What follows belongs to an exercise in optimizing a design on an open flow for small area, a short achievable clock period and few clock cycles per item; a production flow would make more cautious choices.
Where RTL was checked, it was by simulation tests only, not by an equivalence proof against the original.
The series may have gaps, and a smaller design here may also do less where the tests do not look.
Function not checked in runs 2 to 5: the RTL went through the layout flow alone.
No activity file was given, so power comes from the tool's default toggle rates.

==> run_1/layout.png <==
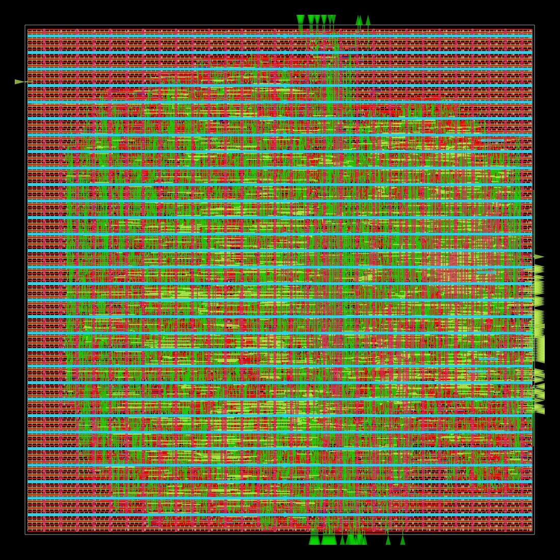
==> run_1/registers.png <==
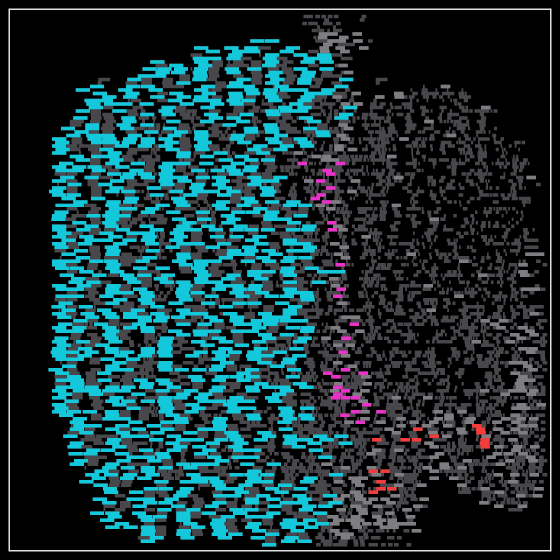
==> run_1/cell_classes.png <==
Bar = 100 microns. Fill, decap, tap and diode cells in grey.
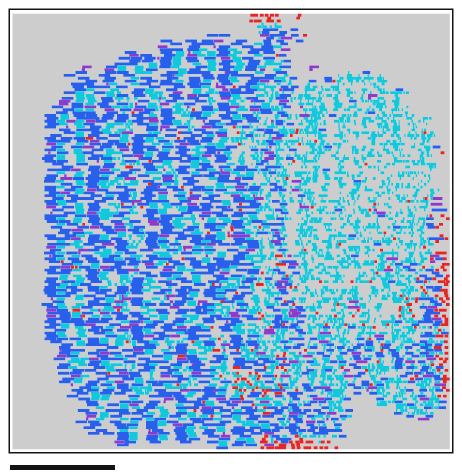
## design/flow/design.v

```verilog
`timescale 1ps / 1ps
module adder(
							in_a,
							in_b,
							sum
							);
parameter width = 10;
input  [width-1:0]in_a;
input  [width-1:0]in_b;
output [width-1:0]sum;
assign sum = in_a + in_b;
endmodule
`timescale 1ps / 1ps
module mux_2to1(in_a,in_b,sel,out);
parameter bus_size = 10;
input [bus_size-1:0]in_a;
input [bus_size-1:0]in_b;
input sel;
output reg [bus_size-1:0]out;
always@(sel,in_a,in_b)
begin
	case (sel)
	1'b0: out = in_a;
	1'b1: out = in_b;
	endcase
end
endmodule
`timescale 1ns / 1ps
module mux_3to1(in_a,in_b,in_c,sel,out);
parameter bus_size = 10;
input [bus_size-1:0]in_a;
input [bus_size-1:0]in_b;
input [bus_size-1:0]in_c;
input [1:0]sel;
output reg [bus_size-1:0]out;
always@(sel,in_a,in_b, in_c)
begin
	case (sel)
	2'b00: out = in_a;	
	2'b10: out = in_b;
	2'b01: out = in_c;
	default: out = in_a;
	endcase
end
endmodule
`timescale 1ps / 1ps
module PC(
					input clock,
					input reset,
					input PC_write,
					input [9:0] PC_new,			 
					output reg [9:0]PC_current		 
					);
always@ (posedge clock)
begin
	if(reset)
		PC_current<=0;
	else if(PC_write)
		PC_current<=PC_new;
	else
		PC_current<=PC_current;
end
endmodule
`timescale 1ns / 1ps
module instruction_fetch(
												input clock,
												input reset,
												input PC_sel,
												input jump_sel,
												input PC_write,
												input [9:0] branch_address,
												input [9:0] jump_address,
												input [31:0] imem_data,
												output [9:0] imem_addr,
												output [31:0]instruc,
												output [9:0]PC_current
												);
wire [9:0] PC;
wire [9:0] PC_plus_1;
assign imem_addr = PC_current;
assign instruc = imem_data;
mux_3to1 #(10) mux_PC (
    .in_a(PC_plus_1),
    .in_b(branch_address),
    .in_c(jump_address),
    .sel({PC_sel,jump_sel}),
    .out(PC)
    );
PC pc_reg(
					.clock(clock),
					.reset(reset),
					.PC_write(PC_write),
					.PC_new(PC),			 
					.PC_current(PC_current)		 
					 );
adder #(10) add_1(
									.in_a(PC_current),
									.in_b(10'b1),
									.sum(PC_plus_1)
									 );
endmodule
`timescale 1ns / 1ps
module IF_ID(
							input clock,
							input reset,
							input [31:0]instruc_in,
							input [9:0]PC_plus_1_in,
							input IF_ID_write,
							input branch_taken,
							input jump_sel,
							output reg[31:0]instruc_out,
							output reg[9:0]PC_plus_1_out
							);
always@(posedge clock)
begin
	if(reset || branch_taken || jump_sel)  
		begin
			instruc_out <= 0;
			PC_plus_1_out <= 0;
		end
	else
		begin
			if(!IF_ID_write)
				begin
					instruc_out <= instruc_out;
					PC_plus_1_out <= PC_plus_1_out;
				end
			else
				begin
					instruc_out <= instruc_in;
					PC_plus_1_out <= PC_plus_1_in;  
				end
		end
end
endmodule
`timescale 1ns / 1ps
module comparer(a,b,cmp_out);
parameter BUS_SIZE = 10;
input [BUS_SIZE-1:0] a,b;
output cmp_out;
assign cmp_out = (a == b);
endmodule
`timescale 1ns / 1ps
module branch_logic(
							input [1:0] DE_control,
							input cmp,
							output reg PC_sel
							);
always @(*)
PC_sel = ((DE_control[0] ~^ cmp) & DE_control[1]);
endmodule
`timescale 1ps / 1ps
module control_unit(input [5:0] opcode,
							output reg [1:0] DE_control,	 
							output reg [3:0] EX_control,	 
							output reg [1:0] M_control,	 
							output reg [1:0] WB_control	 
    );
always@(opcode)
begin
	case (opcode)
	6'b100011:  
		begin
			EX_control = 4'b0100;
			M_control = 2'b10;
			WB_control = 2'b10;
			DE_control = 2'b00;
		end
	6'b101011:   
		begin
			EX_control = 4'b0100;
			M_control = 2'b01;
			WB_control = 2'b00;
			DE_control = 2'b00;
		end
	6'b000100:  
		begin
			EX_control = 4'b0001;
			M_control = 2'b00;
			WB_control = 2'b00;
			DE_control = 2'b11;
		end
	6'b000101:  
		begin
			EX_control = 4'b0001;
			M_control = 2'b00;
			WB_control = 2'b00;
			DE_control = 2'b10;
		end
	6'b000000:  
		begin
			EX_control = 4'b1010;
			M_control = 2'b00;
			WB_control = 2'b11;
			DE_control = 2'b00;
		end
	6'b001000,  
	6'b001100,  
	6'b001010,  
	6'b001101,  
	6'b001110:  
		begin
			EX_control = 4'b0111;  
			M_control = 2'b00;
			WB_control = 2'b11;
			DE_control = 2'b00;
		end
	default:
		begin
			EX_control = 4'b0000;
			M_control = 2'b00;
			WB_control = 2'b00;
			DE_control = 2'b00;
		end
	endcase
end
endmodule
`timescale 1ns / 1ps
module jump_decode(
											input [5:0] opcode,
											output reg jump_sel
										);
always@(opcode)
begin
	case (opcode)
	6'b000010:  
		begin
			jump_sel = 1;
		end
	default:
		begin
			jump_sel = 0;
		end
	endcase
end
endmodule
`timescale 1ps / 1ps
module register_bank(input reg_write,
							input clock,
							input [4:0] ra,
							input [4:0] rb,
							input [4:0] rw,
							input [31:0] busw,
							output [31:0] bus_a,
							output [31:0] bus_b
    );
reg [31:0] registro[1:31];  
wire write_ok = reg_write && (rw != 0);
assign bus_a = (ra == 0) ? 32'b0 : (write_ok && (rw == ra)) ? busw : registro[ra];
assign bus_b = (rb == 0) ? 32'b0 : (write_ok && (rw == rb)) ? busw : registro[rb];
always @(posedge clock)
	begin
		if(write_ok)
			registro[rw] <= busw;
	end
endmodule
`timescale 1ps / 1ps
module instruction_decode(
									input [31:0] instruc,
									input clock,
									input [9:0] current_PC,
									input [4:0] rw,
									input reg_write,
									input [31:0] busw,
									input mux_ctrl_signal_sel,
									output [3:0] EX_control,
									output [1:0] M_control,
									output [1:0] WB_control,
									output [31:0] bus_a,
									output [31:0] bus_b,
									output reg [31:0] immed_ext,
									output [9:0] branch_address,
									output [9:0] jump_address,
									output branch_sel, 
									output jump_sel,
									output is_branch
									);
always @(instruc)  
begin
	if(instruc[31:28] == 4'b0011)
		immed_ext = {16'b0,{instruc[15:0]}};
	else
		immed_ext = {{16{instruc[15]}},{instruc[15:0]}};
end
wire cmp_out;
wire [1:0] DE_control;
wire branch_out;
wire jump_out;
comparer #(32) branch_cmp(
														.a(bus_a),
														.b(bus_b),
														.cmp_out(cmp_out)
														);
branch_logic branch_log(
							.DE_control(DE_control),
							.cmp(cmp_out),
							.PC_sel(branch_out)
							);
adder #(10) add(
								.in_a(current_PC),
								.in_b(immed_ext[9:0]),
								.sum(branch_address)
								 );
register_bank registers(
							.reg_write(reg_write),
							.clock(clock),
							.ra(instruc[25:21]),
							.rb(instruc[20:16]),
							.rw(rw),
							.busw(busw),
							.bus_a(bus_a),
							.bus_b(bus_b)
    );
wire [3:0] EX_control_out;
wire [1:0] M_control_out;
wire [1:0] WB_control_out;
control_unit ctrl_unit( .opcode(instruc[31:26]),
							.DE_control(DE_control),
							.EX_control(EX_control_out),
							.M_control(M_control_out),
							.WB_control(WB_control_out)
    );
wire [7:0] control;
mux_2to1 #(8) mux_ctrl_signal (
    .in_a(8'b0),
    .in_b({EX_control_out,M_control_out,WB_control_out}),
    .sel(mux_ctrl_signal_sel),
    .out(control)
    );
assign EX_control = control[7:4];
assign M_control = control[3:2];
assign WB_control = control[1:0];
jump_decode jump_decode (
													 .opcode(instruc[31:26]),
													 .jump_sel(jump_out)
													 );
assign jump_address = instruc[9:0];
assign is_branch = DE_control[1];
assign branch_sel = branch_out & mux_ctrl_signal_sel;
assign jump_sel = jump_out & mux_ctrl_signal_sel;
endmodule
`timescale 1ns / 1ps
module ID_EX(
							input clock,
							input reset,
							input [3:0] EX_control_in,
							input [1:0] M_control_in,
							input [1:0] WB_control_in,
							input [31:0] bus_a_in,
							input [31:0] bus_b_in,
							input [31:0] immed_ext_in,
							input [31:0] instruc_in,
							output reg [3:0] EX_control_out,
							output reg [1:0] M_control_out,
							output reg [1:0] WB_control_out,
							output reg [31:0] bus_a_out,
							output reg [31:0] bus_b_out,
							output reg [31:0] immed_ext_out,
							output reg [31:0] instruc_out
							);
always@(posedge clock)
	begin
		if(reset)
			begin
				EX_control_out <= 0;
				M_control_out <= 0;
				WB_control_out <= 0;
				bus_a_out <= 0;
				bus_b_out <= 0;
				immed_ext_out <= 0;
				instruc_out <= 0;
			end
		else
			begin
				EX_control_out <= EX_control_in;
				M_control_out <= M_control_in;
				WB_control_out <= WB_control_in;
				bus_a_out <= bus_a_in;
				bus_b_out <= bus_b_in;
				immed_ext_out <= immed_ext_in;
				instruc_out <= instruc_in;
			end
	end
endmodule
`timescale 1ps / 1ps
module alu(a,b,op,rdo,zero);
	parameter b_dat = 32;
	parameter b_op = 4;
	input [b_dat-1:0] a,b;
	output [b_dat-1:0] rdo; 
	output zero ; 
	input [b_op-1:0] op ; 
	wire [b_dat:0] resultado;
	assign resultado = funcion_alu(a,b,op);
	assign rdo = resultado[b_dat-1:0]; 
	assign zero = bandera_Z(rdo) ; 
function [b_dat:0] funcion_alu; 
	input [b_dat-1:0] a,b ;
	input [b_op-1:0] op ; 
	case ( op ) 
		4'b0010: funcion_alu = a + b;
		4'b0110: funcion_alu = a - b;
		4'b0000: funcion_alu = a & b;
		4'b0001: funcion_alu = a | b;
		4'b0011: funcion_alu = {1'b0,~(a | b)}; 
		4'b0100: funcion_alu = a ^ b;
		4'b1100: funcion_alu = $signed(a) >>> b;
		4'b1010: funcion_alu = a >> b;
		4'b0101: funcion_alu = a << b;
		4'b1001: funcion_alu = $signed(a) << b[4:0];
		4'b1011: funcion_alu = a >> b[4:0];
		4'b1101: funcion_alu = $signed(a) >>> b[4:0];
		4'b1110: funcion_alu = $unsigned(a) + $unsigned(b);
		4'b1111: funcion_alu = $unsigned(a) - $unsigned(b);
		4'b0111: funcion_alu = $signed(a) < $signed(b);
		4'b1000: funcion_alu = $unsigned(a) < $unsigned(b);
		default : begin
			funcion_alu = {b_dat+1{1'b0}};
			$display("Operacion Ilegal Detectada!!"); 
		end
	endcase
endfunction
function bandera_Z ; 
	input [b_dat-1:0] res ;
	begin
		bandera_Z = (res == {b_dat+1{1'b0}});
	end 
endfunction 
endmodule
`timescale 1ps / 1ps
module ALU_ctrl(input [5:0] op,
					input [5:0] funct,
					input [1:0] ALU_op,
					output reg [3:0] ALU_ctrl
    );
always@(op, funct, ALU_op)
begin
	casez({funct,ALU_op})
	8'b??????00:  
		begin
			ALU_ctrl = 4'b0010;
		end
	8'b??????01:  
		begin
			ALU_ctrl = 4'b0110;
		end
	8'b??????11:  
		begin
			case (op)
			6'b001100: ALU_ctrl = 4'b0000;	 
			6'b001101: ALU_ctrl = 4'b0001;		 
			6'b001110: ALU_ctrl = 4'b0100;	 
			6'b001010: ALU_ctrl = 4'b0111;	 
			default:   ALU_ctrl = 4'b0010;	 
			endcase
		end
	8'b10000010:  
		begin
			ALU_ctrl = 4'b0010;
		end
	8'b10001010:  
		begin
			ALU_ctrl = 4'b0110;
		end
	8'b10010010:  
		begin
			ALU_ctrl = 4'b0000;
		end
	8'b10010110:  
		begin
			ALU_ctrl = 4'b0001;
		end
	8'b10101010:  
		begin
			ALU_ctrl = 4'b0111;
		end
	8'b00010010:  
		begin
			ALU_ctrl = 4'b1001;
		end
	8'b10011110:  
		begin
			ALU_ctrl = 4'b0011;
		end
	8'b10011010:  
		begin
			ALU_ctrl = 4'b0100;
		end
	8'b00011010:  
		begin
			ALU_ctrl = 4'b1011;
		end
	8'b00011110:  
		begin
			ALU_ctrl = 4'b1101;
		end
	8'b00000010:  
		begin
			ALU_ctrl = 4'b0101;
		end
	8'b00001010:  
		begin
			ALU_ctrl = 4'b1010;
		end
	8'b00001110:  
		begin
			ALU_ctrl = 4'b1100;
		end
	8'b10000110:  
		begin
			ALU_ctrl = 4'b1110;
		end
	8'b10001110:  
		begin
			ALU_ctrl = 4'b1111;
		end
	8'b10101110:  
		begin
			ALU_ctrl = 4'b1000;
		end
	default:
		begin
			ALU_ctrl = 4'b0000; 
		end
	endcase
end
endmodule
`timescale 1ps / 1ps
module execution( 
									input  [3:0] EX_control,
									input  [1:0] sel_a_forwarding,
									input  [1:0] sel_b_forwarding,
									input [31:0] bus_a,
									input [31:0] bus_b,
									input	[31:0] alu_out_forwarded,
									input	[31:0] bus_w_forwarded,
									input [31:0] immed_ext,
									input [31:0] instruc,
									output zero,
									output [31:0] ALU_out,
									output [31:0] data_write,  
									output [4:0] WB_register  
									);
wire [3:0] ALU_ctrl;
wire [31:0] ALU_a;
wire [31:0] ALU_b;
wire [31:0] mux_b_mux;
assign data_write=mux_b_mux;
alu ALU(
				.a(ALU_a),
				.b(ALU_b),
				.op(ALU_ctrl),
				.rdo(ALU_out),
				.zero(zero)
				);
mux_3to1 #(32) mux_op_a (
													 .in_a(bus_a), 
													 .in_b(alu_out_forwarded), 
													 .in_c(bus_w_forwarded), 
													 .sel(sel_a_forwarding), 
													 .out(ALU_a)
													 );
mux_3to1 #(32) mux_op_b (
													 .in_a(bus_b), 
													 .in_b(alu_out_forwarded), 
													 .in_c(bus_w_forwarded), 
													 .sel(sel_b_forwarding), 
													 .out(mux_b_mux)
													 );
mux_2to1 #(32) mux_alu_src (
														.in_a(mux_b_mux),
														.in_b(immed_ext),
														.sel(EX_control[2]), 
														.out(ALU_b)
														 );
mux_2to1 #(5) mux_reg_dst (
														.in_a(instruc[20:16]),
														.in_b(instruc[15:11]),
														.sel(EX_control[3]),
														.out(WB_register)
														 );
ALU_ctrl alu_ctrl(
								.op(instruc[31:26]),
								.funct(instruc[5:0]),
								.ALU_op(EX_control[1:0]),
								.ALU_ctrl(ALU_ctrl)
								);
endmodule
`timescale 1ns / 1ps
module EX_MEM(
								input clock,
								input reset,
								input [1:0] M_control_in,
								input [1:0] WB_control_in,
								input [31:0] ALU_out_in,
								input [31:0] data_write_in,
								input [4:0] rw_in,
								output reg [1:0] M_control_out,
								output reg [1:0] WB_control_out,
								output reg [31:0] ALU_out_out,
								output reg [31:0] data_write_out,
								output reg [4:0] rw_out
								);
always@(posedge clock)
	begin
		if(reset)
			begin
				M_control_out <= 0;
				WB_control_out <= 0;
				ALU_out_out <= 0;
				data_write_out <= 0;
				rw_out <= 0;
			end
		else
			begin
				M_control_out <= M_control_in;
				WB_control_out <= WB_control_in;
				ALU_out_out <= ALU_out_in;
				data_write_out <= data_write_in;
				rw_out <= rw_in;
			end
	end
endmodule
`timescale 1ns / 1ps
module data_memory(
						input [1:0]M_control,
						input [31:0]data_write,
						input [31:0]ALU_out,	 
						input [31:0]dmem_rdata,
						output [9:0]dmem_addr,
						output [31:0]dmem_wdata,
						output dmem_we,
						output [31:0]data_from_mem,
						output [31:0]data_from_ALU
    );
assign data_from_ALU=ALU_out;  
assign dmem_addr = ALU_out[9:0];
assign dmem_wdata = data_write;
assign dmem_we = M_control[0];  
assign data_from_mem = dmem_rdata;
endmodule
`timescale 1ns / 1ps
module MEM_WB(
									input clock,
									input reset,
									input [1:0] WB_control_in,
									input [31:0] data_from_mem_in,
									input [31:0] data_from_ALU_in,
									input [4:0] rw_in,
									output reg[1:0] WB_control_out,
									output reg[31:0] data_from_mem_out,
									output reg[31:0] data_from_ALU_out,
									output reg [4:0] rw_out
									);
always@(posedge clock)
	begin
		if(reset)
			begin
				WB_control_out <= 0;
				data_from_mem_out <= 0;
				data_from_ALU_out <= 0;
				rw_out <= 0;
			end
		else
			begin
				WB_control_out <= WB_control_in;
				data_from_mem_out <= data_from_mem_in;
				data_from_ALU_out <= data_from_ALU_in;
				rw_out <= rw_in;
			end
	end
endmodule
`timescale 1ns / 1ps
module write_back(
						input WB_control,
						input [31:0]data_from_mem,
						input [31:0]data_from_ALU,
						output [31:0]bus_w
    );
mux_2to1 #(32) mux (
	.in_a(data_from_mem),
	.in_b(data_from_ALU),
	.sel(WB_control),
	.out(bus_w)
    );
endmodule
`timescale 1ns / 1ps
module forwarding_unit(input [4:0] rt,
							  input [4:0] rs,
							  input [4:0] rw_EX_MEM,
							  input [4:0] rw_MEM_WB,
							  input reg_write_MEM_ctrl,
							  input write_reg_WB_ctrl,
							  output reg [1:0] mux_ALU_a,
							  output reg [1:0] mux_ALU_b);
	always @ (*)
	begin
		if(reg_write_MEM_ctrl
		&& (rw_EX_MEM !=0)
		&& (rw_EX_MEM == rs))
			mux_ALU_a = 2'b10;
		else if(write_reg_WB_ctrl
				&& (rw_MEM_WB !=0)
				&& (rw_MEM_WB == rs))
					mux_ALU_a = 2'b01;
		else
			mux_ALU_a = 2'b00;
		if(reg_write_MEM_ctrl
			&& (rw_EX_MEM !=0)
			&& (rw_EX_MEM == rt))
			mux_ALU_b = 2'b10;
		else if(write_reg_WB_ctrl
			&& (rw_MEM_WB !=0)
			&& (rw_MEM_WB == rt))
			mux_ALU_b = 2'b01;
		else
			mux_ALU_b = 2'b00;
	end
endmodule
`timescale 1ns / 1ps
module hazard_detection_unit(input mem_read_MEM_ctrl,
										input [4:0] rs_IF_ID,
										input [4:0] rt_IF_ID,
										input [4:0] rt_ID_EX,
										input is_branch,
										input reg_write_EX,
										input [4:0] rw_EX,
										input reg_write_MEM,
										input [4:0] rw_MEM,
										output reg PC_write,
										output reg mux_ctrl_signal_sel,
										output reg IF_ID_write
										);
wire branch_hazard = is_branch
	&& ((reg_write_EX && (rw_EX != 0) && ((rw_EX == rs_IF_ID) || (rw_EX == rt_IF_ID)))
	|| (reg_write_MEM && (rw_MEM != 0) && ((rw_MEM == rs_IF_ID) || (rw_MEM == rt_IF_ID))));
always @ *
begin
	if( (mem_read_MEM_ctrl
	&& ((rt_ID_EX == rs_IF_ID)
	||(rt_ID_EX == rt_IF_ID)))
	|| branch_hazard)
		begin
			PC_write = 0;
			mux_ctrl_signal_sel = 0;
			IF_ID_write = 0;
		end
	else
		begin
			PC_write = 1;
			mux_ctrl_signal_sel = 1;
			IF_ID_write = 1;
		end
end
endmodule
`timescale 1ns / 1ps
module MIPS_DLX(
									input clock,
									input reset,
									output [9:0] imem_addr,
									input [31:0] imem_data,
									output [9:0] dmem_addr,
									output [31:0] dmem_wdata,
									output dmem_we,
									input [31:0] dmem_rdata
									);
wire [31:0] instruc;
wire [9:0] PC_plus_1;
wire [9:0] branch_address;
wire [9:0] jump_address;
wire PC_sel;
wire jump_sel;
wire PC_write;
instruction_fetch IF_instance (
														.clock(clock),
														.reset(reset),
														.PC_sel(PC_sel),
														.jump_sel(jump_sel),
														.PC_write(PC_write),
														.branch_address(branch_address),
														.jump_address(jump_address),
														.imem_data(imem_data),
														.imem_addr(imem_addr),
														.instruc(instruc),
														.PC_current(PC_plus_1)
														);
wire [31:0] instruc_latch_IF_ID;
wire [9:0] PC_plus_1_latch;
wire IF_ID_write;
IF_ID IF_ID_latch(
								.clock(clock),
								.reset(reset),
								.instruc_in(instruc),
								.IF_ID_write(IF_ID_write),
								.branch_taken(PC_sel),
								.jump_sel(jump_sel),
								.PC_plus_1_in(PC_plus_1),
								.instruc_out(instruc_latch_IF_ID),
								.PC_plus_1_out(PC_plus_1_latch)
								);
wire [31:0] bus_a, bus_b, immed_ext;
wire [3:0]EX_control;
wire [1:0]M_control;
wire [1:0]WB_control;
wire [31:0] busw;
wire [4:0] rw_latch_MEM_WB;
wire [1:0] WB_control_latch_MEM_WB;
wire mux_ctrl_signal_sel;
wire branch_stall;
wire is_branch;
instruction_decode ID_instance(
									.instruc(instruc_latch_IF_ID),
									.clock(clock),
									.rw(rw_latch_MEM_WB),
									.current_PC(PC_plus_1_latch),
									.busw(busw),
									.mux_ctrl_signal_sel(mux_ctrl_signal_sel),
									.reg_write(WB_control_latch_MEM_WB[1]),
									.EX_control(EX_control),
									.M_control(M_control),
									.WB_control(WB_control),
									.bus_a(bus_a),
									.bus_b(bus_b),
									.immed_ext(immed_ext),
									.branch_address(branch_address),
									.jump_address(jump_address),
									.branch_sel(PC_sel),
									.jump_sel(jump_sel),
									.is_branch(is_branch)
    );
wire [31:0] instruc_latch_ID_EX;
wire [31:0] bus_a_latch, bus_b_latch, immed_ext_latch;
wire [3:0]EX_control_latch;
wire [1:0]M_control_latch_ID_EX;
wire [1:0]WB_control_latch_ID_EX;
ID_EX ID_EX_latch (
									.clock(clock),
									.reset(reset),
									.EX_control_in(EX_control),
									.M_control_in(M_control),
									.WB_control_in(WB_control),
									.bus_a_in(bus_a),
									.bus_b_in(bus_b),
									.immed_ext_in(immed_ext),
									.instruc_in(instruc_latch_IF_ID),
									.EX_control_out(EX_control_latch),
									.M_control_out(M_control_latch_ID_EX),
									.WB_control_out(WB_control_latch_ID_EX),
									.bus_a_out(bus_a_latch),
									.bus_b_out(bus_b_latch),
									.immed_ext_out(immed_ext_latch),
									.instruc_out(instruc_latch_ID_EX)
									);
wire [31:0] data_write;
wire [31:0]ALU_out;
wire [31:0] ALU_out_latch;
wire [4:0] rw;
wire [1:0] forward_sel_a;
wire [1:0] forward_sel_b;
execution EX_instance (
							 .EX_control(EX_control_latch),
							 .sel_a_forwarding(forward_sel_a),
							 .sel_b_forwarding(forward_sel_b),
							 .bus_a(bus_a_latch),
							 .bus_b(bus_b_latch),
							 .alu_out_forwarded(ALU_out_latch),
							 .bus_w_forwarded(busw),
							 .immed_ext(immed_ext_latch),
							 .instruc(instruc_latch_ID_EX),
							 .zero(),
							 .ALU_out(ALU_out),
							 .data_write(data_write),
							 .WB_register(rw)
							 );
wire [31:0] data_write_latch;
wire [1:0] M_control_latch_EX_MEM;
wire [1:0] WB_control_latch_EX_MEM;
wire [4:0] rw_latch_EX_MEM;
EX_MEM EX_MEM_latch (
												.clock(clock),
												.reset(reset),
												.M_control_in(M_control_latch_ID_EX),
												.WB_control_in(WB_control_latch_ID_EX),
												.ALU_out_in(ALU_out),
												.data_write_in(data_write),
												.rw_in(rw),
												.M_control_out(M_control_latch_EX_MEM),
												.WB_control_out(WB_control_latch_EX_MEM),
												.ALU_out_out(ALU_out_latch),
												.data_write_out(data_write_latch),
												.rw_out(rw_latch_EX_MEM)
												);
wire[31:0]data_from_mem;
wire[31:0]data_from_ALU;
data_memory DM_instance(
													.M_control(M_control_latch_EX_MEM),
													.data_write(data_write_latch),
													.ALU_out(ALU_out_latch),	 
													.dmem_rdata(dmem_rdata),
													.dmem_addr(dmem_addr),
													.dmem_wdata(dmem_wdata),
													.dmem_we(dmem_we),
													.data_from_mem(data_from_mem),
													.data_from_ALU(data_from_ALU)
													);
wire[31:0] data_from_mem_latch;
wire[31:0] data_from_ALU_latch;
MEM_WB MEM_WB_latch  (
													.clock(clock),
													.reset(reset),
													.WB_control_in(WB_control_latch_EX_MEM),
													.data_from_mem_in(data_from_mem),
													.data_from_ALU_in(data_from_ALU),
													.rw_in(rw_latch_EX_MEM),
													.WB_control_out(WB_control_latch_MEM_WB),
													.data_from_mem_out(data_from_mem_latch),
													.data_from_ALU_out(data_from_ALU_latch),
													.rw_out(rw_latch_MEM_WB)
													);
write_back WB_instance(
												.WB_control(WB_control_latch_MEM_WB[0]),
												.data_from_mem(data_from_mem_latch),
												.data_from_ALU(data_from_ALU_latch),
												.bus_w(busw)
												);
forwarding_unit forward_unit (
														 .rt(instruc_latch_ID_EX[20:16]),
														 .rs(instruc_latch_ID_EX[25:21]),
														 .rw_EX_MEM(rw_latch_EX_MEM),
														 .rw_MEM_WB(rw_latch_MEM_WB),
														 .reg_write_MEM_ctrl(WB_control_latch_EX_MEM[1]),
														 .write_reg_WB_ctrl(WB_control_latch_MEM_WB[1]),
														 .mux_ALU_a(forward_sel_a),
														 .mux_ALU_b(forward_sel_b)
														 );
hazard_detection_unit hazard_detection_unit (
																					 .mem_read_MEM_ctrl(M_control_latch_ID_EX[1]),
																					 .rs_IF_ID(instruc_latch_IF_ID[25:21]),
																					 .rt_IF_ID(instruc_latch_IF_ID[20:16]),
																					 .rt_ID_EX(instruc_latch_ID_EX[20:16]),
																					 .is_branch(is_branch),
																					 .reg_write_EX(WB_control_latch_ID_EX[1]),
																					 .rw_EX(rw),
																					 .reg_write_MEM(WB_control_latch_EX_MEM[1]),
																					 .rw_MEM(rw_latch_EX_MEM),
																					 .PC_write(PC_write),
																					 .mux_ctrl_signal_sel(mux_ctrl_signal_sel),
																					 .IF_ID_write(IF_ID_write)
																					 );
endmodule
```

## design/flow/run.sh

```bash
#!/bin/bash
# synth_recipe.tcl (not shown) runs the flow's synth.tcl, then flattens the netlist and writes it again
# the make line also repeats each setting of config.mk as NAME=value (left out here)
make -C /OpenROAD-flow-scripts/flow DESIGN_CONFIG=/design/flow/config.mk WORK_HOME=/design/flow/orfs CLKGATE_MAP_FILE= SYNTH_SCRIPT=/design/flow/synth_recipe.tcl finish
```

## design/flow/config.mk

```make
export PLATFORM = sky130hd
export DESIGN_NAME = MIPS_DLX
export DESIGN_NICKNAME = MIPS_DLX
export VERILOG_FILES = /design/flow/design.v
export SDC_FILE = /design/flow/constraint.sdc
export NUM_CORES = 8
export LEC_CHECK = 0
export CAP_MARGIN = 20
export CORE_MARGIN = 2
export CORE_UTILIZATION = 40
export SLEW_MARGIN = 20
```

## design/flow/constraint.sdc

```tcl
create_clock -name core_clock -period 9.0 [get_ports {clock}]
set_input_delay 1.8000 -clock core_clock [delete_from_list [all_inputs] [get_ports {clock}]]
set_output_delay 1.8000 -clock core_clock [all_outputs]
set_load 0.01 [all_outputs]
```

==> impl_metrics.env, run 1 <==
export IMPL_status="timing/DRC/antenna clean"
export IMPL_synth_commonest_cells="edfxtp_1 (992), mux4_2 (550), nor2_1 (416)"
export IMPL_antenna_found_initial=13
export IMPL_crit_type="flop to flop"
export IMPL_yosysTopAreaCellShare=0.431
export IMPL_dp_cells=7326
export IMPL_drt_iter0_markers=7174
export IMPL_fin_nets=5341
export IMPL_grt_pass1_vias=47500
export IMPL_ys_ff_latch=1302
export IMPL_swShare=0.291
export IMPL_cp_end_kind="flop"
export IMPL_inv_count=123
export IMPL_fin_ws_ns=1.15
export IMPL_firstDrtPassIters=6
export IMPL_top_layer="met5"
export IMPL_area_growth_pct=13.1
export IMPL_largest_reg_flops=992
export IMPL_instances_no_fill=7594
export IMPL_required_ns=9.63
export IMPL_dr_wl_met3_microns=22900
export IMPL_drive_gt1_frac=0.203
export IMPL_reg2reg_slack_ns=1.15
export IMPL_period_minus_slack_ns=7.85
export IMPL_clock_path_buffers=3
export IMPL_initial_core_util=0.403
export IMPL_vias_per_cell=6.46
export IMPL_endpoint="EX_MEM_latch.ALU_out_out[25]$_SDFF_PP0_"
export IMPL_antenna_left=0
export IMPL_synthSimpleGateAreaFrac=0.0786
export IMPL_p_comb_w=0.00297
export IMPL_muxShareOfSynthArea=0.236
export IMPL_holdWs_ns=0.444
export IMPL_vias=49100
export IMPL_min_to="MEM_WB_latch.WB_control_out[0]$_SDFF_PP0_"
export IMPL_clk_pin_slew_worst_paths_ns=0.06
export IMPL_grt_met2_usage=0.453
export IMPL_die_w_microns=420
export IMPL_multi_input_area_sq_um=31300
export IMPL_worst_hold_startpoint="EX_MEM_latch.WB_control_out[0]$_SDFF_PP0_"
export IMPL_postCtsHoldBufs=0
export IMPL_cts_setup_buffers=0
export IMPL_powerClk_w=0.00615
export IMPL_path_cells="or3_1 -> o31ai_1 -> buf_4 -> or4_1 -> or2_2 -> o221ai_1 -> inv_1 -> ha_1 -> o21ai_0 -> nand2b_1 -> a2111oi_0 -> o41ai_1 -> buf_4 -> a31oi_1 -> a21oi_1 -> and3_1 -> a31oi_1 -> nor2_1 -> a2111oi_0 -> a221oi_1"
export IMPL_core_area_sq_um=172000
export IMPL_fin_crit_sh=0.872
export IMPL_power_frac_comb=0.186
export IMPL_critical_path_top_delay_family="compound AO/OA/AOI/OAI gates"
export IMPL_seq_cell_count=1302
export IMPL_drc_errors=0
export IMPL_power_frac_seq=0.428
export IMPL_cts_sinks=1302
export IMPL_ys_types=94
export IMPL_start_kind="flop"
export IMPL_insertion_delay_ns=0.82
export IMPL_power_top_consumer="registers"
export IMPL_overflow=0
export IMPL_r2r_cells=20
export IMPL_cp_buffers_inverters=3
export IMPL_routed_wl_microns=252000
export IMPL_nFillCells=15100
export IMPL_syn_nets=5327
export IMPL_synth_top_family_by_area="multiplexers"
export IMPL_cts_tree="yes"
export IMPL_hold_path_class="flop to flop"
export IMPL_grt_util_met1=0.370
export IMPL_synth_avg_cell_area_sq_um=13.4
export IMPL_nonClockBufferCount=288
Testbench counts for the RTL of run 1, summed over its fixed seeds: cycles 176,310, instrs 122,234.
About layout.png:
Die Height: 420 microns
Design Area, Final: 78200 sq um
Core Rows: 152
Layout Utilization: 0.455

About registers.png:
legend:
  red:
    signal: ID_EX_latch.instruc_out
    flops: 17
    where: south-east
  magenta:
    signal: ID_EX_latch.bus_b_out
    flops: 32
  cyan:
    signal: ID_instance.registers.registro
    flops: 992
not coloured: 261
register area: 36000 sq um
sequential cell power: 0.00681 W
Seq/total area: 0.461

About cell_classes.png:
legend:
  cyan:
    class: all other logic
    cells: 3427
    share_of_their_area: 42%
  red:
    class: other buffers and delay cells
    cells: 288
    share_of_their_area: 3.5%
  purple:
    class: clock drivers and dummy loads
    cells: 261
    share_of_their_area: 6.4%
  blue:
    class: flops
    cells: 1302
    share_of_their_area: 48%

--- run 2 (changed files replaced; the others as in run 1) ---
==> design/flow/design.v <==
`timescale 1ns / 1ps
module register_bank(
	input clock,
	input we,
	input [4:0] wa,
	input [31:0] wd,
	input [4:0] ra,
	input [4:0] rb,
	output reg [31:0] qa,
	output reg [31:0] qb
	);
reg [31:0] r [1:31];
genvar g;
generate
	for (g = 1; g < 32; g = g + 1) begin : wr
		always @(posedge clock)
			if (we && wa == g)
				r[g] <= wd;
	end
endgenerate
integer i;
always @* begin
	qa = 32'b0;
	qb = 32'b0;
	for (i = 1; i < 32; i = i + 1) begin
		qa = qa | ({32{ra == i}} & r[i]);
		qb = qb | ({32{rb == i}} & r[i]);
	end
end
endmodule
`timescale 1ns / 1ps
module alu(
	input [31:0] a,
	input [31:0] b,       
	input [31:0] sh_b,    
	input sub,
	input sel_add,
	input sel_logic,
	input sel_shift,
	input sel_slt,
	input [1:0] lop,
	input sltu,
	input sleft,
	input sarith,
	input sfull,
	output [31:0] sum,
	output [31:0] y
	);
wire [31:0] bx = b ^ {32{sub}};
wire [32:0] s33 = {1'b0, a} + {1'b0, bx} + {32'b0, sub};
assign sum = s33[31:0];
wire lt = sltu ? ~s33[32] : ((a[31] ^ b[31]) ? a[31] : s33[31]);
reg [31:0] lg;
always @* begin
	case (lop)
		2'b00: lg = a & b;
		2'b01: lg = a | b;
		2'b10: lg = a ^ b;
		default: lg = ~(a | b);
	endcase
end
wire fill = sarith & a[31];
wire big = sfull & (|sh_b[31:5]);
reg [31:0] xin, xout;
integer k;
always @* begin
	for (k = 0; k < 32; k = k + 1)
		xin[k] = sleft ? a[31-k] : a[k];
end
wire [63:0] xs = {{32{fill}}, xin} >> sh_b[4:0];
always @* begin
	for (k = 0; k < 32; k = k + 1)
		xout[k] = sleft ? xs[31-k] : xs[k];
end
wire [31:0] shr = big ? {32{fill}} : xout;
assign y = ({32{sel_add}} & sum)
         | ({32{sel_logic}} & lg)
         | ({32{sel_shift}} & shr)
         | {31'b0, sel_slt & lt};
endmodule
`timescale 1ns / 1ps
module MIPS_DLX(
	input clock,
	input reset,
	output [9:0] imem_addr,
	input [31:0] imem_data,
	output [9:0] dmem_addr,
	output [31:0] dmem_wdata,
	output dmem_we,
	input [31:0] dmem_rdata
	);
reg        e_wen;           
reg [4:0]  e_wa;
reg        e_load, e_store, e_br, e_bne, e_pt;
reg [9:0]  e_alt;           
reg [31:0] e_a, e_b;
reg [15:0] e_imm;
reg        e_useimm, e_sext;
reg        e_sub, e_sadd, e_slog, e_ssh, e_sslt, e_sltu, e_sleft, e_sarith, e_sfull;
reg [1:0]  e_lop;
wire [31:0] e_bop = e_useimm ? {{16{e_sext & e_imm[15]}}, e_imm} : e_b;
wire [31:0] alu_sum, alu_y;
alu ALU (
	.a(e_a), .b(e_bop), .sh_b(e_b),
	.sub(e_sub), .sel_add(e_sadd), .sel_logic(e_slog), .sel_shift(e_ssh), .sel_slt(e_sslt),
	.lop(e_lop), .sltu(e_sltu), .sleft(e_sleft), .sarith(e_sarith), .sfull(e_sfull),
	.sum(alu_sum), .y(alu_y)
	);
assign dmem_addr  = alu_sum[9:0];
assign dmem_wdata = e_b;
assign dmem_we    = e_store;
wire [31:0] e_res = e_load ? dmem_rdata : alu_y;
wire e_taken = e_bne ^ (e_a == e_b);
wire mispredict = e_br & (e_taken ^ e_pt);
reg [9:0] pc;
assign imem_addr = pc;
wire [31:0] ins = imem_data;
wire [5:0] op = ins[31:26];
wire [4:0] rs = ins[25:21];
wire [4:0] rt = ins[20:16];
wire [4:0] rd = ins[15:11];
wire [5:0] fn = ins[5:0];
wire d_rtype = ~op[5] & ~op[3] & ~op[2] & ~op[1];
wire d_j     = ~op[5] & ~op[3] & ~op[2] &  op[1];
wire d_br    = ~op[5] & ~op[3] &  op[2];
wire d_immal = ~op[5] &  op[3];
wire d_load  =  op[5] & ~op[3];
wire d_store =  op[5] &  op[3];
wire [4:0] d_wa = d_rtype ? rd : rt;
wire d_wen = (d_rtype | d_immal | d_load) & (d_wa != 5'd0);
wire valid = ~mispredict;
wire [31:0] rf_a, rf_b;
register_bank RF (
	.clock(clock),
	.we(e_wen), .wa(e_wa), .wd(e_res),
	.ra(rs), .rb(rt),
	.qa(rf_a), .qb(rf_b)
	);
wire byp_a = e_wen & (e_wa == rs);
wire byp_b = e_wen & (e_wa == rt);
wire [31:0] d_a = byp_a ? e_res : rf_a;
wire [31:0] d_b = byp_b ? e_res : rf_b;
wire [9:0] pc_inc = pc + 10'd1;
wire [9:0] pc_br  = pc + ins[9:0];
wire d_pt = ins[9] | (op[0] ^ (rs == rt));
reg [9:0] pc_next;
always @* begin
	if (mispredict)            pc_next = e_alt;
	else if (d_j)              pc_next = ins[9:0];
	else if (d_br & d_pt)      pc_next = pc_br;
	else                       pc_next = pc_inc;
end
always @(posedge clock) begin
	if (reset)
		pc <= 10'd0;
	else
		pc <= pc_next;
end
always @(posedge clock) begin
	if (reset) begin
		e_wen   <= 1'b0;
		e_load  <= 1'b0;
		e_store <= 1'b0;
		e_br    <= 1'b0;
	end else begin
		e_wen   <= valid & d_wen;
		e_load  <= valid & d_load;
		e_store <= valid & d_store;
		e_br    <= valid & d_br;
	end
end
always @(posedge clock) begin
	e_wa     <= d_wa;
	e_bne    <= op[0];
	e_pt     <= d_pt;
	e_alt    <= d_pt ? pc_inc : pc_br;
	e_a      <= d_a;
	e_b      <= d_b;
	e_imm    <= ins[15:0];
	e_useimm <= ~d_rtype;
	e_sext   <= ~(d_immal & op[2]);
	e_sub    <= d_rtype ? fn[1] : (d_immal & ~op[2] & op[1]);
	e_sadd   <= d_rtype ? (fn[5] & ~fn[3] & ~fn[2]) : ~(d_immal & (op[2] | op[1]));
	e_slog   <= d_rtype ? (fn[5] & ~fn[3] & fn[2]) : (d_immal & op[2]);
	e_ssh    <= d_rtype & ~fn[5];
	e_sslt   <= d_rtype ? (fn[5] & fn[3]) : (d_immal & ~op[2] & op[1]);
	e_lop    <= d_rtype ? fn[1:0] : op[1:0];
	e_sltu   <= d_rtype & fn[0];
	e_sleft  <= ~fn[1];
	e_sarith <= fn[0];
	e_sfull  <= ~fn[2];
end
endmodule
==> impl_metrics.env, run 2 <==
export IMPL_status="timing/DRC/antenna clean"
export IMPL_grt_met2_usage=0.549
export IMPL_vias=48000
export IMPL_power_top_consumer="registers"
export IMPL_crit_type="flop to flop"
export IMPL_grt_pass1_vias=45100
export IMPL_ir_drop_mv=0.165
export IMPL_layout_commonest_cell="edfxtp_1"
export IMPL_crit_arrival_ns=6.56
export IMPL_seq_cell_count=1115
export IMPL_synth_top_family_by_area="compound AO/OA/AOI/OAI gates"
export IMPL_crit_cells=12
export IMPL_routed_wl_microns=275000
export IMPL_worst_hold_startpoint="e_alt[1]$_DFF_P_"
export IMPL_dominant_cells="flip-flops and latches"
export IMPL_nFillCells=12400
export IMPL_insertion_delay_ns=0.75
export IMPL_antenna_found_initial=13
export IMPL_syn_nets=4737
export IMPL_p_seq_w=0.00653
export IMPL_dp_cells=6323
export IMPL_inv_count=140
export IMPL_final_util=0.461
export IMPL_min_to="pc[1]$_SDFF_PP0_"
export IMPL_period_minus_slack_ns=6.29
export IMPL_regMostFlops="RF.r"
export IMPL_clkPwrFrac=0.336
export IMPL_largest_reg_flops=992
export IMPL_cp_buffers_inverters=1
export IMPL_synth_avg_cell_area_sq_um=12.1
export IMPL_cp_end_kind="flop"
export IMPL_die_w_microns=375
export IMPL_postCtsHoldBufs=0
export IMPL_vias_per_cell=7.35
export IMPL_fin_nets=4814
export IMPL_initial_core_util=0.402
export IMPL_endpoint="RF.r[16][25]$_DFFE_PP_"
export IMPL_seq_area_sq_um=32300
export IMPL_cpPeakStageDelay_ns=0.98
export IMPL_instances_no_fill=6534
export IMPL_clk_pin_slew_worst_paths_ns=0.06
export IMPL_worst_path_max_fanout=31
export IMPL_hold_path_class="flop to flop"
export IMPL_critical_path_top_delay_family="compound AO/OA/AOI/OAI gates"
export IMPL_drive_gt1_frac=0.123
export IMPL_rsz0062_at_grt="false"
export IMPL_syn_inst=4564
export IMPL_die_h_microns=375
export IMPL_dp_slack_ns=3.04
export IMPL_synth_most_common_cell="edfxtp_1"
export IMPL_overflow=0
export IMPL_powerClk_w=0.00484
export IMPL_required_ns=9.27
export IMPL_multi_input_area_sq_um=21900
export IMPL_hold_depth=2
export IMPL_synth_edff_count=992
export IMPL_start_kind="flop"
export IMPL_fin_crit_sh=0.699
export IMPL_reg2reg_slack_ns=2.71
export IMPL_gp_congestion=0.996
export IMPL_firstDrtPassIters=13
export IMPL_power_frac_seq=0.453
export IMPL_cts_tree="yes"
export IMPL_die_area_sq_um=141000
export IMPL_grt_util_met1=0.449
export IMPL_drt_iter0_markers=10100
export IMPL_cts_setup_buffers=0
export IMPL_synth_commonest_cells="edfxtp_1 (992), a22oi_1 (879), nand2_1 (378)"
export IMPL_cts_sinks=1115
export IMPL_top_layer="met5"
export IMPL_swShare=0.309
export IMPL_yosysTopAreaCellShare=0.540
export IMPL_synthSimpleGateAreaFrac=0.0966
export IMPL_taps=1794
export IMPL_muxShareOfSynthArea=0.0455
export IMPL_ys_warnings_count=4
export IMPL_power_frac_comb=0.211
export IMPL_dr_wl_met3_microns=46600
export IMPL_cap_viol_max_count=0
export IMPL_clock_path_buffers=3
export IMPL_ys_types=98
export IMPL_r2r_cells=12
export IMPL_path_cells="nand2_1 -> nand2_1 -> o21ai_0 -> xnor2_1 -> ha_1 -> nand2_1 -> a211o_1 -> a31oi_1 -> o21ai_0 -> o2111a_1 -> o41ai_2 -> inv_1"
export IMPL_core_area_sq_um=137000
export IMPL_antenna_left=0
export IMPL_p_comb_w=0.00305
export IMPL_holdWs_ns=0.472
export IMPL_ys_ff_latch=1115
export IMPL_finalPower_w=0.0144
export IMPL_drc_errors=0
export IMPL_m1WireLength_microns=89800
==> run_2/cell_classes.png <==
Bar = 100 microns. Fill, decap, tap and diode cells in grey.
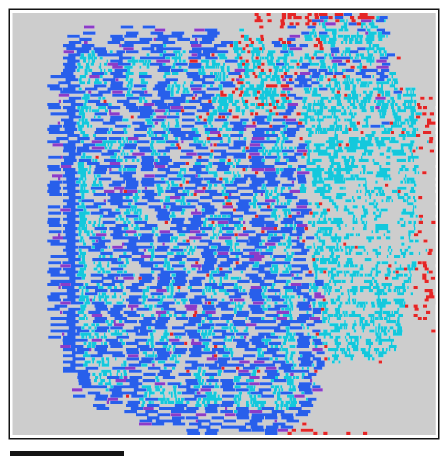
legend:
  red:
    class: other buffers and delay cells
    cells: 286
    share_of_their_area: 4.1%
  purple:
    class: clock drivers and dummy loads
    cells: 204
    share_of_their_area: 6.1%
  cyan:
    class: all other logic
    cells: 3129
    share_of_their_area: 37%
  blue:
    class: flops
    cells: 1115
    share_of_their_area: 53%
Core Rows: 136
Seq/total area: 0.511

==> run_2/drive_strength.png <==
Bar = 100 microns.
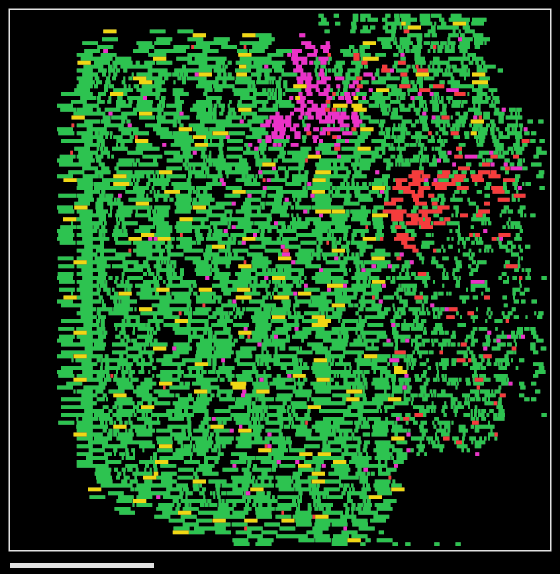
legend:
  red:
    size: drive 2
    cells: 162
  yellow:
    size: drive 6 and up
    cells: 140
  magenta:
    size: drive 3 to 4
    cells: 280
  green:
    size: drive 1 or less
    cells: 4152
Layout area overhead: 14.6%
Design Area, Final: 63200 sq um
setup ws final: 2.71 ns
Signal buffers: 286

==> run 2 -> run 3 <==
--- a/design/flow/config.mk
+++ b/design/flow/config.mk
@@ -5,7 +5,9 @@
 export SDC_FILE = /design/flow/constraint.sdc
 export NUM_CORES = 8
 export LEC_CHECK = 0
+export ABC_CLOCK_PERIOD_IN_PS = 4000
 export CAP_MARGIN = 20
 export CORE_MARGIN = 2
 export CORE_UTILIZATION = 40
+export SETUP_SLACK_MARGIN = 5
 export SLEW_MARGIN = 20
==> impl_metrics.env, run 3 <==
export IMPL_top_layer="met5"
export IMPL_inv_count=165
export IMPL_multi_input_area_share=0.349
export IMPL_p_leak_nw=23.3
export IMPL_path_cells="buf_12 -> mux2i_4 -> nor2_2 -> a21oi_2 -> fa_2 -> nor2b_4 -> o31a_1 -> a221o_1 -> a21oi_2 -> xnor2_2 -> buf_4"
export IMPL_drive_gt1_frac=0.205
export IMPL_core_area_sq_um=137000
export IMPL_power_frac_seq=0.421
export IMPL_critical_path_top_delay_family="compound AO/OA/AOI/OAI gates"
export IMPL_ys_types=98
export IMPL_seq_cell_count=1115
export IMPL_hold_path_class="flop to flop"
export IMPL_cp_buffers_inverters=2
export IMPL_layout_commonest_cell="edfxtp_1"
export IMPL_min_to="pc[0]$_SDFF_PP0_"
export IMPL_die_w_microns=375
export IMPL_slowest_stage="dfxtp_4"
export IMPL_holdWs_ns=0.466
export IMPL_io_buffers=117
export IMPL_final_area_sq_um=67500
export IMPL_crit_cells=11
export IMPL_worst_path_max_fanout=5
export IMPL_ir_drop_mv=0.159
export IMPL_yosys_top_cells_area="edfxtp_1 (54%), a22oi_1 (12%), dfxtp_1 (4.5%)"
export IMPL_required_ns=7.20
export IMPL_antenna_left=0
export IMPL_antenna_found_initial=13
export IMPL_start_kind="flop"
export IMPL_drt_iter0_markers=10600
export IMPL_r2r_cells=19
export IMPL_postCtsHoldBufs=0
export IMPL_largest_reg_flops=992
export IMPL_buffer_area_frac=0.0715
export IMPL_place_area_sq_um=59400
export IMPL_synth_area_sq_um=55100
export IMPL_r2r_start="e_useimm$_DFF_P_"
export IMPL_finalHoldViolations=0
export IMPL_dp_slack_ns=3.04
export IMPL_power_top_consumer="registers"
export IMPL_cts_resized=294
export IMPL_ys_ff_latch=1115
export IMPL_synth_commonest_cells="edfxtp_1 (992), a22oi_1 (879), nand2_1 (378)"
export IMPL_skew_ns=0.0339
export IMPL_crit_type="flop to output port"
export IMPL_dominant_cells="flip-flops and latches"
export IMPL_yosys_area_top_type="edfxtp_1"
export IMPL_p_per_area_nw_per_um2=229
export IMPL_nClkBuffers=135
export IMPL_nFillCells=11900
export IMPL_syn_nets=4737
export IMPL_overflow=0
export IMPL_yosysTopAreaCellShare=0.540
export IMPL_synth_compound_area_frac=0.198
export IMPL_fin_ws_ns=3.91
export IMPL_grt_max_degree=47
export IMPL_grt_util_met1=0.458
export IMPL_m1WireLength_microns=91700
export IMPL_yosys_area_share_adder=0.0246
export IMPL_synth_top_family_by_area="compound AO/OA/AOI/OAI gates"
export IMPL_row_count=136
export IMPL_relSlewSlack=0.199
export IMPL_fmax_mhz=197
export IMPL_worst_pin_slew_ns=1.20
export IMPL_grt_pass1_wl_microns=380000
export IMPL_synth_edff_count=992
export IMPL_gp_congestion=1.03
export IMPL_cts_tree="yes"
export IMPL_reg2reg_to="RF.r[23][25]$_DFFE_PP_"
export IMPL_nonClockBufferCount=474
export IMPL_ys_warnings_count=4
export IMPL_cts_root_buf="clkbuf_16"
export IMPL_cp_end_kind="output port"
export IMPL_synthSimpleGateAreaFrac=0.0966
export IMPL_seq_cell_share=0.478
export IMPL_io_pins=119
export IMPL_setup_tns_final_ns=0
export IMPL_synth_flop_cell="edfxtp_1"
export IMPL_hpwl_microns=161000
export IMPL_status="timing/DRC/antenna clean"
export IMPL_met3_usage=0.168
export IMPL_crit_arrival_ns=3.29
export IMPL_vias_per_cell=7.49
export IMPL_multi_input_gates=2994
export IMPL_cts_setup_buffers=115
export IMPL_instances_no_fill=6756
export IMPL_period_minus_slack_ns=5.09
export IMPL_dr_wl_met2_microns=116000
export IMPL_crit_start="e_useimm$_DFF_P_"
export IMPL_seq_area_sq_um=32300
export IMPL_die_area_sq_um=141000
export IMPL_cts_sinks=1115
export IMPL_reg2reg_slack_ns=4.72
export IMPL_power_frac_comb=0.262
export IMPL_cpPeakStageDelay_ns=0.42
export IMPL_wl_per_cell_microns=42.4
export IMPL_clkPwrFrac=0.316
export IMPL_dr_wl_met3_microns=49600
export IMPL_drc_errors=0
export IMPL_p_seq_w=0.00652
export IMPL_final_util=0.492
export IMPL_initial_core_util=0.402
export IMPL_p_comb_w=0.00406
export IMPL_grt_pass1_vias=46400
export IMPL_syn_inst=4564
export IMPL_firstDrtPassIters=14
export IMPL_synthXorXnorAreaFrac=0.0179
export IMPL_reg_top3="RF.r: 992 flops, e_a: 32 flops, e_b: 32 flops"
export IMPL_powerClk_w=0.00490
export IMPL_clk_pin_slew_worst_paths_ns=0.06
export IMPL_die_h_microns=375
export IMPL_regMostFlops="RF.r"
export IMPL_muxShareOfSynthArea=0.0455
export IMPL_endpoint="dmem_addr[8]"
export IMPL_clock_area_frac=0.0560
export IMPL_synth_avg_cell_area_sq_um=12.1
export IMPL_cap_viol_max_count=0
export IMPL_yosysSeqAreaShare=0.585
export IMPL_vias=50600
export IMPL_htreeDepth=3
export IMPL_p_int_w=0.0106
export IMPL_diodes=9
export IMPL_cts_buffers=110
export IMPL_fin_crit_sh=0.565
export IMPL_insertion_delay_ns=0.74
export IMPL_p_switching_w=0.00488
export IMPL_grt_busiest_layer="met2"
export IMPL_hold_depth=2
export IMPL_clock_path_buffers=3
export IMPL_slew_viol_final=0
export IMPL_worst_hold_startpoint="e_alt[0]$_DFF_P_"
export IMPL_grt_met2_usage=0.560
export IMPL_dp_cells=6318
export IMPL_setup_viol=0
export IMPL_finalPower_w=0.0155
export IMPL_rsz0062_at_grt="true"
export IMPL_area_growth_pct=22.3
export IMPL_async_reset_ff_frac=0
export IMPL_swShare=0.315
export IMPL_taps=1794
export IMPL_fin_nets=5033
export IMPL_layout_common_cells="edfxtp_1 (992), a22oi_1 (877), nand2_1 (372), buf_4 (250)"
export IMPL_crit_path_frequent_cell="a21oi_2"
export IMPL_multi_input_area_sq_um=23500
export IMPL_synth_most_common_cell="edfxtp_1"
==> run_3/metal_stack.png <==
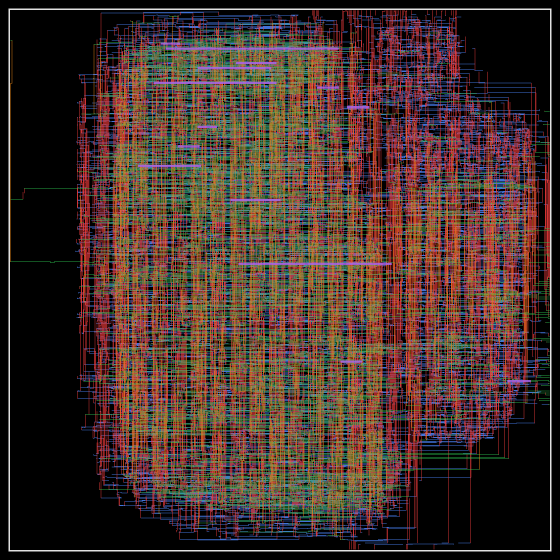
legend:
  red:
    layer: met2
    wire_length: 116 mm
  purple:
    layer: met5
    wire_length: 553 microns
  green:
    layer: met3
    wire_length: 49.6 mm
  blue:
    layer: met1
    wire_length: 91.7 mm
  orange:
    layer: met4
    wire_length: 28.7 mm
Routed Wire Length: 287000 microns
GRT Total Usage: 0.388

==> run_3/cell_classes.png <==
Bar = 100 microns. Fill, decap, tap and diode cells in grey.
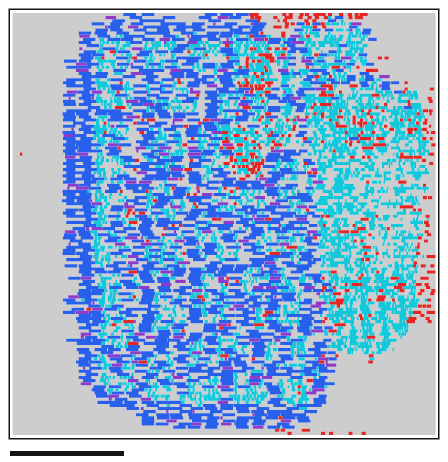
legend:
  cyan:
    class: all other logic
    cells: 3159
    share_of_their_area: 37%
  purple:
    class: clock drivers and dummy loads
    cells: 205
    share_of_their_area: 5.8%
  blue:
    class: flops
    cells: 1115
    share_of_their_area: 50%
  red:
    class: other buffers and delay cells
    cells: 474
    share_of_their_area: 7.4%

==> run_3/drive_strength.png <==
Bar = 100 microns.
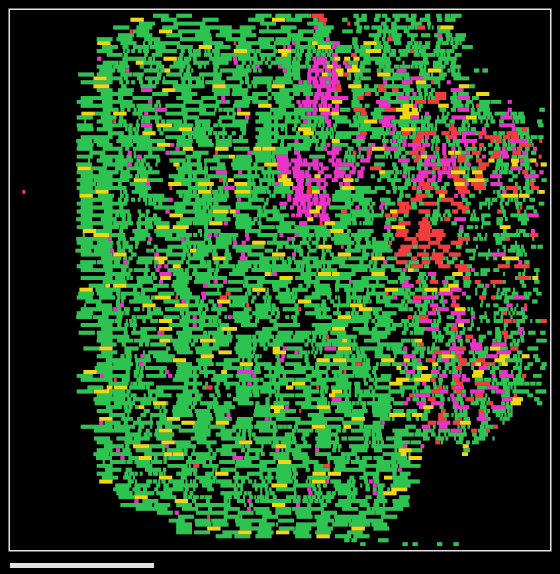

==> run 3 -> run 4 <==
--- a/design/flow/config.mk
+++ b/design/flow/config.mk
@@ -8,6 +8,7 @@
 export ABC_CLOCK_PERIOD_IN_PS = 4000
 export CAP_MARGIN = 20
 export CORE_MARGIN = 2
-export CORE_UTILIZATION = 40
+export CORE_UTILIZATION = 50
+export CTS_BUF_LIST = sky130_fd_sc_hd__clkbuf_8
 export SETUP_SLACK_MARGIN = 5
 export SLEW_MARGIN = 20
==> run_4/drive_strength.png <==
Bar = 100 microns.
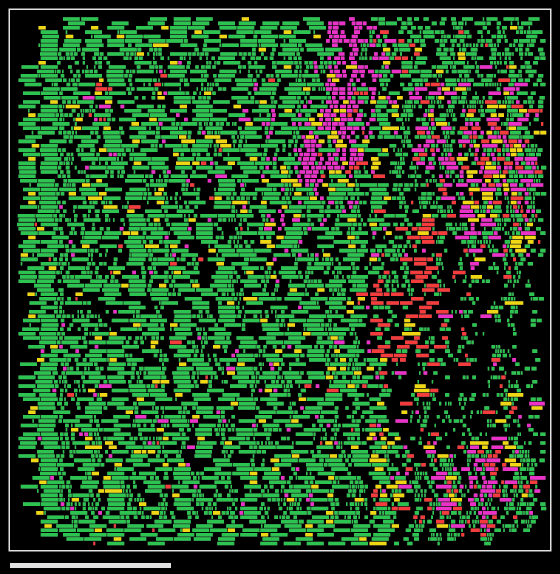
legend:
  red:
    size: drive 2
    cells: 261
  yellow:
    size: drive 6 and up
    cells: 357
  magenta:
    size: drive 3 to 4
    cells: 544
  green:
    size: drive 1 or less
    cells: 3988
Signal buffers: 538
Design Area, Final: 67600 sq um

==> impl_metrics.env, run 4 <==
export IMPL_r2r_start="e_useimm$_DFF_P_"
export IMPL_cts_sinks=1115
export IMPL_syn_inst=4564
export IMPL_crit_arrival_ns=3.49
export IMPL_diodes=17
export IMPL_power_frac_comb=0.295
export IMPL_synth_avg_cell_area_sq_um=12.1
export IMPL_p_per_area_nw_per_um2=228
export IMPL_holdWs_ns=0.465
export IMPL_path_cells="buf_12 -> mux2i_4 -> xnor2_2 -> ha_1 -> buf_6 -> buf_6 -> buf_6 -> nand4b_1 -> and3b_2 -> o21bai_1 -> xor2_1 -> buf_2"
export IMPL_ys_warnings_count=4
export IMPL_reg2reg_to="RF.r[15][25]$_DFFE_PP_"
export IMPL_clk_pin_slew_worst_paths_ns=0.06
export IMPL_met3_usage=0.258
export IMPL_fmax_mhz=189
export IMPL_cts_resized=377
export IMPL_ir_drop_mv=0.136
export IMPL_worst_pin_slew_ns=1.18
export IMPL_cpPeakStageDelay_ns=0.37
export IMPL_grt_max_degree=52
export IMPL_yosysTopAreaCellShare=0.540
export IMPL_postCtsHoldBufs=0
export IMPL_overflow=0
export IMPL_synth_area_sq_um=55100
export IMPL_antenna_left=0
export IMPL_multi_input_area_sq_um=23600
export IMPL_grt_util_met1=0.595
export IMPL_gp_congestion=1.04
export IMPL_dr_wl_met3_microns=53500
export IMPL_cts_setup_buffers=184
export IMPL_critical_path_top_delay_family="buffers and inverters"
export IMPL_cts_tree="yes"
export IMPL_clkPwrFrac=0.281
export IMPL_seq_area_sq_um=32300
export IMPL_multi_input_gates=2993
export IMPL_hpwl_microns=160000
export IMPL_required_ns=7.20
export IMPL_rsz0062_at_grt="true"
export IMPL_fin_crit_sh=0.588
export IMPL_dr_wl_met2_microns=117000
export IMPL_p_switching_w=0.00522
export IMPL_powerClk_w=0.00433
export IMPL_grt_pass1_vias=47400
export IMPL_hold_path_class="flop to flop"
export IMPL_synth_commonest_cells="edfxtp_1 (992), a22oi_1 (879), nand2_1 (378)"
export IMPL_vias_per_cell=7.76
export IMPL_die_w_microns=336
export IMPL_yosys_area_share_adder=0.0246
export IMPL_dp_slack_ns=2.84
export IMPL_reg2reg_slack_ns=4.52
export IMPL_htreeDepth=4
export IMPL_fin_ws_ns=3.71
export IMPL_status="timing/DRC/antenna clean"
export IMPL_synth_most_common_cell="edfxtp_1"
export IMPL_cts_buffers=181
export IMPL_crit_start="e_useimm$_DFF_P_"
export IMPL_power_top_consumer="registers"
export IMPL_crit_type="flop to output port"
export IMPL_buffer_area_frac=0.0816
export IMPL_worst_path_max_fanout=6
export IMPL_crit_path_frequent_cell="buf_6"
export IMPL_synth_flop_cell="edfxtp_1"
export IMPL_worst_hold_startpoint="e_alt[0]$_DFF_P_"
export IMPL_vias=51500
export IMPL_inv_count=175
export IMPL_p_int_w=0.0102
export IMPL_io_buffers=117
export IMPL_syn_nets=4737
export IMPL_cts_root_buf="clkbuf_8"
export IMPL_skew_ns=0.0447
export IMPL_start_kind="flop"
export IMPL_drc_errors=0
export IMPL_clock_area_frac=0.0511
export IMPL_ys_types=98
export IMPL_swShare=0.339
export IMPL_yosysSeqAreaShare=0.585
export IMPL_place_area_sq_um=59100
export IMPL_p_seq_w=0.00653
export IMPL_reg_top3="RF.r: 992 flops, e_a: 32 flops, e_b: 32 flops"
export IMPL_routed_wl_microns=295000
export IMPL_cp_end_kind="output port"
export IMPL_grt_met2_usage=0.709
==> run_4/layout.png <==
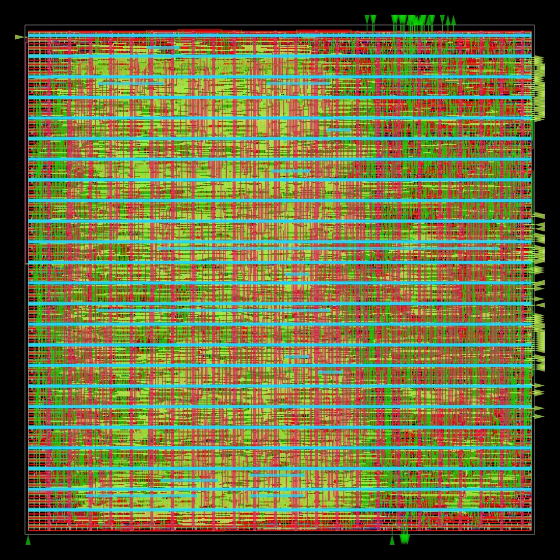
final std cells w/o fill: 6643
Core Rows: 121
Die Height: 336 microns

--- run 5 (changed files replaced; the others as in run 4) ---
==> design/flow/design.v <==
`timescale 1ns / 1ps
module ksadd #(parameter W = 32) (
	input [W-1:0] a,
	input [W-1:0] b,
	input ci,
	output [W-1:0] s,
	output co
	);
localparam L = $clog2(W);
wire [W-1:0] p0 = a ^ b;
wire [W-1:0] g [0:L];
wire [W-1:0] p [0:L];
assign g[0] = (a & b) | {{(W-1){1'b0}}, p0[0] & ci};
assign p[0] = p0;
genvar l, i;
generate
	for (l = 0; l < L; l = l + 1) begin : lvl
		for (i = 0; i < W; i = i + 1) begin : bit_
			if (i >= (1 << l)) begin : m
				assign g[l+1][i] = g[l][i] | (p[l][i] & g[l][i-(1<<l)]);
				assign p[l+1][i] = p[l][i] & p[l][i-(1<<l)];
			end else begin : c
				assign g[l+1][i] = g[l][i];
				assign p[l+1][i] = p[l][i];
			end
		end
	end
endgenerate
wire [W:0] c = {g[L], ci};
assign s = p0 ^ c[W-1:0];
assign co = c[W];
endmodule
`timescale 1ns / 1ps
module register_bank(
	input clock,
	input we,
	input [4:0] wa,
	input [31:0] wd,
	input [4:0] ra,
	input [4:0] rb,
	output reg [31:0] qa,
	output reg [31:0] qb
	);
reg [31:0] r [1:31];
genvar g;
generate
	for (g = 1; g < 32; g = g + 1) begin : wr
		always @(posedge clock)
			if (we && wa == g)
				r[g] <= wd;
	end
endgenerate
integer i;
always @* begin
	qa = 32'b0;
	qb = 32'b0;
	for (i = 1; i < 32; i = i + 1) begin
		qa = qa | ({32{ra == i}} & r[i]);
		qb = qb | ({32{rb == i}} & r[i]);
	end
end
endmodule
`timescale 1ns / 1ps
module alu(
	input [31:0] a,
	input [31:0] bx,
	input sub,
	input sel_add,
	input sel_logic,
	input sel_shift,
	input sel_slt,
	input [1:0] lop,
	input sltu,
	input sleft,
	input sarith,
	input sfull,
	output [31:0] y
	);
wire [31:0] sum;
wire cout;
ksadd #(32) add (.a(a), .b(bx), .ci(sub), .s(sum), .co(cout));
wire [32:0] s33 = {cout, sum};
wire b31 = bx[31] ^ sub;
wire lt = sltu ? ~s33[32] : ((a[31] ^ b31) ? a[31] : s33[31]);
reg [31:0] lg;
always @* begin
	case (lop)
		2'b00: lg = a & bx;
		2'b01: lg = a | bx;
		2'b10: lg = a ^ bx;
		default: lg = ~(a | bx);
	endcase
end
wire fill = sarith & a[31];
wire big = sfull & (|bx[31:5]);
reg [31:0] xin, xout;
integer k;
always @* begin
	for (k = 0; k < 32; k = k + 1)
		xin[k] = sleft ? a[31-k] : a[k];
end
wire [63:0] xs = {{32{fill}}, xin} >> bx[4:0];
always @* begin
	for (k = 0; k < 32; k = k + 1)
		xout[k] = sleft ? xs[31-k] : xs[k];
end
wire [31:0] shr = big ? {32{fill}} : xout;
assign y = ({32{sel_add}} & sum)
         | ({32{sel_logic}} & lg)
         | ({32{sel_shift}} & shr)
         | {31'b0, sel_slt & lt};
endmodule
`timescale 1ns / 1ps
module MIPS_DLX(
	input clock,
	input reset,
	output [9:0] imem_addr,
	input [31:0] imem_data,
	output [9:0] dmem_addr,
	output [31:0] dmem_wdata,
	output dmem_we,
	input [31:0] dmem_rdata
	);
reg [9:0]  pc;
reg        d_v;             
reg [31:0] d_ir;
reg        d_bpa, d_bpb;    
reg        d_wen;           
reg [4:0]  d_wa;
reg        d_pt;            
reg [9:0]  d_alt;           
reg        e_wen;
reg [4:0]  e_wa;
reg        e_load, e_store, e_br, e_bne, e_pt;
reg [9:0]  e_alt;
reg [9:0]  e_addr;          
reg [31:0] e_a;             
reg [31:0] e_b;             
reg        e_sub, e_sadd, e_slog, e_ssh, e_sslt, e_sltu, e_sleft, e_sarith, e_sfull;
reg [1:0]  e_lop;
wire [31:0] alu_y;
alu ALU (
	.a(e_a), .bx(e_b),
	.sub(e_sub), .sel_add(e_sadd), .sel_logic(e_slog), .sel_shift(e_ssh), .sel_slt(e_sslt),
	.lop(e_lop), .sltu(e_sltu), .sleft(e_sleft), .sarith(e_sarith), .sfull(e_sfull),
	.y(alu_y)
	);
assign dmem_addr  = e_addr;
assign dmem_wdata = e_b;
assign dmem_we    = e_store;
wire [31:0] e_res = e_load ? dmem_rdata : alu_y;
wire e_taken = e_bne ^ (e_a == e_b);
wire mispredict = e_br & (e_taken ^ e_pt);
wire [5:0] op = d_ir[31:26];
wire [5:0] fn = d_ir[5:0];
wire d_rtype = ~op[5] & ~op[3] & ~op[2] & ~op[1];
wire d_br    = ~op[5] & ~op[3] &  op[2];
wire d_immal = ~op[5] &  op[3];
wire d_load  =  op[5] & ~op[3];
wire d_store =  op[5] &  op[3];
wire [31:0] rf_a, rf_b;
register_bank RF (
	.clock(clock),
	.we(e_wen), .wa(e_wa), .wd(e_res),
	.ra(d_ir[25:21]), .rb(d_ir[20:16]),
	.qa(rf_a), .qb(rf_b)
	);
wire byp_a = d_bpa & e_wen;
wire byp_b = d_bpb & e_wen;
wire stall = d_v & op[5] & byp_a;
wire go = d_v & ~stall & ~mispredict;
wire [31:0] d_a = byp_a ? e_res : rf_a;
wire [31:0] d_rtv = byp_b ? e_res : rf_b;
wire d_useimm = d_immal | d_load;
wire d_sext = ~(d_immal & op[2]);
wire d_sub = d_rtype ? (fn[5] & fn[1] & (fn[3] | ~fn[2])) : (d_immal & ~op[2] & op[1]);
wire [31:0] d_imm = {{16{d_sext & d_ir[15]}}, d_ir[15:0]};
wire [31:0] d_b = (d_useimm ? d_imm : d_rtv) ^ {32{d_sub}};
wire [9:0] d_addr;
ksadd #(10) add_ad (.a(rf_a[9:0]), .b(d_ir[9:0]), .ci(1'b0), .s(d_addr), .co());
always @(posedge clock) begin
	if (reset) begin
		e_wen   <= 1'b0;
		e_load  <= 1'b0;
		e_store <= 1'b0;
		e_br    <= 1'b0;
	end else begin
		e_wen   <= go & d_wen;
		e_load  <= go & d_load;
		e_store <= go & d_store;
		e_br    <= go & d_br;
	end
end
always @(posedge clock) begin
	e_wa     <= d_wa;
	e_bne    <= op[0];
	e_pt     <= d_pt;
	e_alt    <= d_alt;
	e_addr   <= d_addr;
	e_a      <= d_a;
	e_b      <= d_b;
	e_sub    <= d_sub;
	e_sadd   <= d_rtype ? (fn[5] & ~fn[3] & ~fn[2]) : ~(d_immal & (op[2] | op[1]));
	e_slog   <= d_rtype ? (fn[5] & ~fn[3] & fn[2]) : (d_immal & op[2]);
	e_ssh    <= d_rtype & ~fn[5];
	e_sslt   <= d_rtype ? (fn[5] & fn[3]) : (d_immal & ~op[2] & op[1]);
	e_lop    <= d_rtype ? fn[1:0] : op[1:0];
	e_sltu   <= d_rtype & fn[0];
	e_sleft  <= ~fn[1];
	e_sarith <= fn[0];
	e_sfull  <= ~fn[2];
end
assign imem_addr = pc;
wire [31:0] ins = imem_data;
wire [5:0] f_op = ins[31:26];
wire [4:0] f_rs = ins[25:21];
wire [4:0] f_rt = ins[20:16];
wire [4:0] f_rd = ins[15:11];
wire f_rtype = ~f_op[5] & ~f_op[3] & ~f_op[2] & ~f_op[1];
wire f_j     = ~f_op[5] & ~f_op[3] & ~f_op[2] &  f_op[1];
wire f_br    = ~f_op[5] & ~f_op[3] &  f_op[2];
wire f_writes = f_rtype | (~f_op[5] & f_op[3]) | (f_op[5] & ~f_op[3]);
wire [4:0] f_wa = f_rtype ? f_rd : f_rt;
wire f_wen = f_writes & (f_wa != 5'd0);
wire [9:0] pc_inc = pc + 10'd1;
wire [9:0] pc_br;
ksadd #(10) add_br (.a(pc), .b(ins[9:0]), .ci(1'b0), .s(pc_br), .co());
wire f_pt = ins[9] | (f_op[0] ^ (f_rs == f_rt));
reg [9:0] pc_next;
always @* begin
	if (mispredict)            pc_next = e_alt;
	else if (stall)            pc_next = pc;
	else if (f_j)              pc_next = ins[9:0];
	else if (f_br & f_pt)      pc_next = pc_br;
	else                       pc_next = pc_inc;
end
always @(posedge clock) begin
	if (reset) begin
		pc  <= 10'd0;
		d_v <= 1'b0;
	end else begin
		pc <= pc_next;
		if (mispredict)
			d_v <= 1'b0;
		else if (!stall)
			d_v <= 1'b1;
	end
end
always @(posedge clock) begin
	if (!stall) begin
		d_ir  <= ins;
		d_bpa <= d_v & d_wen & (d_wa == f_rs);
		d_bpb <= d_v & d_wen & (d_wa == f_rt);
		d_wen <= f_wen;
		d_wa  <= f_wa;
		d_pt  <= f_pt;
		d_alt <= f_pt ? pc_inc : pc_br;
	end
end
endmodule
==> design/flow/config.mk <==
export PLATFORM = sky130hd
export DESIGN_NAME = MIPS_DLX
export DESIGN_NICKNAME = MIPS_DLX
export VERILOG_FILES = /design/flow/design.v
export SDC_FILE = /design/flow/constraint.sdc
export NUM_CORES = 8
export LEC_CHECK = 0
export CAP_MARGIN = 20
export CORE_MARGIN = 2
export CORE_UTILIZATION = 40
export SETUP_SLACK_MARGIN = 5
export SLEW_MARGIN = 20
==> run_5/cell_classes.png <==
Bar = 100 microns. Fill, decap, tap and diode cells in grey.
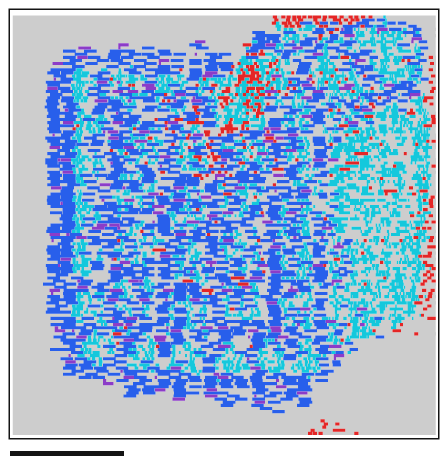
legend:
  blue:
    class: flops
    cells: 1159
    share_of_their_area: 53%
  purple:
    class: clock drivers and dummy loads
    cells: 224
    share_of_their_area: 6.5%
  red:
    class: other buffers and delay cells
    cells: 376
    share_of_their_area: 6.0%
  cyan:
    class: all other logic
    cells: 2745
    share_of_their_area: 34%

==> impl_metrics.env, run 5 <==
export IMPL_status="timing/DRC/antenna clean"
export IMPL_p_seq_w=0.00686
export IMPL_drc_errors=0
export IMPL_met3_usage=0.178
export IMPL_yosys_top_cells_area="edfxtp_1 (57%), a221oi_1 (5.4%), a22o_1 (5.1%)"
export IMPL_initial_core_util=0.404
export IMPL_clkPwrFrac=0.340
export IMPL_cts_sinks=1159
export IMPL_fmax_mhz=248
export IMPL_dr_wl_met3_microns=48600
export IMPL_power_frac_comb=0.218
export IMPL_muxShareOfSynthArea=0.0437
export IMPL_fin_ws_ns=4.97
export IMPL_nFillCells=11700
export IMPL_skew_ns=0.0329
export IMPL_taps=1781
export IMPL_yosys_area_share_adder=0.0215
export IMPL_gp_congestion=0.993
export IMPL_min_to="e_alt[9]$_DFF_P_"
export IMPL_final_area_sq_um=65500
export IMPL_p_leak_nw=21.9
export IMPL_vias=47500
export IMPL_dp_cells=5950
export IMPL_grt_pass1_vias=43900
export IMPL_m1WireLength_microns=88800
export IMPL_io_buffers=117
export IMPL_power_top_consumer="registers"
export IMPL_dominant_cells="flip-flops and latches"
export IMPL_yosysSeqAreaShare=0.612
export IMPL_reg2reg_to="e_a[4]$_DFF_P_"
export IMPL_worst_hold_startpoint="d_alt[9]$_DFFE_PN_"
export IMPL_required_ns=9.63
export IMPL_ys_ff_latch=1159
export IMPL_p_int_w=0.0108
export IMPL_synth_compound_area_frac=0.208
export IMPL_grt_pass1_wl_microns=359000
export IMPL_finalHoldViolations=0
export IMPL_setup_viol=0
export IMPL_holdWs_ns=0.336
export IMPL_power_frac_seq=0.442
export IMPL_area_growth_pct=19.1
export IMPL_worst_path_max_fanout=10
export IMPL_cp_end_kind="flop"
export IMPL_syn_nets=4350
export IMPL_crit_arrival_ns=4.66
export IMPL_fin_nets=4557
export IMPL_synth_top_family_by_area="compound AO/OA/AOI/OAI gates"
export IMPL_antenna_found_initial=9
export IMPL_firstDrtPassIters=11
export IMPL_multi_input_gates=2610
export IMPL_track_usage=0.370
export IMPL_crit_start="e_b[0]$_DFF_P_"
export IMPL_top_layer="met5"
export IMPL_r2r_start="e_b[0]$_DFF_P_"
export IMPL_drt_iter0_markers=10100
export IMPL_grt_busiest_layer="met2"
export IMPL_core_area_sq_um=136000
export IMPL_r2r_cells=12
export IMPL_buffer_area_frac=0.0580
export IMPL_swShare=0.302
export IMPL_nonClockBufferCount=376
export IMPL_async_reset_ff_frac=0
export IMPL_layout_common_cells="edfxtp_1 (1042), a221oi_1 (332), a22o_1 (323), a22oi_1 (292), buf_4 (196)"
export IMPL_largest_reg_flops=992
export IMPL_yosys_area_top_type="edfxtp_1"
export IMPL_hold_depth=0
export IMPL_diodes=11
export IMPL_seq_cell_count=1159
export IMPL_drive_gt1_frac=0.181
export IMPL_rsz0062_at_grt="true"
export IMPL_seq_area_sq_um=33700
export IMPL_synthXorXnorAreaFrac=0.0145
export IMPL_overflow=0
export IMPL_seq_cell_share=0.514
export IMPL_synth_flop_cell="edfxtp_1"
export IMPL_clock_path_buffers=3
export IMPL_cts_setup_buffers=52
export IMPL_p_per_area_nw_per_um2=237
export IMPL_reg2reg_slack_ns=4.97
export IMPL_cp_buffers_inverters=3
export IMPL_cts_tree="yes"
export IMPL_final_util=0.481
export IMPL_crit_type="flop to flop"
export IMPL_p_comb_w=0.00338
export IMPL_p_switching_w=0.00468
export IMPL_powerClk_w=0.00528
export IMPL_dp_slack_ns=3.26
export IMPL_path_cells="buf_12 -> buf_4 -> mux4_2 -> mux2_4 -> o21a_1 -> mux4_2 -> o211ai_1 -> nand4_1 -> buf_4 -> mux2_4 -> nor2_1 -> nor2_1"
export IMPL_grt_max_degree=72
export IMPL_insertion_delay_ns=0.76
export IMPL_antenna_left=0
export IMPL_cts_root_buf="clkbuf_16"
export IMPL_grt_met2_usage=0.523
export IMPL_synth_avg_cell_area_sq_um=13.1
export IMPL_regMostFlops="RF.r"
export IMPL_yosysTopAreaCellShare=0.569
export IMPL_slew_viol_final=0
export IMPL_synth_most_common_cell="edfxtp_1"
export IMPL_instances_no_fill=6296
export IMPL_synth_commonest_cells="edfxtp_1 (1042), a221oi_1 (341), a22o_1 (323)"
export IMPL_start_kind="flop"
export IMPL_die_area_sq_um=140000
export IMPL_endpoint="e_a[4]$_DFF_P_"
export IMPL_wl_per_cell_microns=43.1
export IMPL_multi_input_area_share=0.322
export IMPL_synth_edff_count=1042
export IMPL_postCtsHoldBufs=0
export IMPL_synth_area_sq_um=54900
export IMPL_inv_count=135
export IMPL_slowest_stage="mux4_2"
export IMPL_cpPeakStageDelay_ns=0.57
export IMPL_place_area_sq_um=59100
export IMPL_hold_path_class="flop to flop"
export IMPL_htreeDepth=3
export IMPL_layout_commonest_cell="edfxtp_1"
export IMPL_nClkBuffers=141
export IMPL_setup_tns_final_ns=0
export IMPL_ir_drop_mv=0.167
==> run_5/layout.png <==
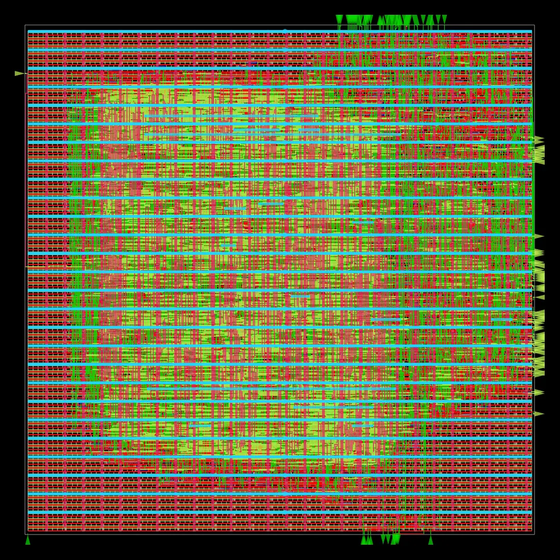
Core Rows: 135
Routed Wire Length: 272000 microns
Die Height: 375 microns
I/O pin count: 119
overall die width: 375 microns

==> run_5/drive_strength.png <==
Bar = 100 microns.
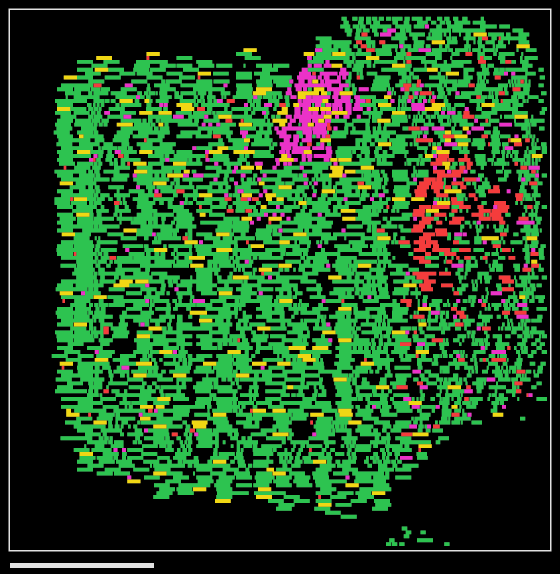

==> run 5 -> run 6 <==
--- a/design/flow/design.v
+++ b/design/flow/design.v
@@ -1,12 +1,11 @@
 `timescale 1ns / 1ps
-module ksadd #(parameter W = 32) (
+module ksadd #(parameter W = 32, parameter L = 5) (   
 	input [W-1:0] a,
 	input [W-1:0] b,
 	input ci,
 	output [W-1:0] s,
 	output co
 	);
-localparam L = $clog2(W);
 wire [W-1:0] p0 = a ^ b;
 wire [W-1:0] g [0:L];
 wire [W-1:0] p [0:L];
@@ -148,7 +147,7 @@
 assign dmem_addr  = e_addr;
 assign dmem_wdata = e_b;
 assign dmem_we    = e_store;
-wire [31:0] e_res = e_load ? dmem_rdata : alu_y;
+wire [31:0] e_res = alu_y | (dmem_rdata & {32{e_load}});
 wire e_taken = e_bne ^ (e_a == e_b);
 wire mispredict = e_br & (e_taken ^ e_pt);
 wire [5:0] op = d_ir[31:26];
@@ -177,7 +176,7 @@
 wire [31:0] d_imm = {{16{d_sext & d_ir[15]}}, d_ir[15:0]};
 wire [31:0] d_b = (d_useimm ? d_imm : d_rtv) ^ {32{d_sub}};
 wire [9:0] d_addr;
-ksadd #(10) add_ad (.a(rf_a[9:0]), .b(d_ir[9:0]), .ci(1'b0), .s(d_addr), .co());
+ksadd #(10, 4) add_ad (.a(rf_a[9:0]), .b(d_ir[9:0]), .ci(1'b0), .s(d_addr), .co());
 always @(posedge clock) begin
 	if (reset) begin
 		e_wen   <= 1'b0;
@@ -200,7 +199,7 @@
 	e_a      <= d_a;
 	e_b      <= d_b;
 	e_sub    <= d_sub;
-	e_sadd   <= d_rtype ? (fn[5] & ~fn[3] & ~fn[2]) : ~(d_immal & (op[2] | op[1]));
+	e_sadd   <= d_rtype ? (fn[5] & ~fn[3] & ~fn[2]) : (d_immal & ~op[2] & ~op[1]);
 	e_slog   <= d_rtype ? (fn[5] & ~fn[3] & fn[2]) : (d_immal & op[2]);
 	e_ssh    <= d_rtype & ~fn[5];
 	e_sslt   <= d_rtype ? (fn[5] & fn[3]) : (d_immal & ~op[2] & op[1]);
@@ -224,7 +223,7 @@
 wire f_wen = f_writes & (f_wa != 5'd0);
 wire [9:0] pc_inc = pc + 10'd1;
 wire [9:0] pc_br;
-ksadd #(10) add_br (.a(pc), .b(ins[9:0]), .ci(1'b0), .s(pc_br), .co());
+ksadd #(10, 4) add_br (.a(pc), .b(ins[9:0]), .ci(1'b0), .s(pc_br), .co());
 wire f_pt = ins[9] | (f_op[0] ^ (f_rs == f_rt));
 reg [9:0] pc_next;
 always @* begin
--- a/design/flow/config.mk
+++ b/design/flow/config.mk
@@ -8,5 +8,7 @@
 export CAP_MARGIN = 20
 export CORE_MARGIN = 2
 export CORE_UTILIZATION = 40
+export CTS_CLUSTER_DIAMETER = 100
+export CTS_CLUSTER_SIZE = 20
 export SETUP_SLACK_MARGIN = 5
 export SLEW_MARGIN = 20
==> run_6/drive_strength.png <==
Bar = 100 microns.
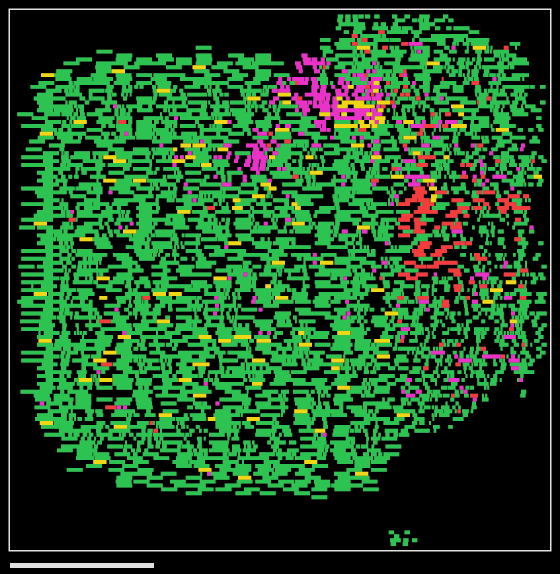
legend:
  red:
    size: drive 2
    cells: 155
  yellow:
    size: drive 6 and up
    cells: 135
  green:
    size: drive 1 or less
    cells: 3977
  magenta:
    size: drive 3 to 4
    cells: 327
Design Area, Final: 63200 sq um
setup ws final: 4.83 ns
Signal buffers: 358

==> impl_metrics.env, run 6 <==
export IMPL_status="timing/DRC/antenna clean"
export IMPL_syn_inst=4432
export IMPL_m1WireLength_microns=90000
export IMPL_clkPwrFrac=0.280
export IMPL_place_area_sq_um=59500
export IMPL_critical_path_top_delay_family="simple AND/OR/NAND/NOR gates"
export IMPL_muxShareOfSynthArea=0.0397
export IMPL_buffer_area_frac=0.0548
export IMPL_cp_buffers_inverters=1
export IMPL_dp_slack_ns=3.81
export IMPL_initial_core_util=0.403
export IMPL_slowest_stage="a21oi_1"
export IMPL_instances_no_fill=6402
export IMPL_setup_viol=0
export IMPL_power_frac_comb=0.201
export IMPL_cts_setup_buffers=44
export IMPL_layout_common_cells="edfxtp_1 (1042), a22oi_1 (642), nand2_1 (407), buf_4 (185), a22o_1 (164)"
export IMPL_min_to="e_alt[7]$_DFF_P_"
export IMPL_diodes=14
export IMPL_fin_crit_sh=0.463
export IMPL_finalPower_w=0.0121
export IMPL_setup_tns_final_ns=0
export IMPL_multi_input_area_sq_um=21300
export IMPL_dp_cells=6189
export IMPL_gp_congestion=1.01
export IMPL_nFillCells=12200
export IMPL_synth_area_sq_um=55300
export IMPL_top_layer="met5"
export IMPL_async_reset_ff_frac=0
export IMPL_seq_cell_count=1159
export IMPL_worst_hold_startpoint="d_alt[7]$_DFFE_PN_"
export IMPL_grt_busiest_layer="met2"
export IMPL_vias_per_cell=7.46
export IMPL_inv_count=113
export IMPL_yosys_area_top_type="edfxtp_1"
export IMPL_die_area_sq_um=141000
export IMPL_p_leak_nw=21.6
export IMPL_clock_area_frac=0.0322
export IMPL_layout_commonest_cell="edfxtp_1"
export IMPL_fmax_mhz=240
export IMPL_reg2reg_to="e_b[23]$_DFF_P_"
export IMPL_io_pins=119
export IMPL_fin_nets=4718
export IMPL_insertion_delay_ns=0.73
export IMPL_hold_path_class="flop to flop"
export IMPL_crit_cells=9
export IMPL_p_int_w=0.00848
export IMPL_cts_sinks=1159
export IMPL_crit_start="d_ir[20]$_DFFE_PN_"
export IMPL_synth_edff_count=1042
export IMPL_antenna_left=0
export IMPL_grt_max_degree=68
export IMPL_core_area_sq_um=137000
export IMPL_crit_arrival_ns=4.74
export IMPL_multi_input_gates=2860
export IMPL_holdWs_ns=0.345
export IMPL_yosys_area_share_adder=0.0211
export IMPL_synth_commonest_cells="edfxtp_1 (1042), a22oi_1 (644), nand2_1 (414)"
export IMPL_ir_drop_mv=0.138
export IMPL_p_switching_w=0.00363
export IMPL_clk_pin_slew_worst_paths_ns=0.08
export IMPL_nClkBuffers=95
export IMPL_grt_met2_usage=0.521
export IMPL_endpoint="e_b[23]$_DFF_P_"
export IMPL_dr_wl_met2_microns=108000
export IMPL_skew_ns=0.0564
export IMPL_p_comb_w=0.00244
export IMPL_wl_per_cell_microns=42.3
export IMPL_met3_usage=0.176
export IMPL_synthXorXnorAreaFrac=0.0133
export IMPL_dr_wl_met3_microns=48700
export IMPL_powerClk_w=0.00339
export IMPL_htreeDepth=3
export IMPL_yosys_top_cells_area="edfxtp_1 (57%), a22oi_1 (8.7%), dfxtp_1 (4.2%)"
export IMPL_dominant_cells="flip-flops and latches"
export IMPL_crit_type="flop to flop"
export IMPL_cp_end_kind="flop"
export IMPL_vias=47800
export IMPL_worst_path_max_fanout=20
export IMPL_ys_ff_latch=1159
export IMPL_finalHoldViolations=0
export IMPL_cts_resized=131
export IMPL_synth_most_common_cell="edfxtp_1"
export IMPL_grt_util_met1=0.453
export IMPL_clock_path_buffers=3
export IMPL_r2r_cells=9
export IMPL_grt_pass1_vias=43900
export IMPL_cpPeakStageDelay_ns=0.72
export IMPL_synth_top_family_by_area="compound AO/OA/AOI/OAI gates"
export IMPL_antenna_found_initial=5
export IMPL_io_buffers=117
export IMPL_drc_errors=0
export IMPL_reg2reg_slack_ns=4.83
export IMPL_postCtsHoldBufs=0
export IMPL_start_kind="flop"
export IMPL_taps=1794
export IMPL_synth_compound_area_frac=0.200
export IMPL_synth_avg_cell_area_sq_um=12.5
export IMPL_p_seq_w=0.00628
export IMPL_syn_nets=4589
export IMPL_swShare=0.300
export IMPL_power_frac_seq=0.519
export IMPL_seq_cell_share=0.532
export IMPL_period_minus_slack_ns=4.17
export IMPL_cts_tree="yes"
export IMPL_track_usage=0.370
export IMPL_overflow=0
export IMPL_synth_flop_cell="edfxtp_1"
Testbench counts for the RTL of run 6, summed over its fixed seeds: cycles 134,075, instrs 122,234.
==> run_6/layout.png <==
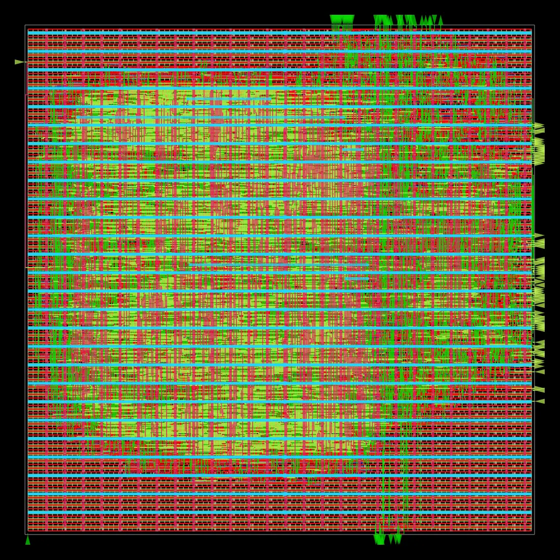
Die Height: 376 microns
Core Rows: 136
Layout Utilization: 0.460

==> run 6 -> run 7 <==
--- a/design/flow/design.v
+++ b/design/flow/design.v
@@ -35,7 +35,7 @@
 	input we,
 	input [4:0] wa,
 	input [31:0] wd,
-	input [4:0] ra,
+	input [31:1] sa,      
 	input [4:0] rb,
 	output reg [31:0] qa,
 	output reg [31:0] qb
@@ -54,7 +54,7 @@
 	qa = 32'b0;
 	qb = 32'b0;
 	for (i = 1; i < 32; i = i + 1) begin
-		qa = qa | ({32{ra == i}} & r[i]);
+		qa = qa | ({32{sa[i]}} & r[i]);
 		qb = qb | ({32{rb == i}} & r[i]);
 	end
 end
@@ -92,7 +92,7 @@
 end
 wire fill = sarith & a[31];
 wire big = sfull & (|bx[31:5]);
-reg [31:0] xin, xout;
+reg [31:0] xin, xrev;
 integer k;
 always @* begin
 	for (k = 0; k < 32; k = k + 1)
@@ -101,12 +101,16 @@
 wire [63:0] xs = {{32{fill}}, xin} >> bx[4:0];
 always @* begin
 	for (k = 0; k < 32; k = k + 1)
-		xout[k] = sleft ? xs[31-k] : xs[k];
-end
-wire [31:0] shr = big ? {32{fill}} : xout;
+		xrev[k] = xs[31-k];
+end
+wire shr = sel_shift & ~sleft & ~big;
+wire shl = sel_shift & sleft & ~big;
+wire shf = sel_shift & big & fill;
 assign y = ({32{sel_add}} & sum)
          | ({32{sel_logic}} & lg)
-         | ({32{sel_shift}} & shr)
+         | ({32{shr}} & xs[31:0])
+         | ({32{shl}} & xrev)
+         | {32{shf}}
          | {31'b0, sel_slt & lt};
 endmodule
 `timescale 1ns / 1ps
@@ -123,6 +127,7 @@
 reg [9:0]  pc;
 reg        d_v;             
 reg [31:0] d_ir;
+reg [31:1] d_sa;            
 reg        d_bpa, d_bpb;    
 reg        d_wen;           
 reg [4:0]  d_wa;
@@ -161,20 +166,22 @@
 register_bank RF (
 	.clock(clock),
 	.we(e_wen), .wa(e_wa), .wd(e_res),
-	.ra(d_ir[25:21]), .rb(d_ir[20:16]),
+	.sa(d_sa), .rb(d_ir[20:16]),
 	.qa(rf_a), .qb(rf_b)
 	);
 wire byp_a = d_bpa & e_wen;
 wire byp_b = d_bpb & e_wen;
 wire stall = d_v & op[5] & byp_a;
 wire go = d_v & ~stall & ~mispredict;
-wire [31:0] d_a = byp_a ? e_res : rf_a;
-wire [31:0] d_rtv = byp_b ? e_res : rf_b;
+wire [31:0] d_a = ({32{byp_a}} & e_res) | ({32{~byp_a}} & rf_a);
 wire d_useimm = d_immal | d_load;
 wire d_sext = ~(d_immal & op[2]);
 wire d_sub = d_rtype ? (fn[5] & fn[1] & (fn[3] | ~fn[2])) : (d_immal & ~op[2] & op[1]);
 wire [31:0] d_imm = {{16{d_sext & d_ir[15]}}, d_ir[15:0]};
-wire [31:0] d_b = (d_useimm ? d_imm : d_rtv) ^ {32{d_sub}};
+wire bpb_n = byp_b & ~d_useimm & ~d_sub;
+wire bpb_i = byp_b & ~d_useimm & d_sub;
+wire [31:0] d_b0 = ((d_useimm ? d_imm : rf_b) ^ {32{d_sub}}) & {32{~(byp_b & ~d_useimm)}};
+wire [31:0] d_b = ({32{bpb_n}} & e_res) | ({32{bpb_i}} & ~e_res) | d_b0;
 wire [9:0] d_addr;
 ksadd #(10, 4) add_ad (.a(rf_a[9:0]), .b(d_ir[9:0]), .ci(1'b0), .s(d_addr), .co());
 always @(posedge clock) begin
@@ -225,6 +232,12 @@
 wire [9:0] pc_br;
 ksadd #(10, 4) add_br (.a(pc), .b(ins[9:0]), .ci(1'b0), .s(pc_br), .co());
 wire f_pt = ins[9] | (f_op[0] ^ (f_rs == f_rt));
+reg [31:1] f_sa;
+integer k;
+always @* begin
+	for (k = 1; k < 32; k = k + 1)
+		f_sa[k] = (f_rs == k);
+end
 reg [9:0] pc_next;
 always @* begin
 	if (mispredict)            pc_next = e_alt;
@@ -248,6 +261,7 @@
 always @(posedge clock) begin
 	if (!stall) begin
 		d_ir  <= ins;
+		d_sa  <= f_sa;
 		d_bpa <= d_v & d_wen & (d_wa == f_rs);
 		d_bpb <= d_v & d_wen & (d_wa == f_rt);
 		d_wen <= f_wen;
==> run_7/registers.png <==
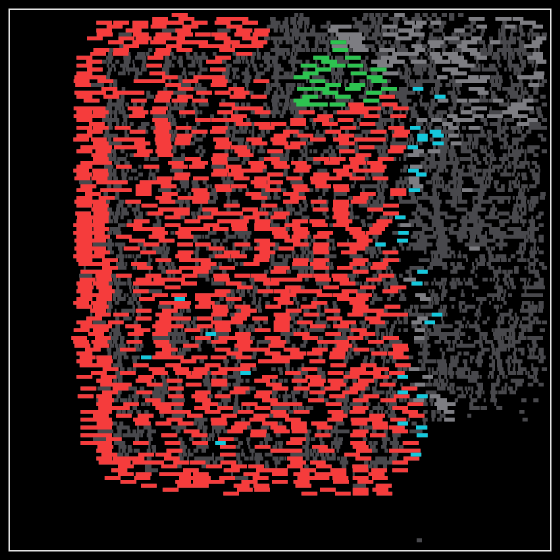
legend:
  cyan:
    signal: e_a
    flops: 32
  red:
    signal: RF.r
    flops: 992
  green:
    signal: d_sa
    flops: 31
    where: north
not coloured: 130
Seq/total area: 0.546
register area: 34400 sq um
Layout Utilization: 0.454

==> run_7/drive_strength.png <==
Bar = 100 microns.
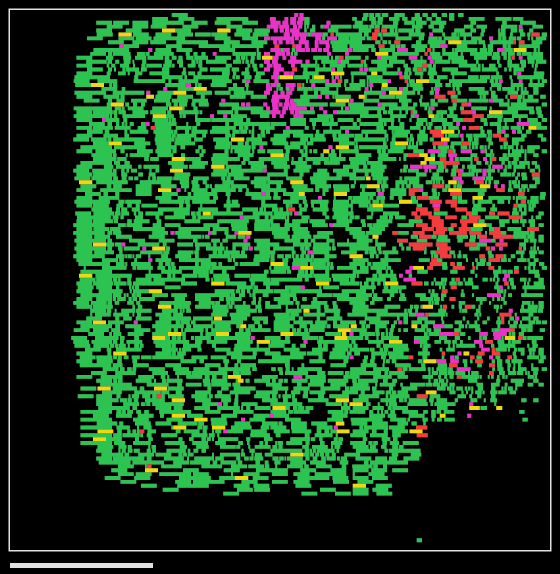
legend:
  magenta:
    size: drive 3 to 4
    cells: 282
  red:
    size: drive 2
    cells: 164
  green:
    size: drive 1 or less
    cells: 3989
  yellow:
    size: drive 6 and up
    cells: 114
Signal buffers: 315
Design Area, Final: 63100 sq um
Layout area overhead: 13.0%
setup ws final: 4.92 ns

==> impl_metrics.env, run 7 <==
export IMPL_postCtsHoldBufs=0
export IMPL_cts_root_buf="clkbuf_16"
export IMPL_yosysTopAreaCellShare=0.575
export IMPL_layout_common_cells="edfxtp_1 (1068), a22oi_1 (614), nand2_1 (384), a221oi_1 (196), buf_4 (165)"
export IMPL_reg_top3="RF.r: 992 flops, e_a: 32 flops, e_b: 32 flops"
export IMPL_status="timing/DRC/antenna clean"
export IMPL_ys_ff_latch=1185
export IMPL_dp_slack_ns=3.49
export IMPL_core_area_sq_um=139000
export IMPL_cp_buffers_inverters=2
export IMPL_grt_busiest_layer="met2"
export IMPL_clk_pin_slew_worst_paths_ns=0.08
export IMPL_dp_cells=6263
export IMPL_ir_drop_mv=0.143
export IMPL_cts_setup_buffers=13
export IMPL_fmax_mhz=245
export IMPL_yosys_area_top_type="edfxtp_1"
export IMPL_drive_gt1_frac=0.123
export IMPL_antenna_found_initial=21
export IMPL_die_w_microns=377
export IMPL_cts_tree="yes"
export IMPL_insertion_delay_ns=0.72
export IMPL_skew_ns=0.0412
export IMPL_powerClk_w=0.00344
export IMPL_grt_util_met1=0.444
export IMPL_p_leak_nw=21.4
export IMPL_required_ns=9.56
export IMPL_synthXorXnorAreaFrac=0.0151
export IMPL_reg2reg_slack_ns=4.92
export IMPL_r2r_start="e_sleft$_DFF_P_"
export IMPL_dr_wl_met3_microns=47300
export IMPL_crit_start="e_sleft$_DFF_P_"
export IMPL_gp_congestion=0.996
export IMPL_p_per_area_nw_per_um2=197
export IMPL_power_top_consumer="registers"
export IMPL_endpoint="e_b[6]$_DFF_P_"
export IMPL_nClkBuffers=107
export IMPL_initial_core_util=0.401
export IMPL_crit_cells=11
export IMPL_die_h_microns=377
export IMPL_cts_buffers=70
export IMPL_setup_tns_final_ns=0
export IMPL_cts_resized=73
export IMPL_syn_nets=4571
export IMPL_routed_wl_microns=269000
export IMPL_met3_usage=0.153
export IMPL_p_seq_w=0.00643
export IMPL_slowest_stage="o21ai_2"
export IMPL_hold_path_class="flop to flop"
export IMPL_synth_top_family_by_area="compound AO/OA/AOI/OAI gates"
export IMPL_hpwl_microns=144000
export IMPL_dr_wl_met2_microns=108000
export IMPL_htreeDepth=3
export IMPL_multi_input_area_sq_um=20600
export IMPL_finalHoldViolations=0
export IMPL_place_area_sq_um=59900
export IMPL_grt_pass1_wl_microns=358000
export IMPL_yosysSeqAreaShare=0.617
export IMPL_inv_count=141
export IMPL_reg2reg_to="e_b[6]$_DFF_P_"
export IMPL_layout_commonest_cell="edfxtp_1"
export IMPL_p_switching_w=0.00372
export IMPL_cap_viol_max_count=0
export IMPL_crit_type="flop to flop"
export IMPL_p_comb_w=0.00253
export IMPL_synth_most_common_cell="edfxtp_1"
export IMPL_rsz0062_at_grt="true"
export IMPL_holdWs_ns=0.345
export IMPL_m1WireLength_microns=87700
export IMPL_synth_commonest_cells="edfxtp_1 (1068), a22oi_1 (614), nand2_1 (390)"
export IMPL_finalPower_w=0.0124
export IMPL_firstDrtPassIters=10
export IMPL_seq_cell_count=1185
export IMPL_synthSimpleGateAreaFrac=0.0795
export IMPL_grt_pass1_vias=43800
export IMPL_row_count=137
export IMPL_syn_inst=4414
export IMPL_grt_max_degree=77
export IMPL_vias_per_cell=7.37
export IMPL_fin_crit_sh=0.453
export IMPL_setup_viol=0
export IMPL_ys_warnings_count=6
export IMPL_fin_nets=4665
export IMPL_nFillCells=12400
export IMPL_critical_path_top_delay_family="multiplexers"
export IMPL_synth_compound_area_frac=0.198
export IMPL_wl_per_cell_microns=41.9
export IMPL_synth_avg_cell_area_sq_um=12.6
export IMPL_clock_area_frac=0.0329
export IMPL_r2r_cells=11
export IMPL_period_minus_slack_ns=4.08
export IMPL_synth_edff_count=1068
export IMPL_drt_iter0_markers=10200
export IMPL_dominant_cells="flip-flops and latches"
export IMPL_synth_flop_cell="edfxtp_1"
export IMPL_min_to="e_alt[4]$_DFF_P_"
export IMPL_worst_pin_slew_ns=1.16
export IMPL_p_int_w=0.00868
export IMPL_diodes=7
export IMPL_antenna_left=0
export IMPL_slew_viol_final=0
export IMPL_cp_end_kind="flop"
export IMPL_yosys_top_cells_area="edfxtp_1 (57%), a22oi_1 (8.3%), dfxtp_1 (4.2%)"
export IMPL_io_buffers=117
export IMPL_grt_met2_usage=0.519
export IMPL_multi_input_gates=2795
export IMPL_vias=47400
export IMPL_ys_types=84
export IMPL_crit_arrival_ns=4.64
export IMPL_worst_path_max_fanout=42
export IMPL_overflow=0
export IMPL_power_frac_seq=0.518
export IMPL_io_pins=119
export IMPL_cpPeakStageDelay_ns=0.81
export IMPL_relSlewSlack=0.218
export IMPL_muxShareOfSynthArea=0.0382
export IMPL_cts_sinks=1185
export IMPL_largest_reg_flops=992
export IMPL_start_kind="flop"
export IMPL_yosys_area_share_adder=0.0209
export IMPL_swShare=0.300
export IMPL_clkPwrFrac=0.278
export IMPL_instances_no_fill=6432
export IMPL_top_layer="met5"
export IMPL_regMostFlops="RF.r"
export IMPL_hold_depth=0
export IMPL_path_cells="buf_12 -> mux2_2 -> mux4_2 -> mux2i_1 -> mux2i_1 -> o21ai_2 -> mux2_2 -> o211ai_1 -> buf_4 -> a21oi_1 -> xnor2_1"
export IMPL_die_area_sq_um=143000
export IMPL_power_frac_comb=0.204
export IMPL_buffer_area_frac=0.0464
export IMPL_multi_input_area_share=0.327
export IMPL_worst_hold_startpoint="d_alt[4]$_DFFE_PN_"
export IMPL_taps=1876
export IMPL_drc_errors=0
export IMPL_clock_path_buffers=3
export IMPL_synth_area_sq_um=55800
export IMPL_track_usage=0.365
export IMPL_async_reset_ff_frac=0
Testbench counts for the RTL of run 7, summed over its fixed seeds: cycles 134,075, instrs 122,234.
==> run_7/metal_stack.png <==
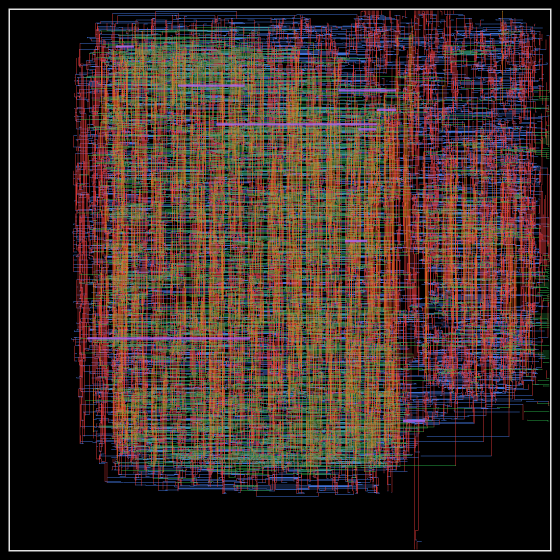

==> run 7 -> run 8 <==
==> design/flow/flow/run.sh (new file) <==
#!/bin/bash
set -euo pipefail
cd "$(dirname "$0")/.."
bash standard.sh ADDER_MAP_FILE= SETUP_SLACK_MARGIN=5.4 finish > orfs_make.log 2>&1
==> design/flow/standard.sh (new file) <==
#!/bin/bash
# synth_recipe.tcl (not shown) runs the flow's synth.tcl, then flattens the netlist and writes it again
# the make line also repeats each setting of config.mk as NAME=value (left out here)
make -C /OpenROAD-flow-scripts/flow DESIGN_CONFIG=/design/flow/config.mk WORK_HOME=/design/flow/orfs CLKGATE_MAP_FILE= SYNTH_SCRIPT=/design/flow/synth_recipe.tcl "${@:-finish}"
--- a/design/flow/config.mk
+++ b/design/flow/config.mk
@@ -10,5 +10,6 @@
 export CORE_UTILIZATION = 40
 export CTS_CLUSTER_DIAMETER = 100
 export CTS_CLUSTER_SIZE = 20
+export PLACE_DENSITY = 0.7
 export SETUP_SLACK_MARGIN = 5
 export SLEW_MARGIN = 20
removed: design/flow/run.sh
==> run_8/metal_stack.png <==
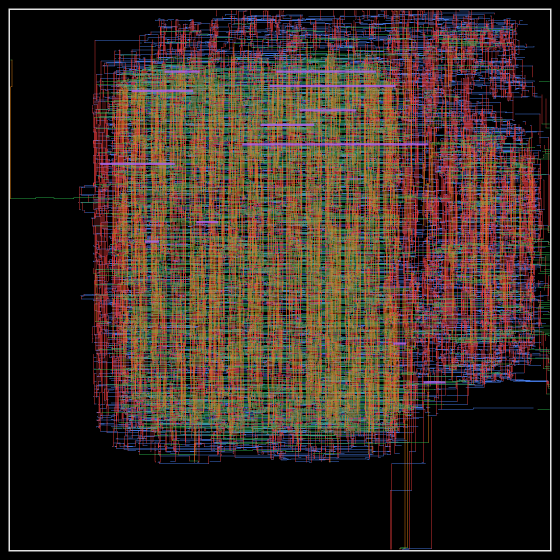
legend:
  purple:
    layer: met5
    wire_length: 515 microns
  green:
    layer: met3
    wire_length: 50.9 mm
  orange:
    layer: met4
    wire_length: 27.0 mm
  red:
    layer: met2
    wire_length: 99.7 mm
  blue:
    layer: met1
    wire_length: 80.3 mm
routed len/inst: 40.7 microns
Routed Wire Length: 258000 microns
via count: 48400
GRT Total Usage: 0.347

==> run_8/cell_classes.png <==
Bar = 100 microns. Fill, decap, tap and diode cells in grey.
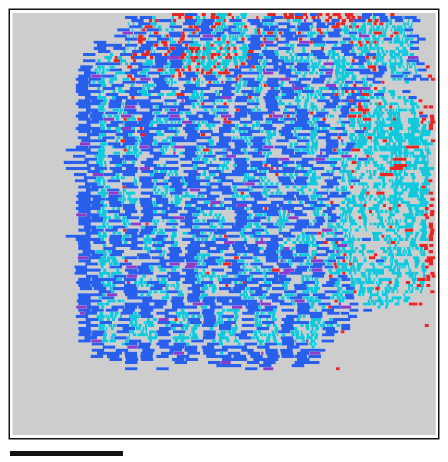
legend:
  purple:
    class: clock drivers and dummy loads
    cells: 105
    share_of_their_area: 3.2%
  blue:
    class: flops
    cells: 1185
    share_of_their_area: 56%
  red:
    class: other buffers and delay cells
    cells: 339
    share_of_their_area: 5.4%
  cyan:
    class: all other logic
    cells: 2842
    share_of_their_area: 35%

==> impl_metrics.env, run 8 <==
export IMPL_fin_ws_ns=5.14
export IMPL_finalPower_w=0.0123
export IMPL_grt_met2_usage=0.477
export IMPL_layout_common_cells="edfxtp_1 (1068), a22oi_1 (492), nand2_1 (291), a22o_1 (243), a221oi_1 (195)"
export IMPL_taps=1876
export IMPL_initial_core_util=0.402
export IMPL_postCtsHoldBufs=0
export IMPL_hold_path_class="flop to flop"
export IMPL_area_growth_pct=13.9
export IMPL_io_pins=119
export IMPL_fin_nets=4503
export IMPL_gp_congestion=0.999
export IMPL_period_minus_slack_ns=3.86
export IMPL_layout_commonest_cell="edfxtp_1"
export IMPL_cts_sinks=1185
export IMPL_htreeDepth=3
export IMPL_grt_pass1_vias=44400
export IMPL_power_frac_comb=0.203
export IMPL_reg2reg_to="e_addr[9]$_DFF_P_"
export IMPL_yosysSeqAreaShare=0.615
export IMPL_p_seq_w=0.00651
export IMPL_cap_viol_max_count=0
export IMPL_cts_tree="yes"
export IMPL_hold_depth=0
export IMPL_die_w_microns=378
export IMPL_clock_path_buffers=3
export IMPL_yosys_top_cells_area="edfxtp_1 (57%), a22oi_1 (6.6%), dfxtp_1 (4.2%)"
export IMPL_ys_types=84
export IMPL_inv_count=52
export IMPL_synth_compound_area_frac=0.213
export IMPL_die_area_sq_um=143000
export IMPL_crit_type="flop to flop"
export IMPL_antenna_found_initial=12
export IMPL_ys_warnings_count=6
export IMPL_powerClk_w=0.00331
export IMPL_multi_input_gates=2790
export IMPL_async_reset_ff_frac=0
export IMPL_slew_viol_final=0
export IMPL_status="timing/DRC/antenna clean"
export IMPL_syn_nets=4436
export IMPL_yosys_area_top_type="edfxtp_1"
export IMPL_drc_errors=0
export IMPL_required_ns=9.57
export IMPL_finalHoldViolations=0
export IMPL_power_top_consumer="registers"
export IMPL_cp_buffers_inverters=3
export IMPL_skew_ns=0.0599
export IMPL_insertion_delay_ns=0.70
export IMPL_seq_cell_share=0.542
export IMPL_grt_util_met1=0.412
export IMPL_crit_path_frequent_cell="buf_4"
export IMPL_diodes=5
export IMPL_final_util=0.458
export IMPL_endpoint="e_addr[9]$_DFF_P_"
export IMPL_crit_cells=11
export IMPL_synth_area_sq_um=55900
export IMPL_top_layer="met5"
export IMPL_io_buffers=117
export IMPL_dp_cells=6143
export IMPL_fin_crit_sh=0.429
export IMPL_p_per_area_nw_per_um2=193
export IMPL_vias_per_cell=7.63
export IMPL_synth_most_common_cell="edfxtp_1"
export IMPL_synth_edff_count=1068
export IMPL_yosysTopAreaCellShare=0.573
export IMPL_place_area_sq_um=59800
export IMPL_holdWs_ns=0.346
export IMPL_p_leak_nw=21.2
export IMPL_r2r_cells=11
export IMPL_nFillCells=12300
export IMPL_fmax_mhz=259
export IMPL_slowest_stage="or4_1"
export IMPL_drive_gt1_frac=0.156
export IMPL_row_count=137
export IMPL_drt_iter0_markers=10600
export IMPL_antenna_left=0
export IMPL_clk_pin_slew_worst_paths_ns=0.09
export IMPL_synth_top_family_by_area="compound AO/OA/AOI/OAI gates"
export IMPL_synth_commonest_cells="edfxtp_1 (1068), a22oi_1 (493), nand2_1 (299)"
export IMPL_dr_wl_met3_microns=50900
export IMPL_largest_reg_flops=992
export IMPL_muxShareOfSynthArea=0.0364
export IMPL_power_frac_seq=0.528
export IMPL_regMostFlops="RF.r"
export IMPL_synth_avg_cell_area_sq_um=12.8
export IMPL_synth_flop_cell="edfxtp_1"
export IMPL_die_h_microns=378
export IMPL_firstDrtPassIters=13
export IMPL_setup_viol=0
export IMPL_reg_top3="RF.r: 992 flops, e_a: 32 flops, e_b: 32 flops"
export IMPL_multi_input_area_share=0.334
export IMPL_setup_tns_final_ns=0
export IMPL_ir_drop_mv=0.190
export IMPL_start_kind="flop"
export IMPL_core_area_sq_um=139000
export IMPL_p_switching_w=0.00367
export IMPL_relSlewSlack=0.221
export IMPL_synthSimpleGateAreaFrac=0.0753
export IMPL_seq_cell_count=1185
export IMPL_multi_input_area_sq_um=21300
export IMPL_grt_pass1_wl_microns=347000
export IMPL_seq_area_sq_um=34500
export IMPL_reg2reg_slack_ns=5.14
export IMPL_nonClockBufferCount=339
export IMPL_dr_wl_met2_microns=99700
export IMPL_cts_resized=247
export IMPL_syn_inst=4370
export IMPL_dominant_cells="flip-flops and latches"
export IMPL_clock_area_frac=0.0308
export IMPL_grt_busiest_layer="met2"
export IMPL_cpPeakStageDelay_ns=0.74
export IMPL_grt_max_degree=78
export IMPL_yosys_area_share_adder=0.00324
export IMPL_overflow=0
export IMPL_worst_path_max_fanout=5
export IMPL_rsz0062_at_grt="true"
export IMPL_critical_path_top_delay_family="compound AO/OA/AOI/OAI gates"
export IMPL_p_comb_w=0.00250
export IMPL_hpwl_microns=134000
export IMPL_dp_slack_ns=3.90
export IMPL_worst_pin_slew_ns=1.16
export IMPL_crit_start="d_sa[31]$_DFFE_PN_"
export IMPL_final_area_sq_um=63700
export IMPL_swShare=0.298
export IMPL_worst_hold_startpoint="d_alt[5]$_DFFE_PN_"
export IMPL_instances_no_fill=6352
export IMPL_buffer_area_frac=0.0516
export IMPL_r2r_start="d_sa[31]$_DFFE_PN_"
export IMPL_m1WireLength_microns=80300
export IMPL_cts_setup_buffers=43
==> run 8 -> run 9 <==
--- a/design/flow/config.mk
+++ b/design/flow/config.mk
@@ -10,6 +10,5 @@
 export CORE_UTILIZATION = 40
 export CTS_CLUSTER_DIAMETER = 100
 export CTS_CLUSTER_SIZE = 20
-export PLACE_DENSITY = 0.7
 export SETUP_SLACK_MARGIN = 5
 export SLEW_MARGIN = 20
==> run_9/drive_strength.png <==
Bar = 100 microns.
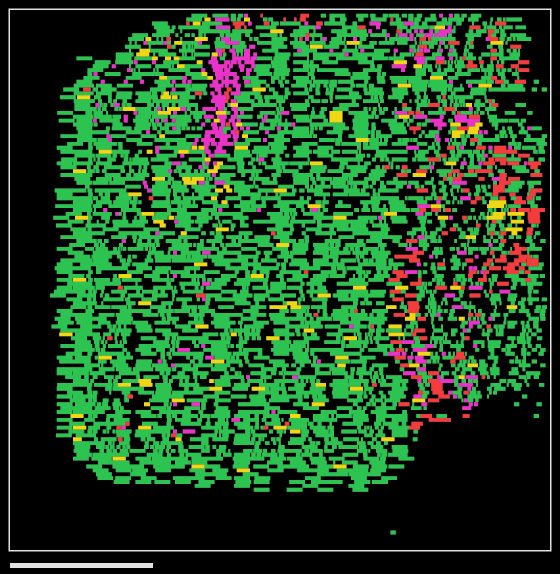
legend:
  yellow:
    size: drive 6 and up
    cells: 159
  green:
    size: drive 1 or less
    cells: 3772
  magenta:
    size: drive 3 to 4
    cells: 337
  red:
    size: drive 2
    cells: 241
setup ws final: 5.33 ns
Signal buffers: 372
Design Area, Final: 64300 sq um
Layout area overhead: 15.0%

==> impl_metrics.env, run 9 <==
export IMPL_insertion_delay_ns=0.72
export IMPL_required_ns=9.54
export IMPL_slowest_stage="mux4_1"
export IMPL_cp_buffers_inverters=1
export IMPL_min_to="e_alt[3]$_DFF_P_"
export IMPL_layout_common_cells="edfxtp_1 (1068), a22oi_1 (490), nand2_1 (291), a22o_1 (243), a221oi_1 (194)"
export IMPL_synth_avg_cell_area_sq_um=12.8
export IMPL_powerClk_w=0.00340
export IMPL_io_pins=119
export IMPL_reg2reg_slack_ns=5.33
export IMPL_nClkBuffers=98
export IMPL_fmax_mhz=272
export IMPL_multi_input_gates=2795
export IMPL_regMostFlops="RF.r"
export IMPL_ys_types=84
export IMPL_synth_top_family_by_area="compound AO/OA/AOI/OAI gates"
export IMPL_cts_sinks=1185
export IMPL_synth_most_common_cell="edfxtp_1"
export IMPL_crit_arrival_ns=4.21
export IMPL_buffer_area_frac=0.0573
export IMPL_hold_depth=0
export IMPL_vias_per_cell=7.57
export IMPL_m1WireLength_microns=89100
export IMPL_layout_commonest_cell="edfxtp_1"
export IMPL_met3_usage=0.170
export IMPL_power_top_consumer="registers"
export IMPL_period_minus_slack_ns=3.67
export IMPL_dr_wl_met2_microns=110000
export IMPL_ys_warnings_count=6
export IMPL_cts_setup_buffers=51
export IMPL_finalPower_w=0.0125
export IMPL_holdWs_ns=0.340
export IMPL_status="timing/DRC/antenna clean"
export IMPL_p_int_w=0.00872
export IMPL_crit_start="e_b[0]$_DFF_P_"
export IMPL_worst_path_max_fanout=11
export IMPL_drive_gt1_frac=0.163
export IMPL_hold_path_class="flop to flop"
export IMPL_setup_tns_final_ns=0
export IMPL_initial_core_util=0.402
export IMPL_cpPeakStageDelay_ns=0.67
export IMPL_top_layer="met5"
export IMPL_grt_busiest_layer="met2"
export IMPL_dr_wl_met3_microns=47900
export IMPL_inv_count=51
export IMPL_antenna_found_initial=13
export IMPL_final_util=0.462
export IMPL_r2r_cells=11
export IMPL_crit_type="flop to flop"
export IMPL_die_area_sq_um=143000
export IMPL_cp_end_kind="flop"
export IMPL_crit_cells=11
export IMPL_cts_resized=271
export IMPL_p_switching_w=0.00376
export IMPL_cap_viol_max_count=0
export IMPL_wl_per_cell_microns=42.7
export IMPL_ir_drop_mv=0.137
export IMPL_relSlewSlack=0.172
export IMPL_nFillCells=12500
export IMPL_multi_input_area_share=0.333
export IMPL_yosys_area_share_adder=0.00324
export IMPL_p_comb_w=0.00259
export IMPL_taps=1876
export IMPL_p_seq_w=0.00650
export IMPL_drt_iter0_markers=9773
export IMPL_power_frac_comb=0.207
export IMPL_synth_commonest_cells="edfxtp_1 (1068), a22oi_1 (493), nand2_1 (299)"
export IMPL_routed_wl_microns=273000
export IMPL_largest_reg_flops=992
export IMPL_seq_cell_count=1185
export IMPL_critical_path_top_delay_family="multiplexers"
export IMPL_cts_root_buf="clkbuf_16"
export IMPL_start_kind="flop"
export IMPL_syn_inst=4370
export IMPL_syn_nets=4436
export IMPL_reg2reg_to="e_a[25]$_DFF_P_"
export IMPL_r2r_start="e_b[0]$_DFF_P_"
export IMPL_fin_crit_sh=0.408
export IMPL_diodes=15
export IMPL_core_area_sq_um=139000
export IMPL_worst_pin_slew_ns=1.24
export IMPL_synth_compound_area_frac=0.213
export IMPL_place_area_sq_um=59900
export IMPL_p_leak_nw=21.4
export IMPL_rsz0062_at_grt="true"
export IMPL_seq_cell_share=0.537
export IMPL_firstDrtPassIters=8
export IMPL_synth_edff_count=1068
export IMPL_power_frac_seq=0.521
export IMPL_grt_met2_usage=0.524
==> run_9/layout.png <==
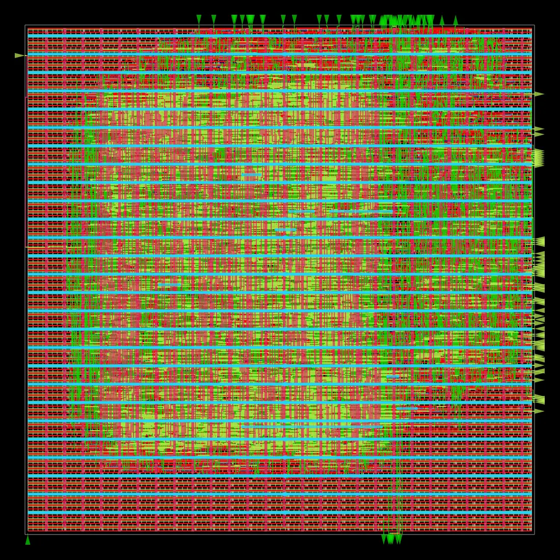
Die Height: 378 microns
final std cells w/o fill: 6400

==> run 9 -> run 10 <==
--- a/design/flow/design.v
+++ b/design/flow/design.v
@@ -128,6 +128,7 @@
 reg        d_v;             
 reg [31:0] d_ir;
 reg [31:1] d_sa;            
+reg        d_lbyp;          
 reg        d_bpa, d_bpb;    
 reg        d_wen;           
 reg [4:0]  d_wa;
@@ -162,16 +163,17 @@
 wire d_immal = ~op[5] &  op[3];
 wire d_load  =  op[5] & ~op[3];
 wire d_store =  op[5] &  op[3];
-wire [31:0] rf_a, rf_b;
+wire [31:0] rf_a0, rf_b;
 register_bank RF (
 	.clock(clock),
 	.we(e_wen), .wa(e_wa), .wd(e_res),
 	.sa(d_sa), .rb(d_ir[20:16]),
-	.qa(rf_a), .qb(rf_b)
-	);
+	.qa(rf_a0), .qb(rf_b)
+	);
+wire [31:0] rf_a = rf_a0 | ({32{d_lbyp}} & dmem_rdata);
 wire byp_a = d_bpa & e_wen;
 wire byp_b = d_bpb & e_wen;
-wire stall = d_v & op[5] & byp_a;
+wire stall = d_v & op[5] & byp_a & ~e_load;
 wire go = d_v & ~stall & ~mispredict;
 wire [31:0] d_a = ({32{byp_a}} & e_res) | ({32{~byp_a}} & rf_a);
 wire d_useimm = d_immal | d_load;
@@ -232,6 +234,7 @@
 wire [9:0] pc_br;
 ksadd #(10, 4) add_br (.a(pc), .b(ins[9:0]), .ci(1'b0), .s(pc_br), .co());
 wire f_pt = ins[9] | (f_op[0] ^ (f_rs == f_rt));
+wire f_lbyp = d_v & d_load & d_wen & (d_wa == f_rs);
 reg [31:1] f_sa;
 integer k;
 always @* begin
@@ -261,7 +264,8 @@
 always @(posedge clock) begin
 	if (!stall) begin
 		d_ir  <= ins;
-		d_sa  <= f_sa;
+		d_sa  <= f_sa & ~{31{f_lbyp}};
+		d_lbyp <= f_lbyp;
 		d_bpa <= d_v & d_wen & (d_wa == f_rs);
 		d_bpb <= d_v & d_wen & (d_wa == f_rt);
 		d_wen <= f_wen;
==> run_10/registers.png <==
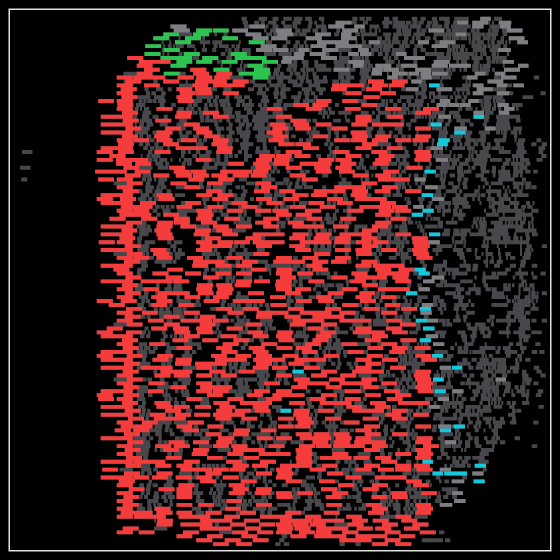
legend:
  red:
    signal: RF.r
    flops: 992
  green:
    signal: d_sa
    flops: 31
  cyan:
    signal: e_a
    flops: 32
    where: a vertical strip on the right

==> run_10/metal_stack.png <==
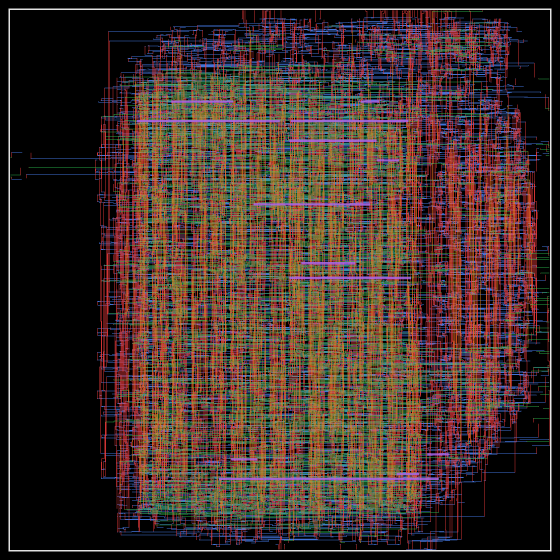
legend:
  green:
    layer: met3
    wire_length: 49.6 mm
  red:
    layer: met2
    wire_length: 110 mm
  purple:
    layer: met5
    wire_length: 696 microns
  orange:
    layer: met4
    wire_length: 27.7 mm
  blue:
    layer: met1
    wire_length: 89.4 mm
via count: 48200
GRT Total Usage: 0.380

==> impl_metrics.env, run 10 <==
export IMPL_status="timing/DRC/antenna clean"
export IMPL_crit_path_frequent_cell="maj3_2"
export IMPL_nClkBuffers=101
export IMPL_power_frac_comb=0.216
export IMPL_power_frac_seq=0.520
export IMPL_cap_viol_max_count=0
export IMPL_inv_count=37
export IMPL_die_h_microns=375
export IMPL_fin_crit_sh=0.461
export IMPL_min_to="e_alt[9]$_DFF_P_"
export IMPL_p_leak_nw=20.8
export IMPL_drive_gt1_frac=0.180
export IMPL_p_seq_w=0.00650
export IMPL_syn_inst=4273
export IMPL_final_util=0.472
export IMPL_cts_root_buf="clkbuf_16"
export IMPL_hold_depth=0
export IMPL_met3_usage=0.171
export IMPL_slew_viol_final=0
export IMPL_regMostFlops="RF.r"
export IMPL_dp_slack_ns=3.43
export IMPL_synthXorXnorAreaFrac=0.0309
export IMPL_seq_cell_share=0.539
export IMPL_crit_arrival_ns=4.58
export IMPL_holdWs_ns=0.338
export IMPL_cts_buffers=69
export IMPL_yosysTopAreaCellShare=0.584
export IMPL_ir_drop_mv=0.140
export IMPL_clock_path_buffers=3
export IMPL_drt_iter0_markers=10400
export IMPL_io_buffers=117
export IMPL_synth_compound_area_frac=0.206
export IMPL_m1WireLength_microns=89400
export IMPL_insertion_delay_ns=0.70
export IMPL_period_minus_slack_ns=4.15
export IMPL_synth_top_family_by_area="compound AO/OA/AOI/OAI gates"
export IMPL_yosysSeqAreaShare=0.627
export IMPL_grt_met2_usage=0.534
export IMPL_finalPower_w=0.0125
export IMPL_crit_type="input pin to flop"
export IMPL_initial_core_util=0.404
export IMPL_powerClk_w=0.00330
export IMPL_yosys_top_cells_area="edfxtp_1 (58%), a22oi_1 (7.6%), dfxtp_1 (4.3%)"
export IMPL_nFillCells=11900
export IMPL_setup_viol=0
export IMPL_ys_warnings_count=6
export IMPL_area_growth_pct=16.7
export IMPL_syn_nets=4339
export IMPL_cts_setup_buffers=70
export IMPL_buffer_area_frac=0.0658
export IMPL_dr_wl_met2_microns=110000
export IMPL_endpoint="d_alt[8]$_DFFE_PN_"
export IMPL_grt_busiest_layer="met2"
export IMPL_wl_per_cell_microns=44.6
export IMPL_firstDrtPassIters=11
export IMPL_fin_ws_ns=4.85
export IMPL_clkPwrFrac=0.264
export IMPL_cts_tree="yes"
export IMPL_power_top_consumer="registers"
export IMPL_die_area_sq_um=140000
export IMPL_nonClockBufferCount=398
export IMPL_synth_avg_cell_area_sq_um=12.9
export IMPL_clk_pin_slew_worst_paths_ns=0.09
export IMPL_taps=1781
export IMPL_die_w_microns=375
export IMPL_clock_area_frac=0.0299
export IMPL_worst_hold_startpoint="d_alt[9]$_DFFE_PN_"
export IMPL_htreeDepth=3
Testbench counts for the RTL of run 10, summed over its fixed seeds: cycles 132,283, instrs 122,234.
==> run 10 -> run 11 <==
--- a/design/flow/design.v
+++ b/design/flow/design.v
@@ -133,6 +133,8 @@
 reg        d_wen;           
 reg [4:0]  d_wa;
 reg        d_pt;            
+reg        d_fuse;          
+reg        d_azero;         
 reg [9:0]  d_alt;           
 reg        e_wen;
 reg [4:0]  e_wa;
@@ -156,6 +158,7 @@
 wire [31:0] e_res = alu_y | (dmem_rdata & {32{e_load}});
 wire e_taken = e_bne ^ (e_a == e_b);
 wire mispredict = e_br & (e_taken ^ e_pt);
+wire d_redirect;
 wire [5:0] op = d_ir[31:26];
 wire [5:0] fn = d_ir[5:0];
 wire d_rtype = ~op[5] & ~op[3] & ~op[2] & ~op[1];
@@ -175,6 +178,11 @@
 wire byp_b = d_bpb & e_wen;
 wire stall = d_v & op[5] & byp_a & ~e_load;
 wire go = d_v & ~stall & ~mispredict;
+wire d_fuse_ok = d_v & d_immal & ~op[2] & ~op[1] & (d_ir[15:0] == 16'hffff) & d_wen & ~byp_a;
+always @(posedge clock)
+	d_azero <= (rf_a0 == 32'd1);
+wire d_fpt = op[0] ^ d_azero;
+assign d_redirect = d_v & d_fuse & (d_fpt ^ d_pt) & ~mispredict;
 wire [31:0] d_a = ({32{byp_a}} & e_res) | ({32{~byp_a}} & rf_a);
 wire d_useimm = d_immal | d_load;
 wire d_sext = ~(d_immal & op[2]);
@@ -202,8 +210,8 @@
 always @(posedge clock) begin
 	e_wa     <= d_wa;
 	e_bne    <= op[0];
-	e_pt     <= d_pt;
-	e_alt    <= d_alt;
+	e_pt     <= d_fuse ? d_fpt : d_pt;
+	e_alt    <= d_redirect ? pc : d_alt;
 	e_addr   <= d_addr;
 	e_a      <= d_a;
 	e_b      <= d_b;
@@ -244,6 +252,7 @@
 reg [9:0] pc_next;
 always @* begin
 	if (mispredict)            pc_next = e_alt;
+	else if (d_redirect)       pc_next = d_alt;
 	else if (stall)            pc_next = pc;
 	else if (f_j)              pc_next = ins[9:0];
 	else if (f_br & f_pt)      pc_next = pc_br;
@@ -255,7 +264,7 @@
 		d_v <= 1'b0;
 	end else begin
 		pc <= pc_next;
-		if (mispredict)
+		if (mispredict | d_redirect)
 			d_v <= 1'b0;
 		else if (!stall)
 			d_v <= 1'b1;
@@ -272,6 +281,7 @@
 		d_wa  <= f_wa;
 		d_pt  <= f_pt;
 		d_alt <= f_pt ? pc_inc : pc_br;
-	end
-end
-endmodule
+		d_fuse <= f_br & (f_rt == 5'd0) & (f_rs == d_wa) & d_fuse_ok;
+	end
+end
+endmodule
==> run_11/registers.png <==
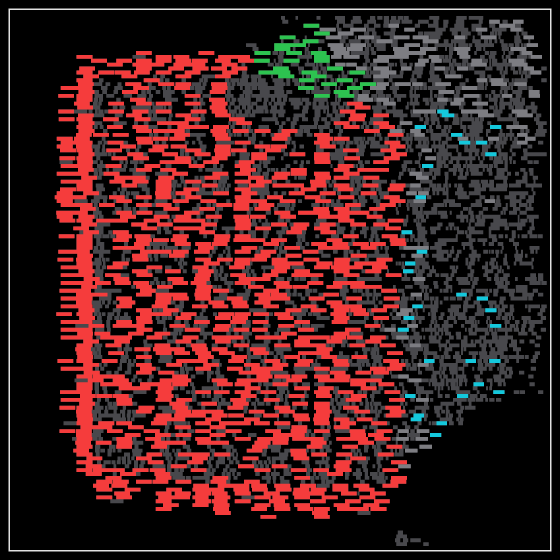
legend:
  cyan:
    signal: e_a
    flops: 32
  green:
    signal: d_sa
    flops: 31
    where: north
  red:
    signal: RF.r
    flops: 992
not coloured: 133
sequential cell power: 0.00653 W
register area: 34600 sq um
Seq/total area: 0.537

==> impl_metrics.env, run 11 <==
export IMPL_power_frac_seq=0.522
export IMPL_die_area_sq_um=142000
export IMPL_yosys_area_share_adder=0.00518
export IMPL_antenna_found_initial=11
export IMPL_buffer_area_frac=0.0659
export IMPL_reg2reg_slack_ns=5.28
export IMPL_diodes=8
export IMPL_critical_path_top_delay_family="adder cells"
export IMPL_grt_util_met1=0.452
export IMPL_grt_pass1_vias=44400
export IMPL_p_int_w=0.00876
export IMPL_grt_met2_usage=0.532
export IMPL_cts_tree="yes"
export IMPL_initial_core_util=0.404
export IMPL_vias=47900
export IMPL_slowest_stage="maj3_2"
export IMPL_ys_warnings_count=6
export IMPL_p_comb_w=0.00258
export IMPL_worst_path_max_fanout=4
export IMPL_final_area_sq_um=64500
export IMPL_ys_ff_latch=1188
export IMPL_multi_input_area_share=0.329
export IMPL_fin_ws_ns=4.82
export IMPL_worst_pin_slew_ns=1.22
export IMPL_path_cells="buf_12 -> a31oi_4 -> o31ai_4 -> maj3_2 -> maj3_2 -> maj3_2 -> maj3_2 -> maj3_2 -> maj3_2 -> xnor2_2 -> mux2i_1 -> xor2_1"
export IMPL_cts_sinks=1188
export IMPL_layout_commonest_cell="edfxtp_1"
export IMPL_p_leak_nw=21.0
export IMPL_hpwl_microns=150000
export IMPL_synth_compound_area_frac=0.209
export IMPL_instances_no_fill=6292
export IMPL_dr_wl_met3_microns=48200
export IMPL_largest_reg_flops=992
export IMPL_grt_pass1_wl_microns=364000
export IMPL_synth_most_common_cell="edfxtp_1"
export IMPL_nClkBuffers=96
export IMPL_cts_root_buf="clkbuf_16"
export IMPL_nFillCells=12100
export IMPL_area_growth_pct=16.0
export IMPL_slew_viol_final=0
export IMPL_fin_crit_sh=0.464
export IMPL_endpoint="d_alt[9]$_DFFE_PN_"
export IMPL_nonClockBufferCount=402
export IMPL_clk_pin_slew_worst_paths_ns=0.09
export IMPL_layout_common_cells="edfxtp_1 (1070), a22oi_1 (512), a22o_1 (235), a221oi_1 (232), buf_4 (185)"
export IMPL_status="timing/DRC/antenna clean"
export IMPL_io_pins=119
export IMPL_core_area_sq_um=138000
export IMPL_routed_wl_microns=274000
export IMPL_synth_commonest_cells="edfxtp_1 (1070), a22oi_1 (514), clkbuf_1 (303)"
export IMPL_gp_congestion=0.951
export IMPL_synth_edff_count=1070
export IMPL_met3_usage=0.163
export IMPL_fin_nets=4525
export IMPL_track_usage=0.371
export IMPL_holdWs_ns=0.440
export IMPL_cts_setup_buffers=64
export IMPL_power_top_consumer="registers"
export IMPL_firstDrtPassIters=9
export IMPL_io_buffers=117
export IMPL_dominant_cells="flip-flops and latches"
export IMPL_regMostFlops="RF.r"
export IMPL_synth_top_family_by_area="compound AO/OA/AOI/OAI gates"
export IMPL_cts_buffers=70
export IMPL_relSlewSlack=0.190
export IMPL_clock_path_buffers=3
export IMPL_die_w_microns=377
export IMPL_clkPwrFrac=0.272
export IMPL_overflow=0
export IMPL_synth_avg_cell_area_sq_um=12.8
export IMPL_syn_nets=4404
export IMPL_multi_input_gates=2771
export IMPL_drc_errors=0
export IMPL_clock_area_frac=0.0312
export IMPL_cts_resized=296
export IMPL_setup_tns_final_ns=0
export IMPL_power_frac_comb=0.206
export IMPL_cp_buffers_inverters=1
export IMPL_antenna_left=0
export IMPL_required_ns=9.46
export IMPL_place_area_sq_um=59600
export IMPL_rsz0062_at_grt="true"
export IMPL_m1WireLength_microns=90600
export IMPL_syn_inst=4338
export IMPL_cp_end_kind="flop"
export IMPL_die_h_microns=377
export IMPL_dr_wl_met2_microns=110000
export IMPL_grt_max_degree=77
export IMPL_start_kind="input pin"
export IMPL_r2r_cells=10
export IMPL_finalHoldViolations=0
export IMPL_vias_per_cell=7.61
Testbench counts for the RTL of run 11, summed over its fixed seeds: cycles 129,100, instrs 122,234.
==> run_11/metal_stack.png <==
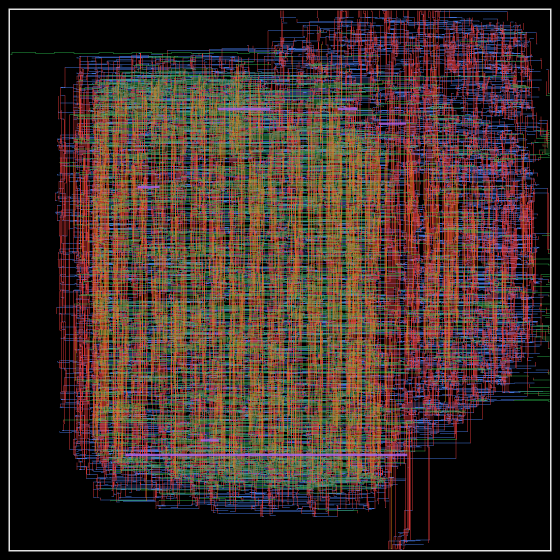
legend:
  orange:
    layer: met4
    wire_length: 24.5 mm
  green:
    layer: met3
    wire_length: 48.2 mm
  blue:
    layer: met1
    wire_length: 90.6 mm
  red:
    layer: met2
    wire_length: 110 mm
  purple:
    layer: met5
    wire_length: 284 microns

==> static timing again, ports no longer ideal <==
The flow's constraints put no driver on any port. The routed layouts listed below were extracted and timed again, unchanged, in two steps. Step 1 (the two cells are an assumption about what drives the block):
set clk [get_ports {clock}]
set_driving_cell -lib_cell sky130_fd_sc_hd__clkbuf_16 $clk
set_driving_cell -lib_cell sky130_fd_sc_hd__buf_2 [delete_from_list [all_inputs] $clk]
Step 2 adds t to the input delays and takes it off the output delays; t is the mean of the earliest and latest rising clock arrival at the registers after step 1. Input paths then give back, and output paths get back, about the clock's delay inside the block. Slacks: ideal / step 1 / step 2; pairs: ideal / step 1.
| run | t, ns | setup slack, ns | cell pins on the clock port's net |
|---|---|---|---|
| run 1 | 0.887 | 1.155 / 1.155 / 1.155 | 1 |
| run 2 | 0.813 | 2.708 / 2.708 / 2.708 | 1 |
| run 3 | 0.803 | 3.912 / 3.837 / 4.072 | 1 |
| run 4 | 0.958 | 3.707 / 3.639 / 3.850 | 1 |
| run 5 | 0.814 | 4.968 / 4.960 / 4.370 | 1 |
| run 6 | 0.772 | 4.831 / 4.831 / 4.429 | 1 |
| run 7 | 0.777 | 4.922 / 4.922 / 4.383 | 1 |
| run 8 | 0.745 | 5.136 / 5.136 / 4.758 | 1 |
| run 9 | 0.767 | 5.330 / 5.330 / 4.779 | 1 |
| run 10 | 0.770 | 4.852 / 4.887 / 4.118 | 1 |
| run 11 | 0.784 | 4.822 / 4.845 / 4.061 | 1 |
After both steps every run listed still meets setup and hold. The setup slack of run 11, which loses most, moves by +0.023 ns with the drivers and by -0.761 ns with both steps.
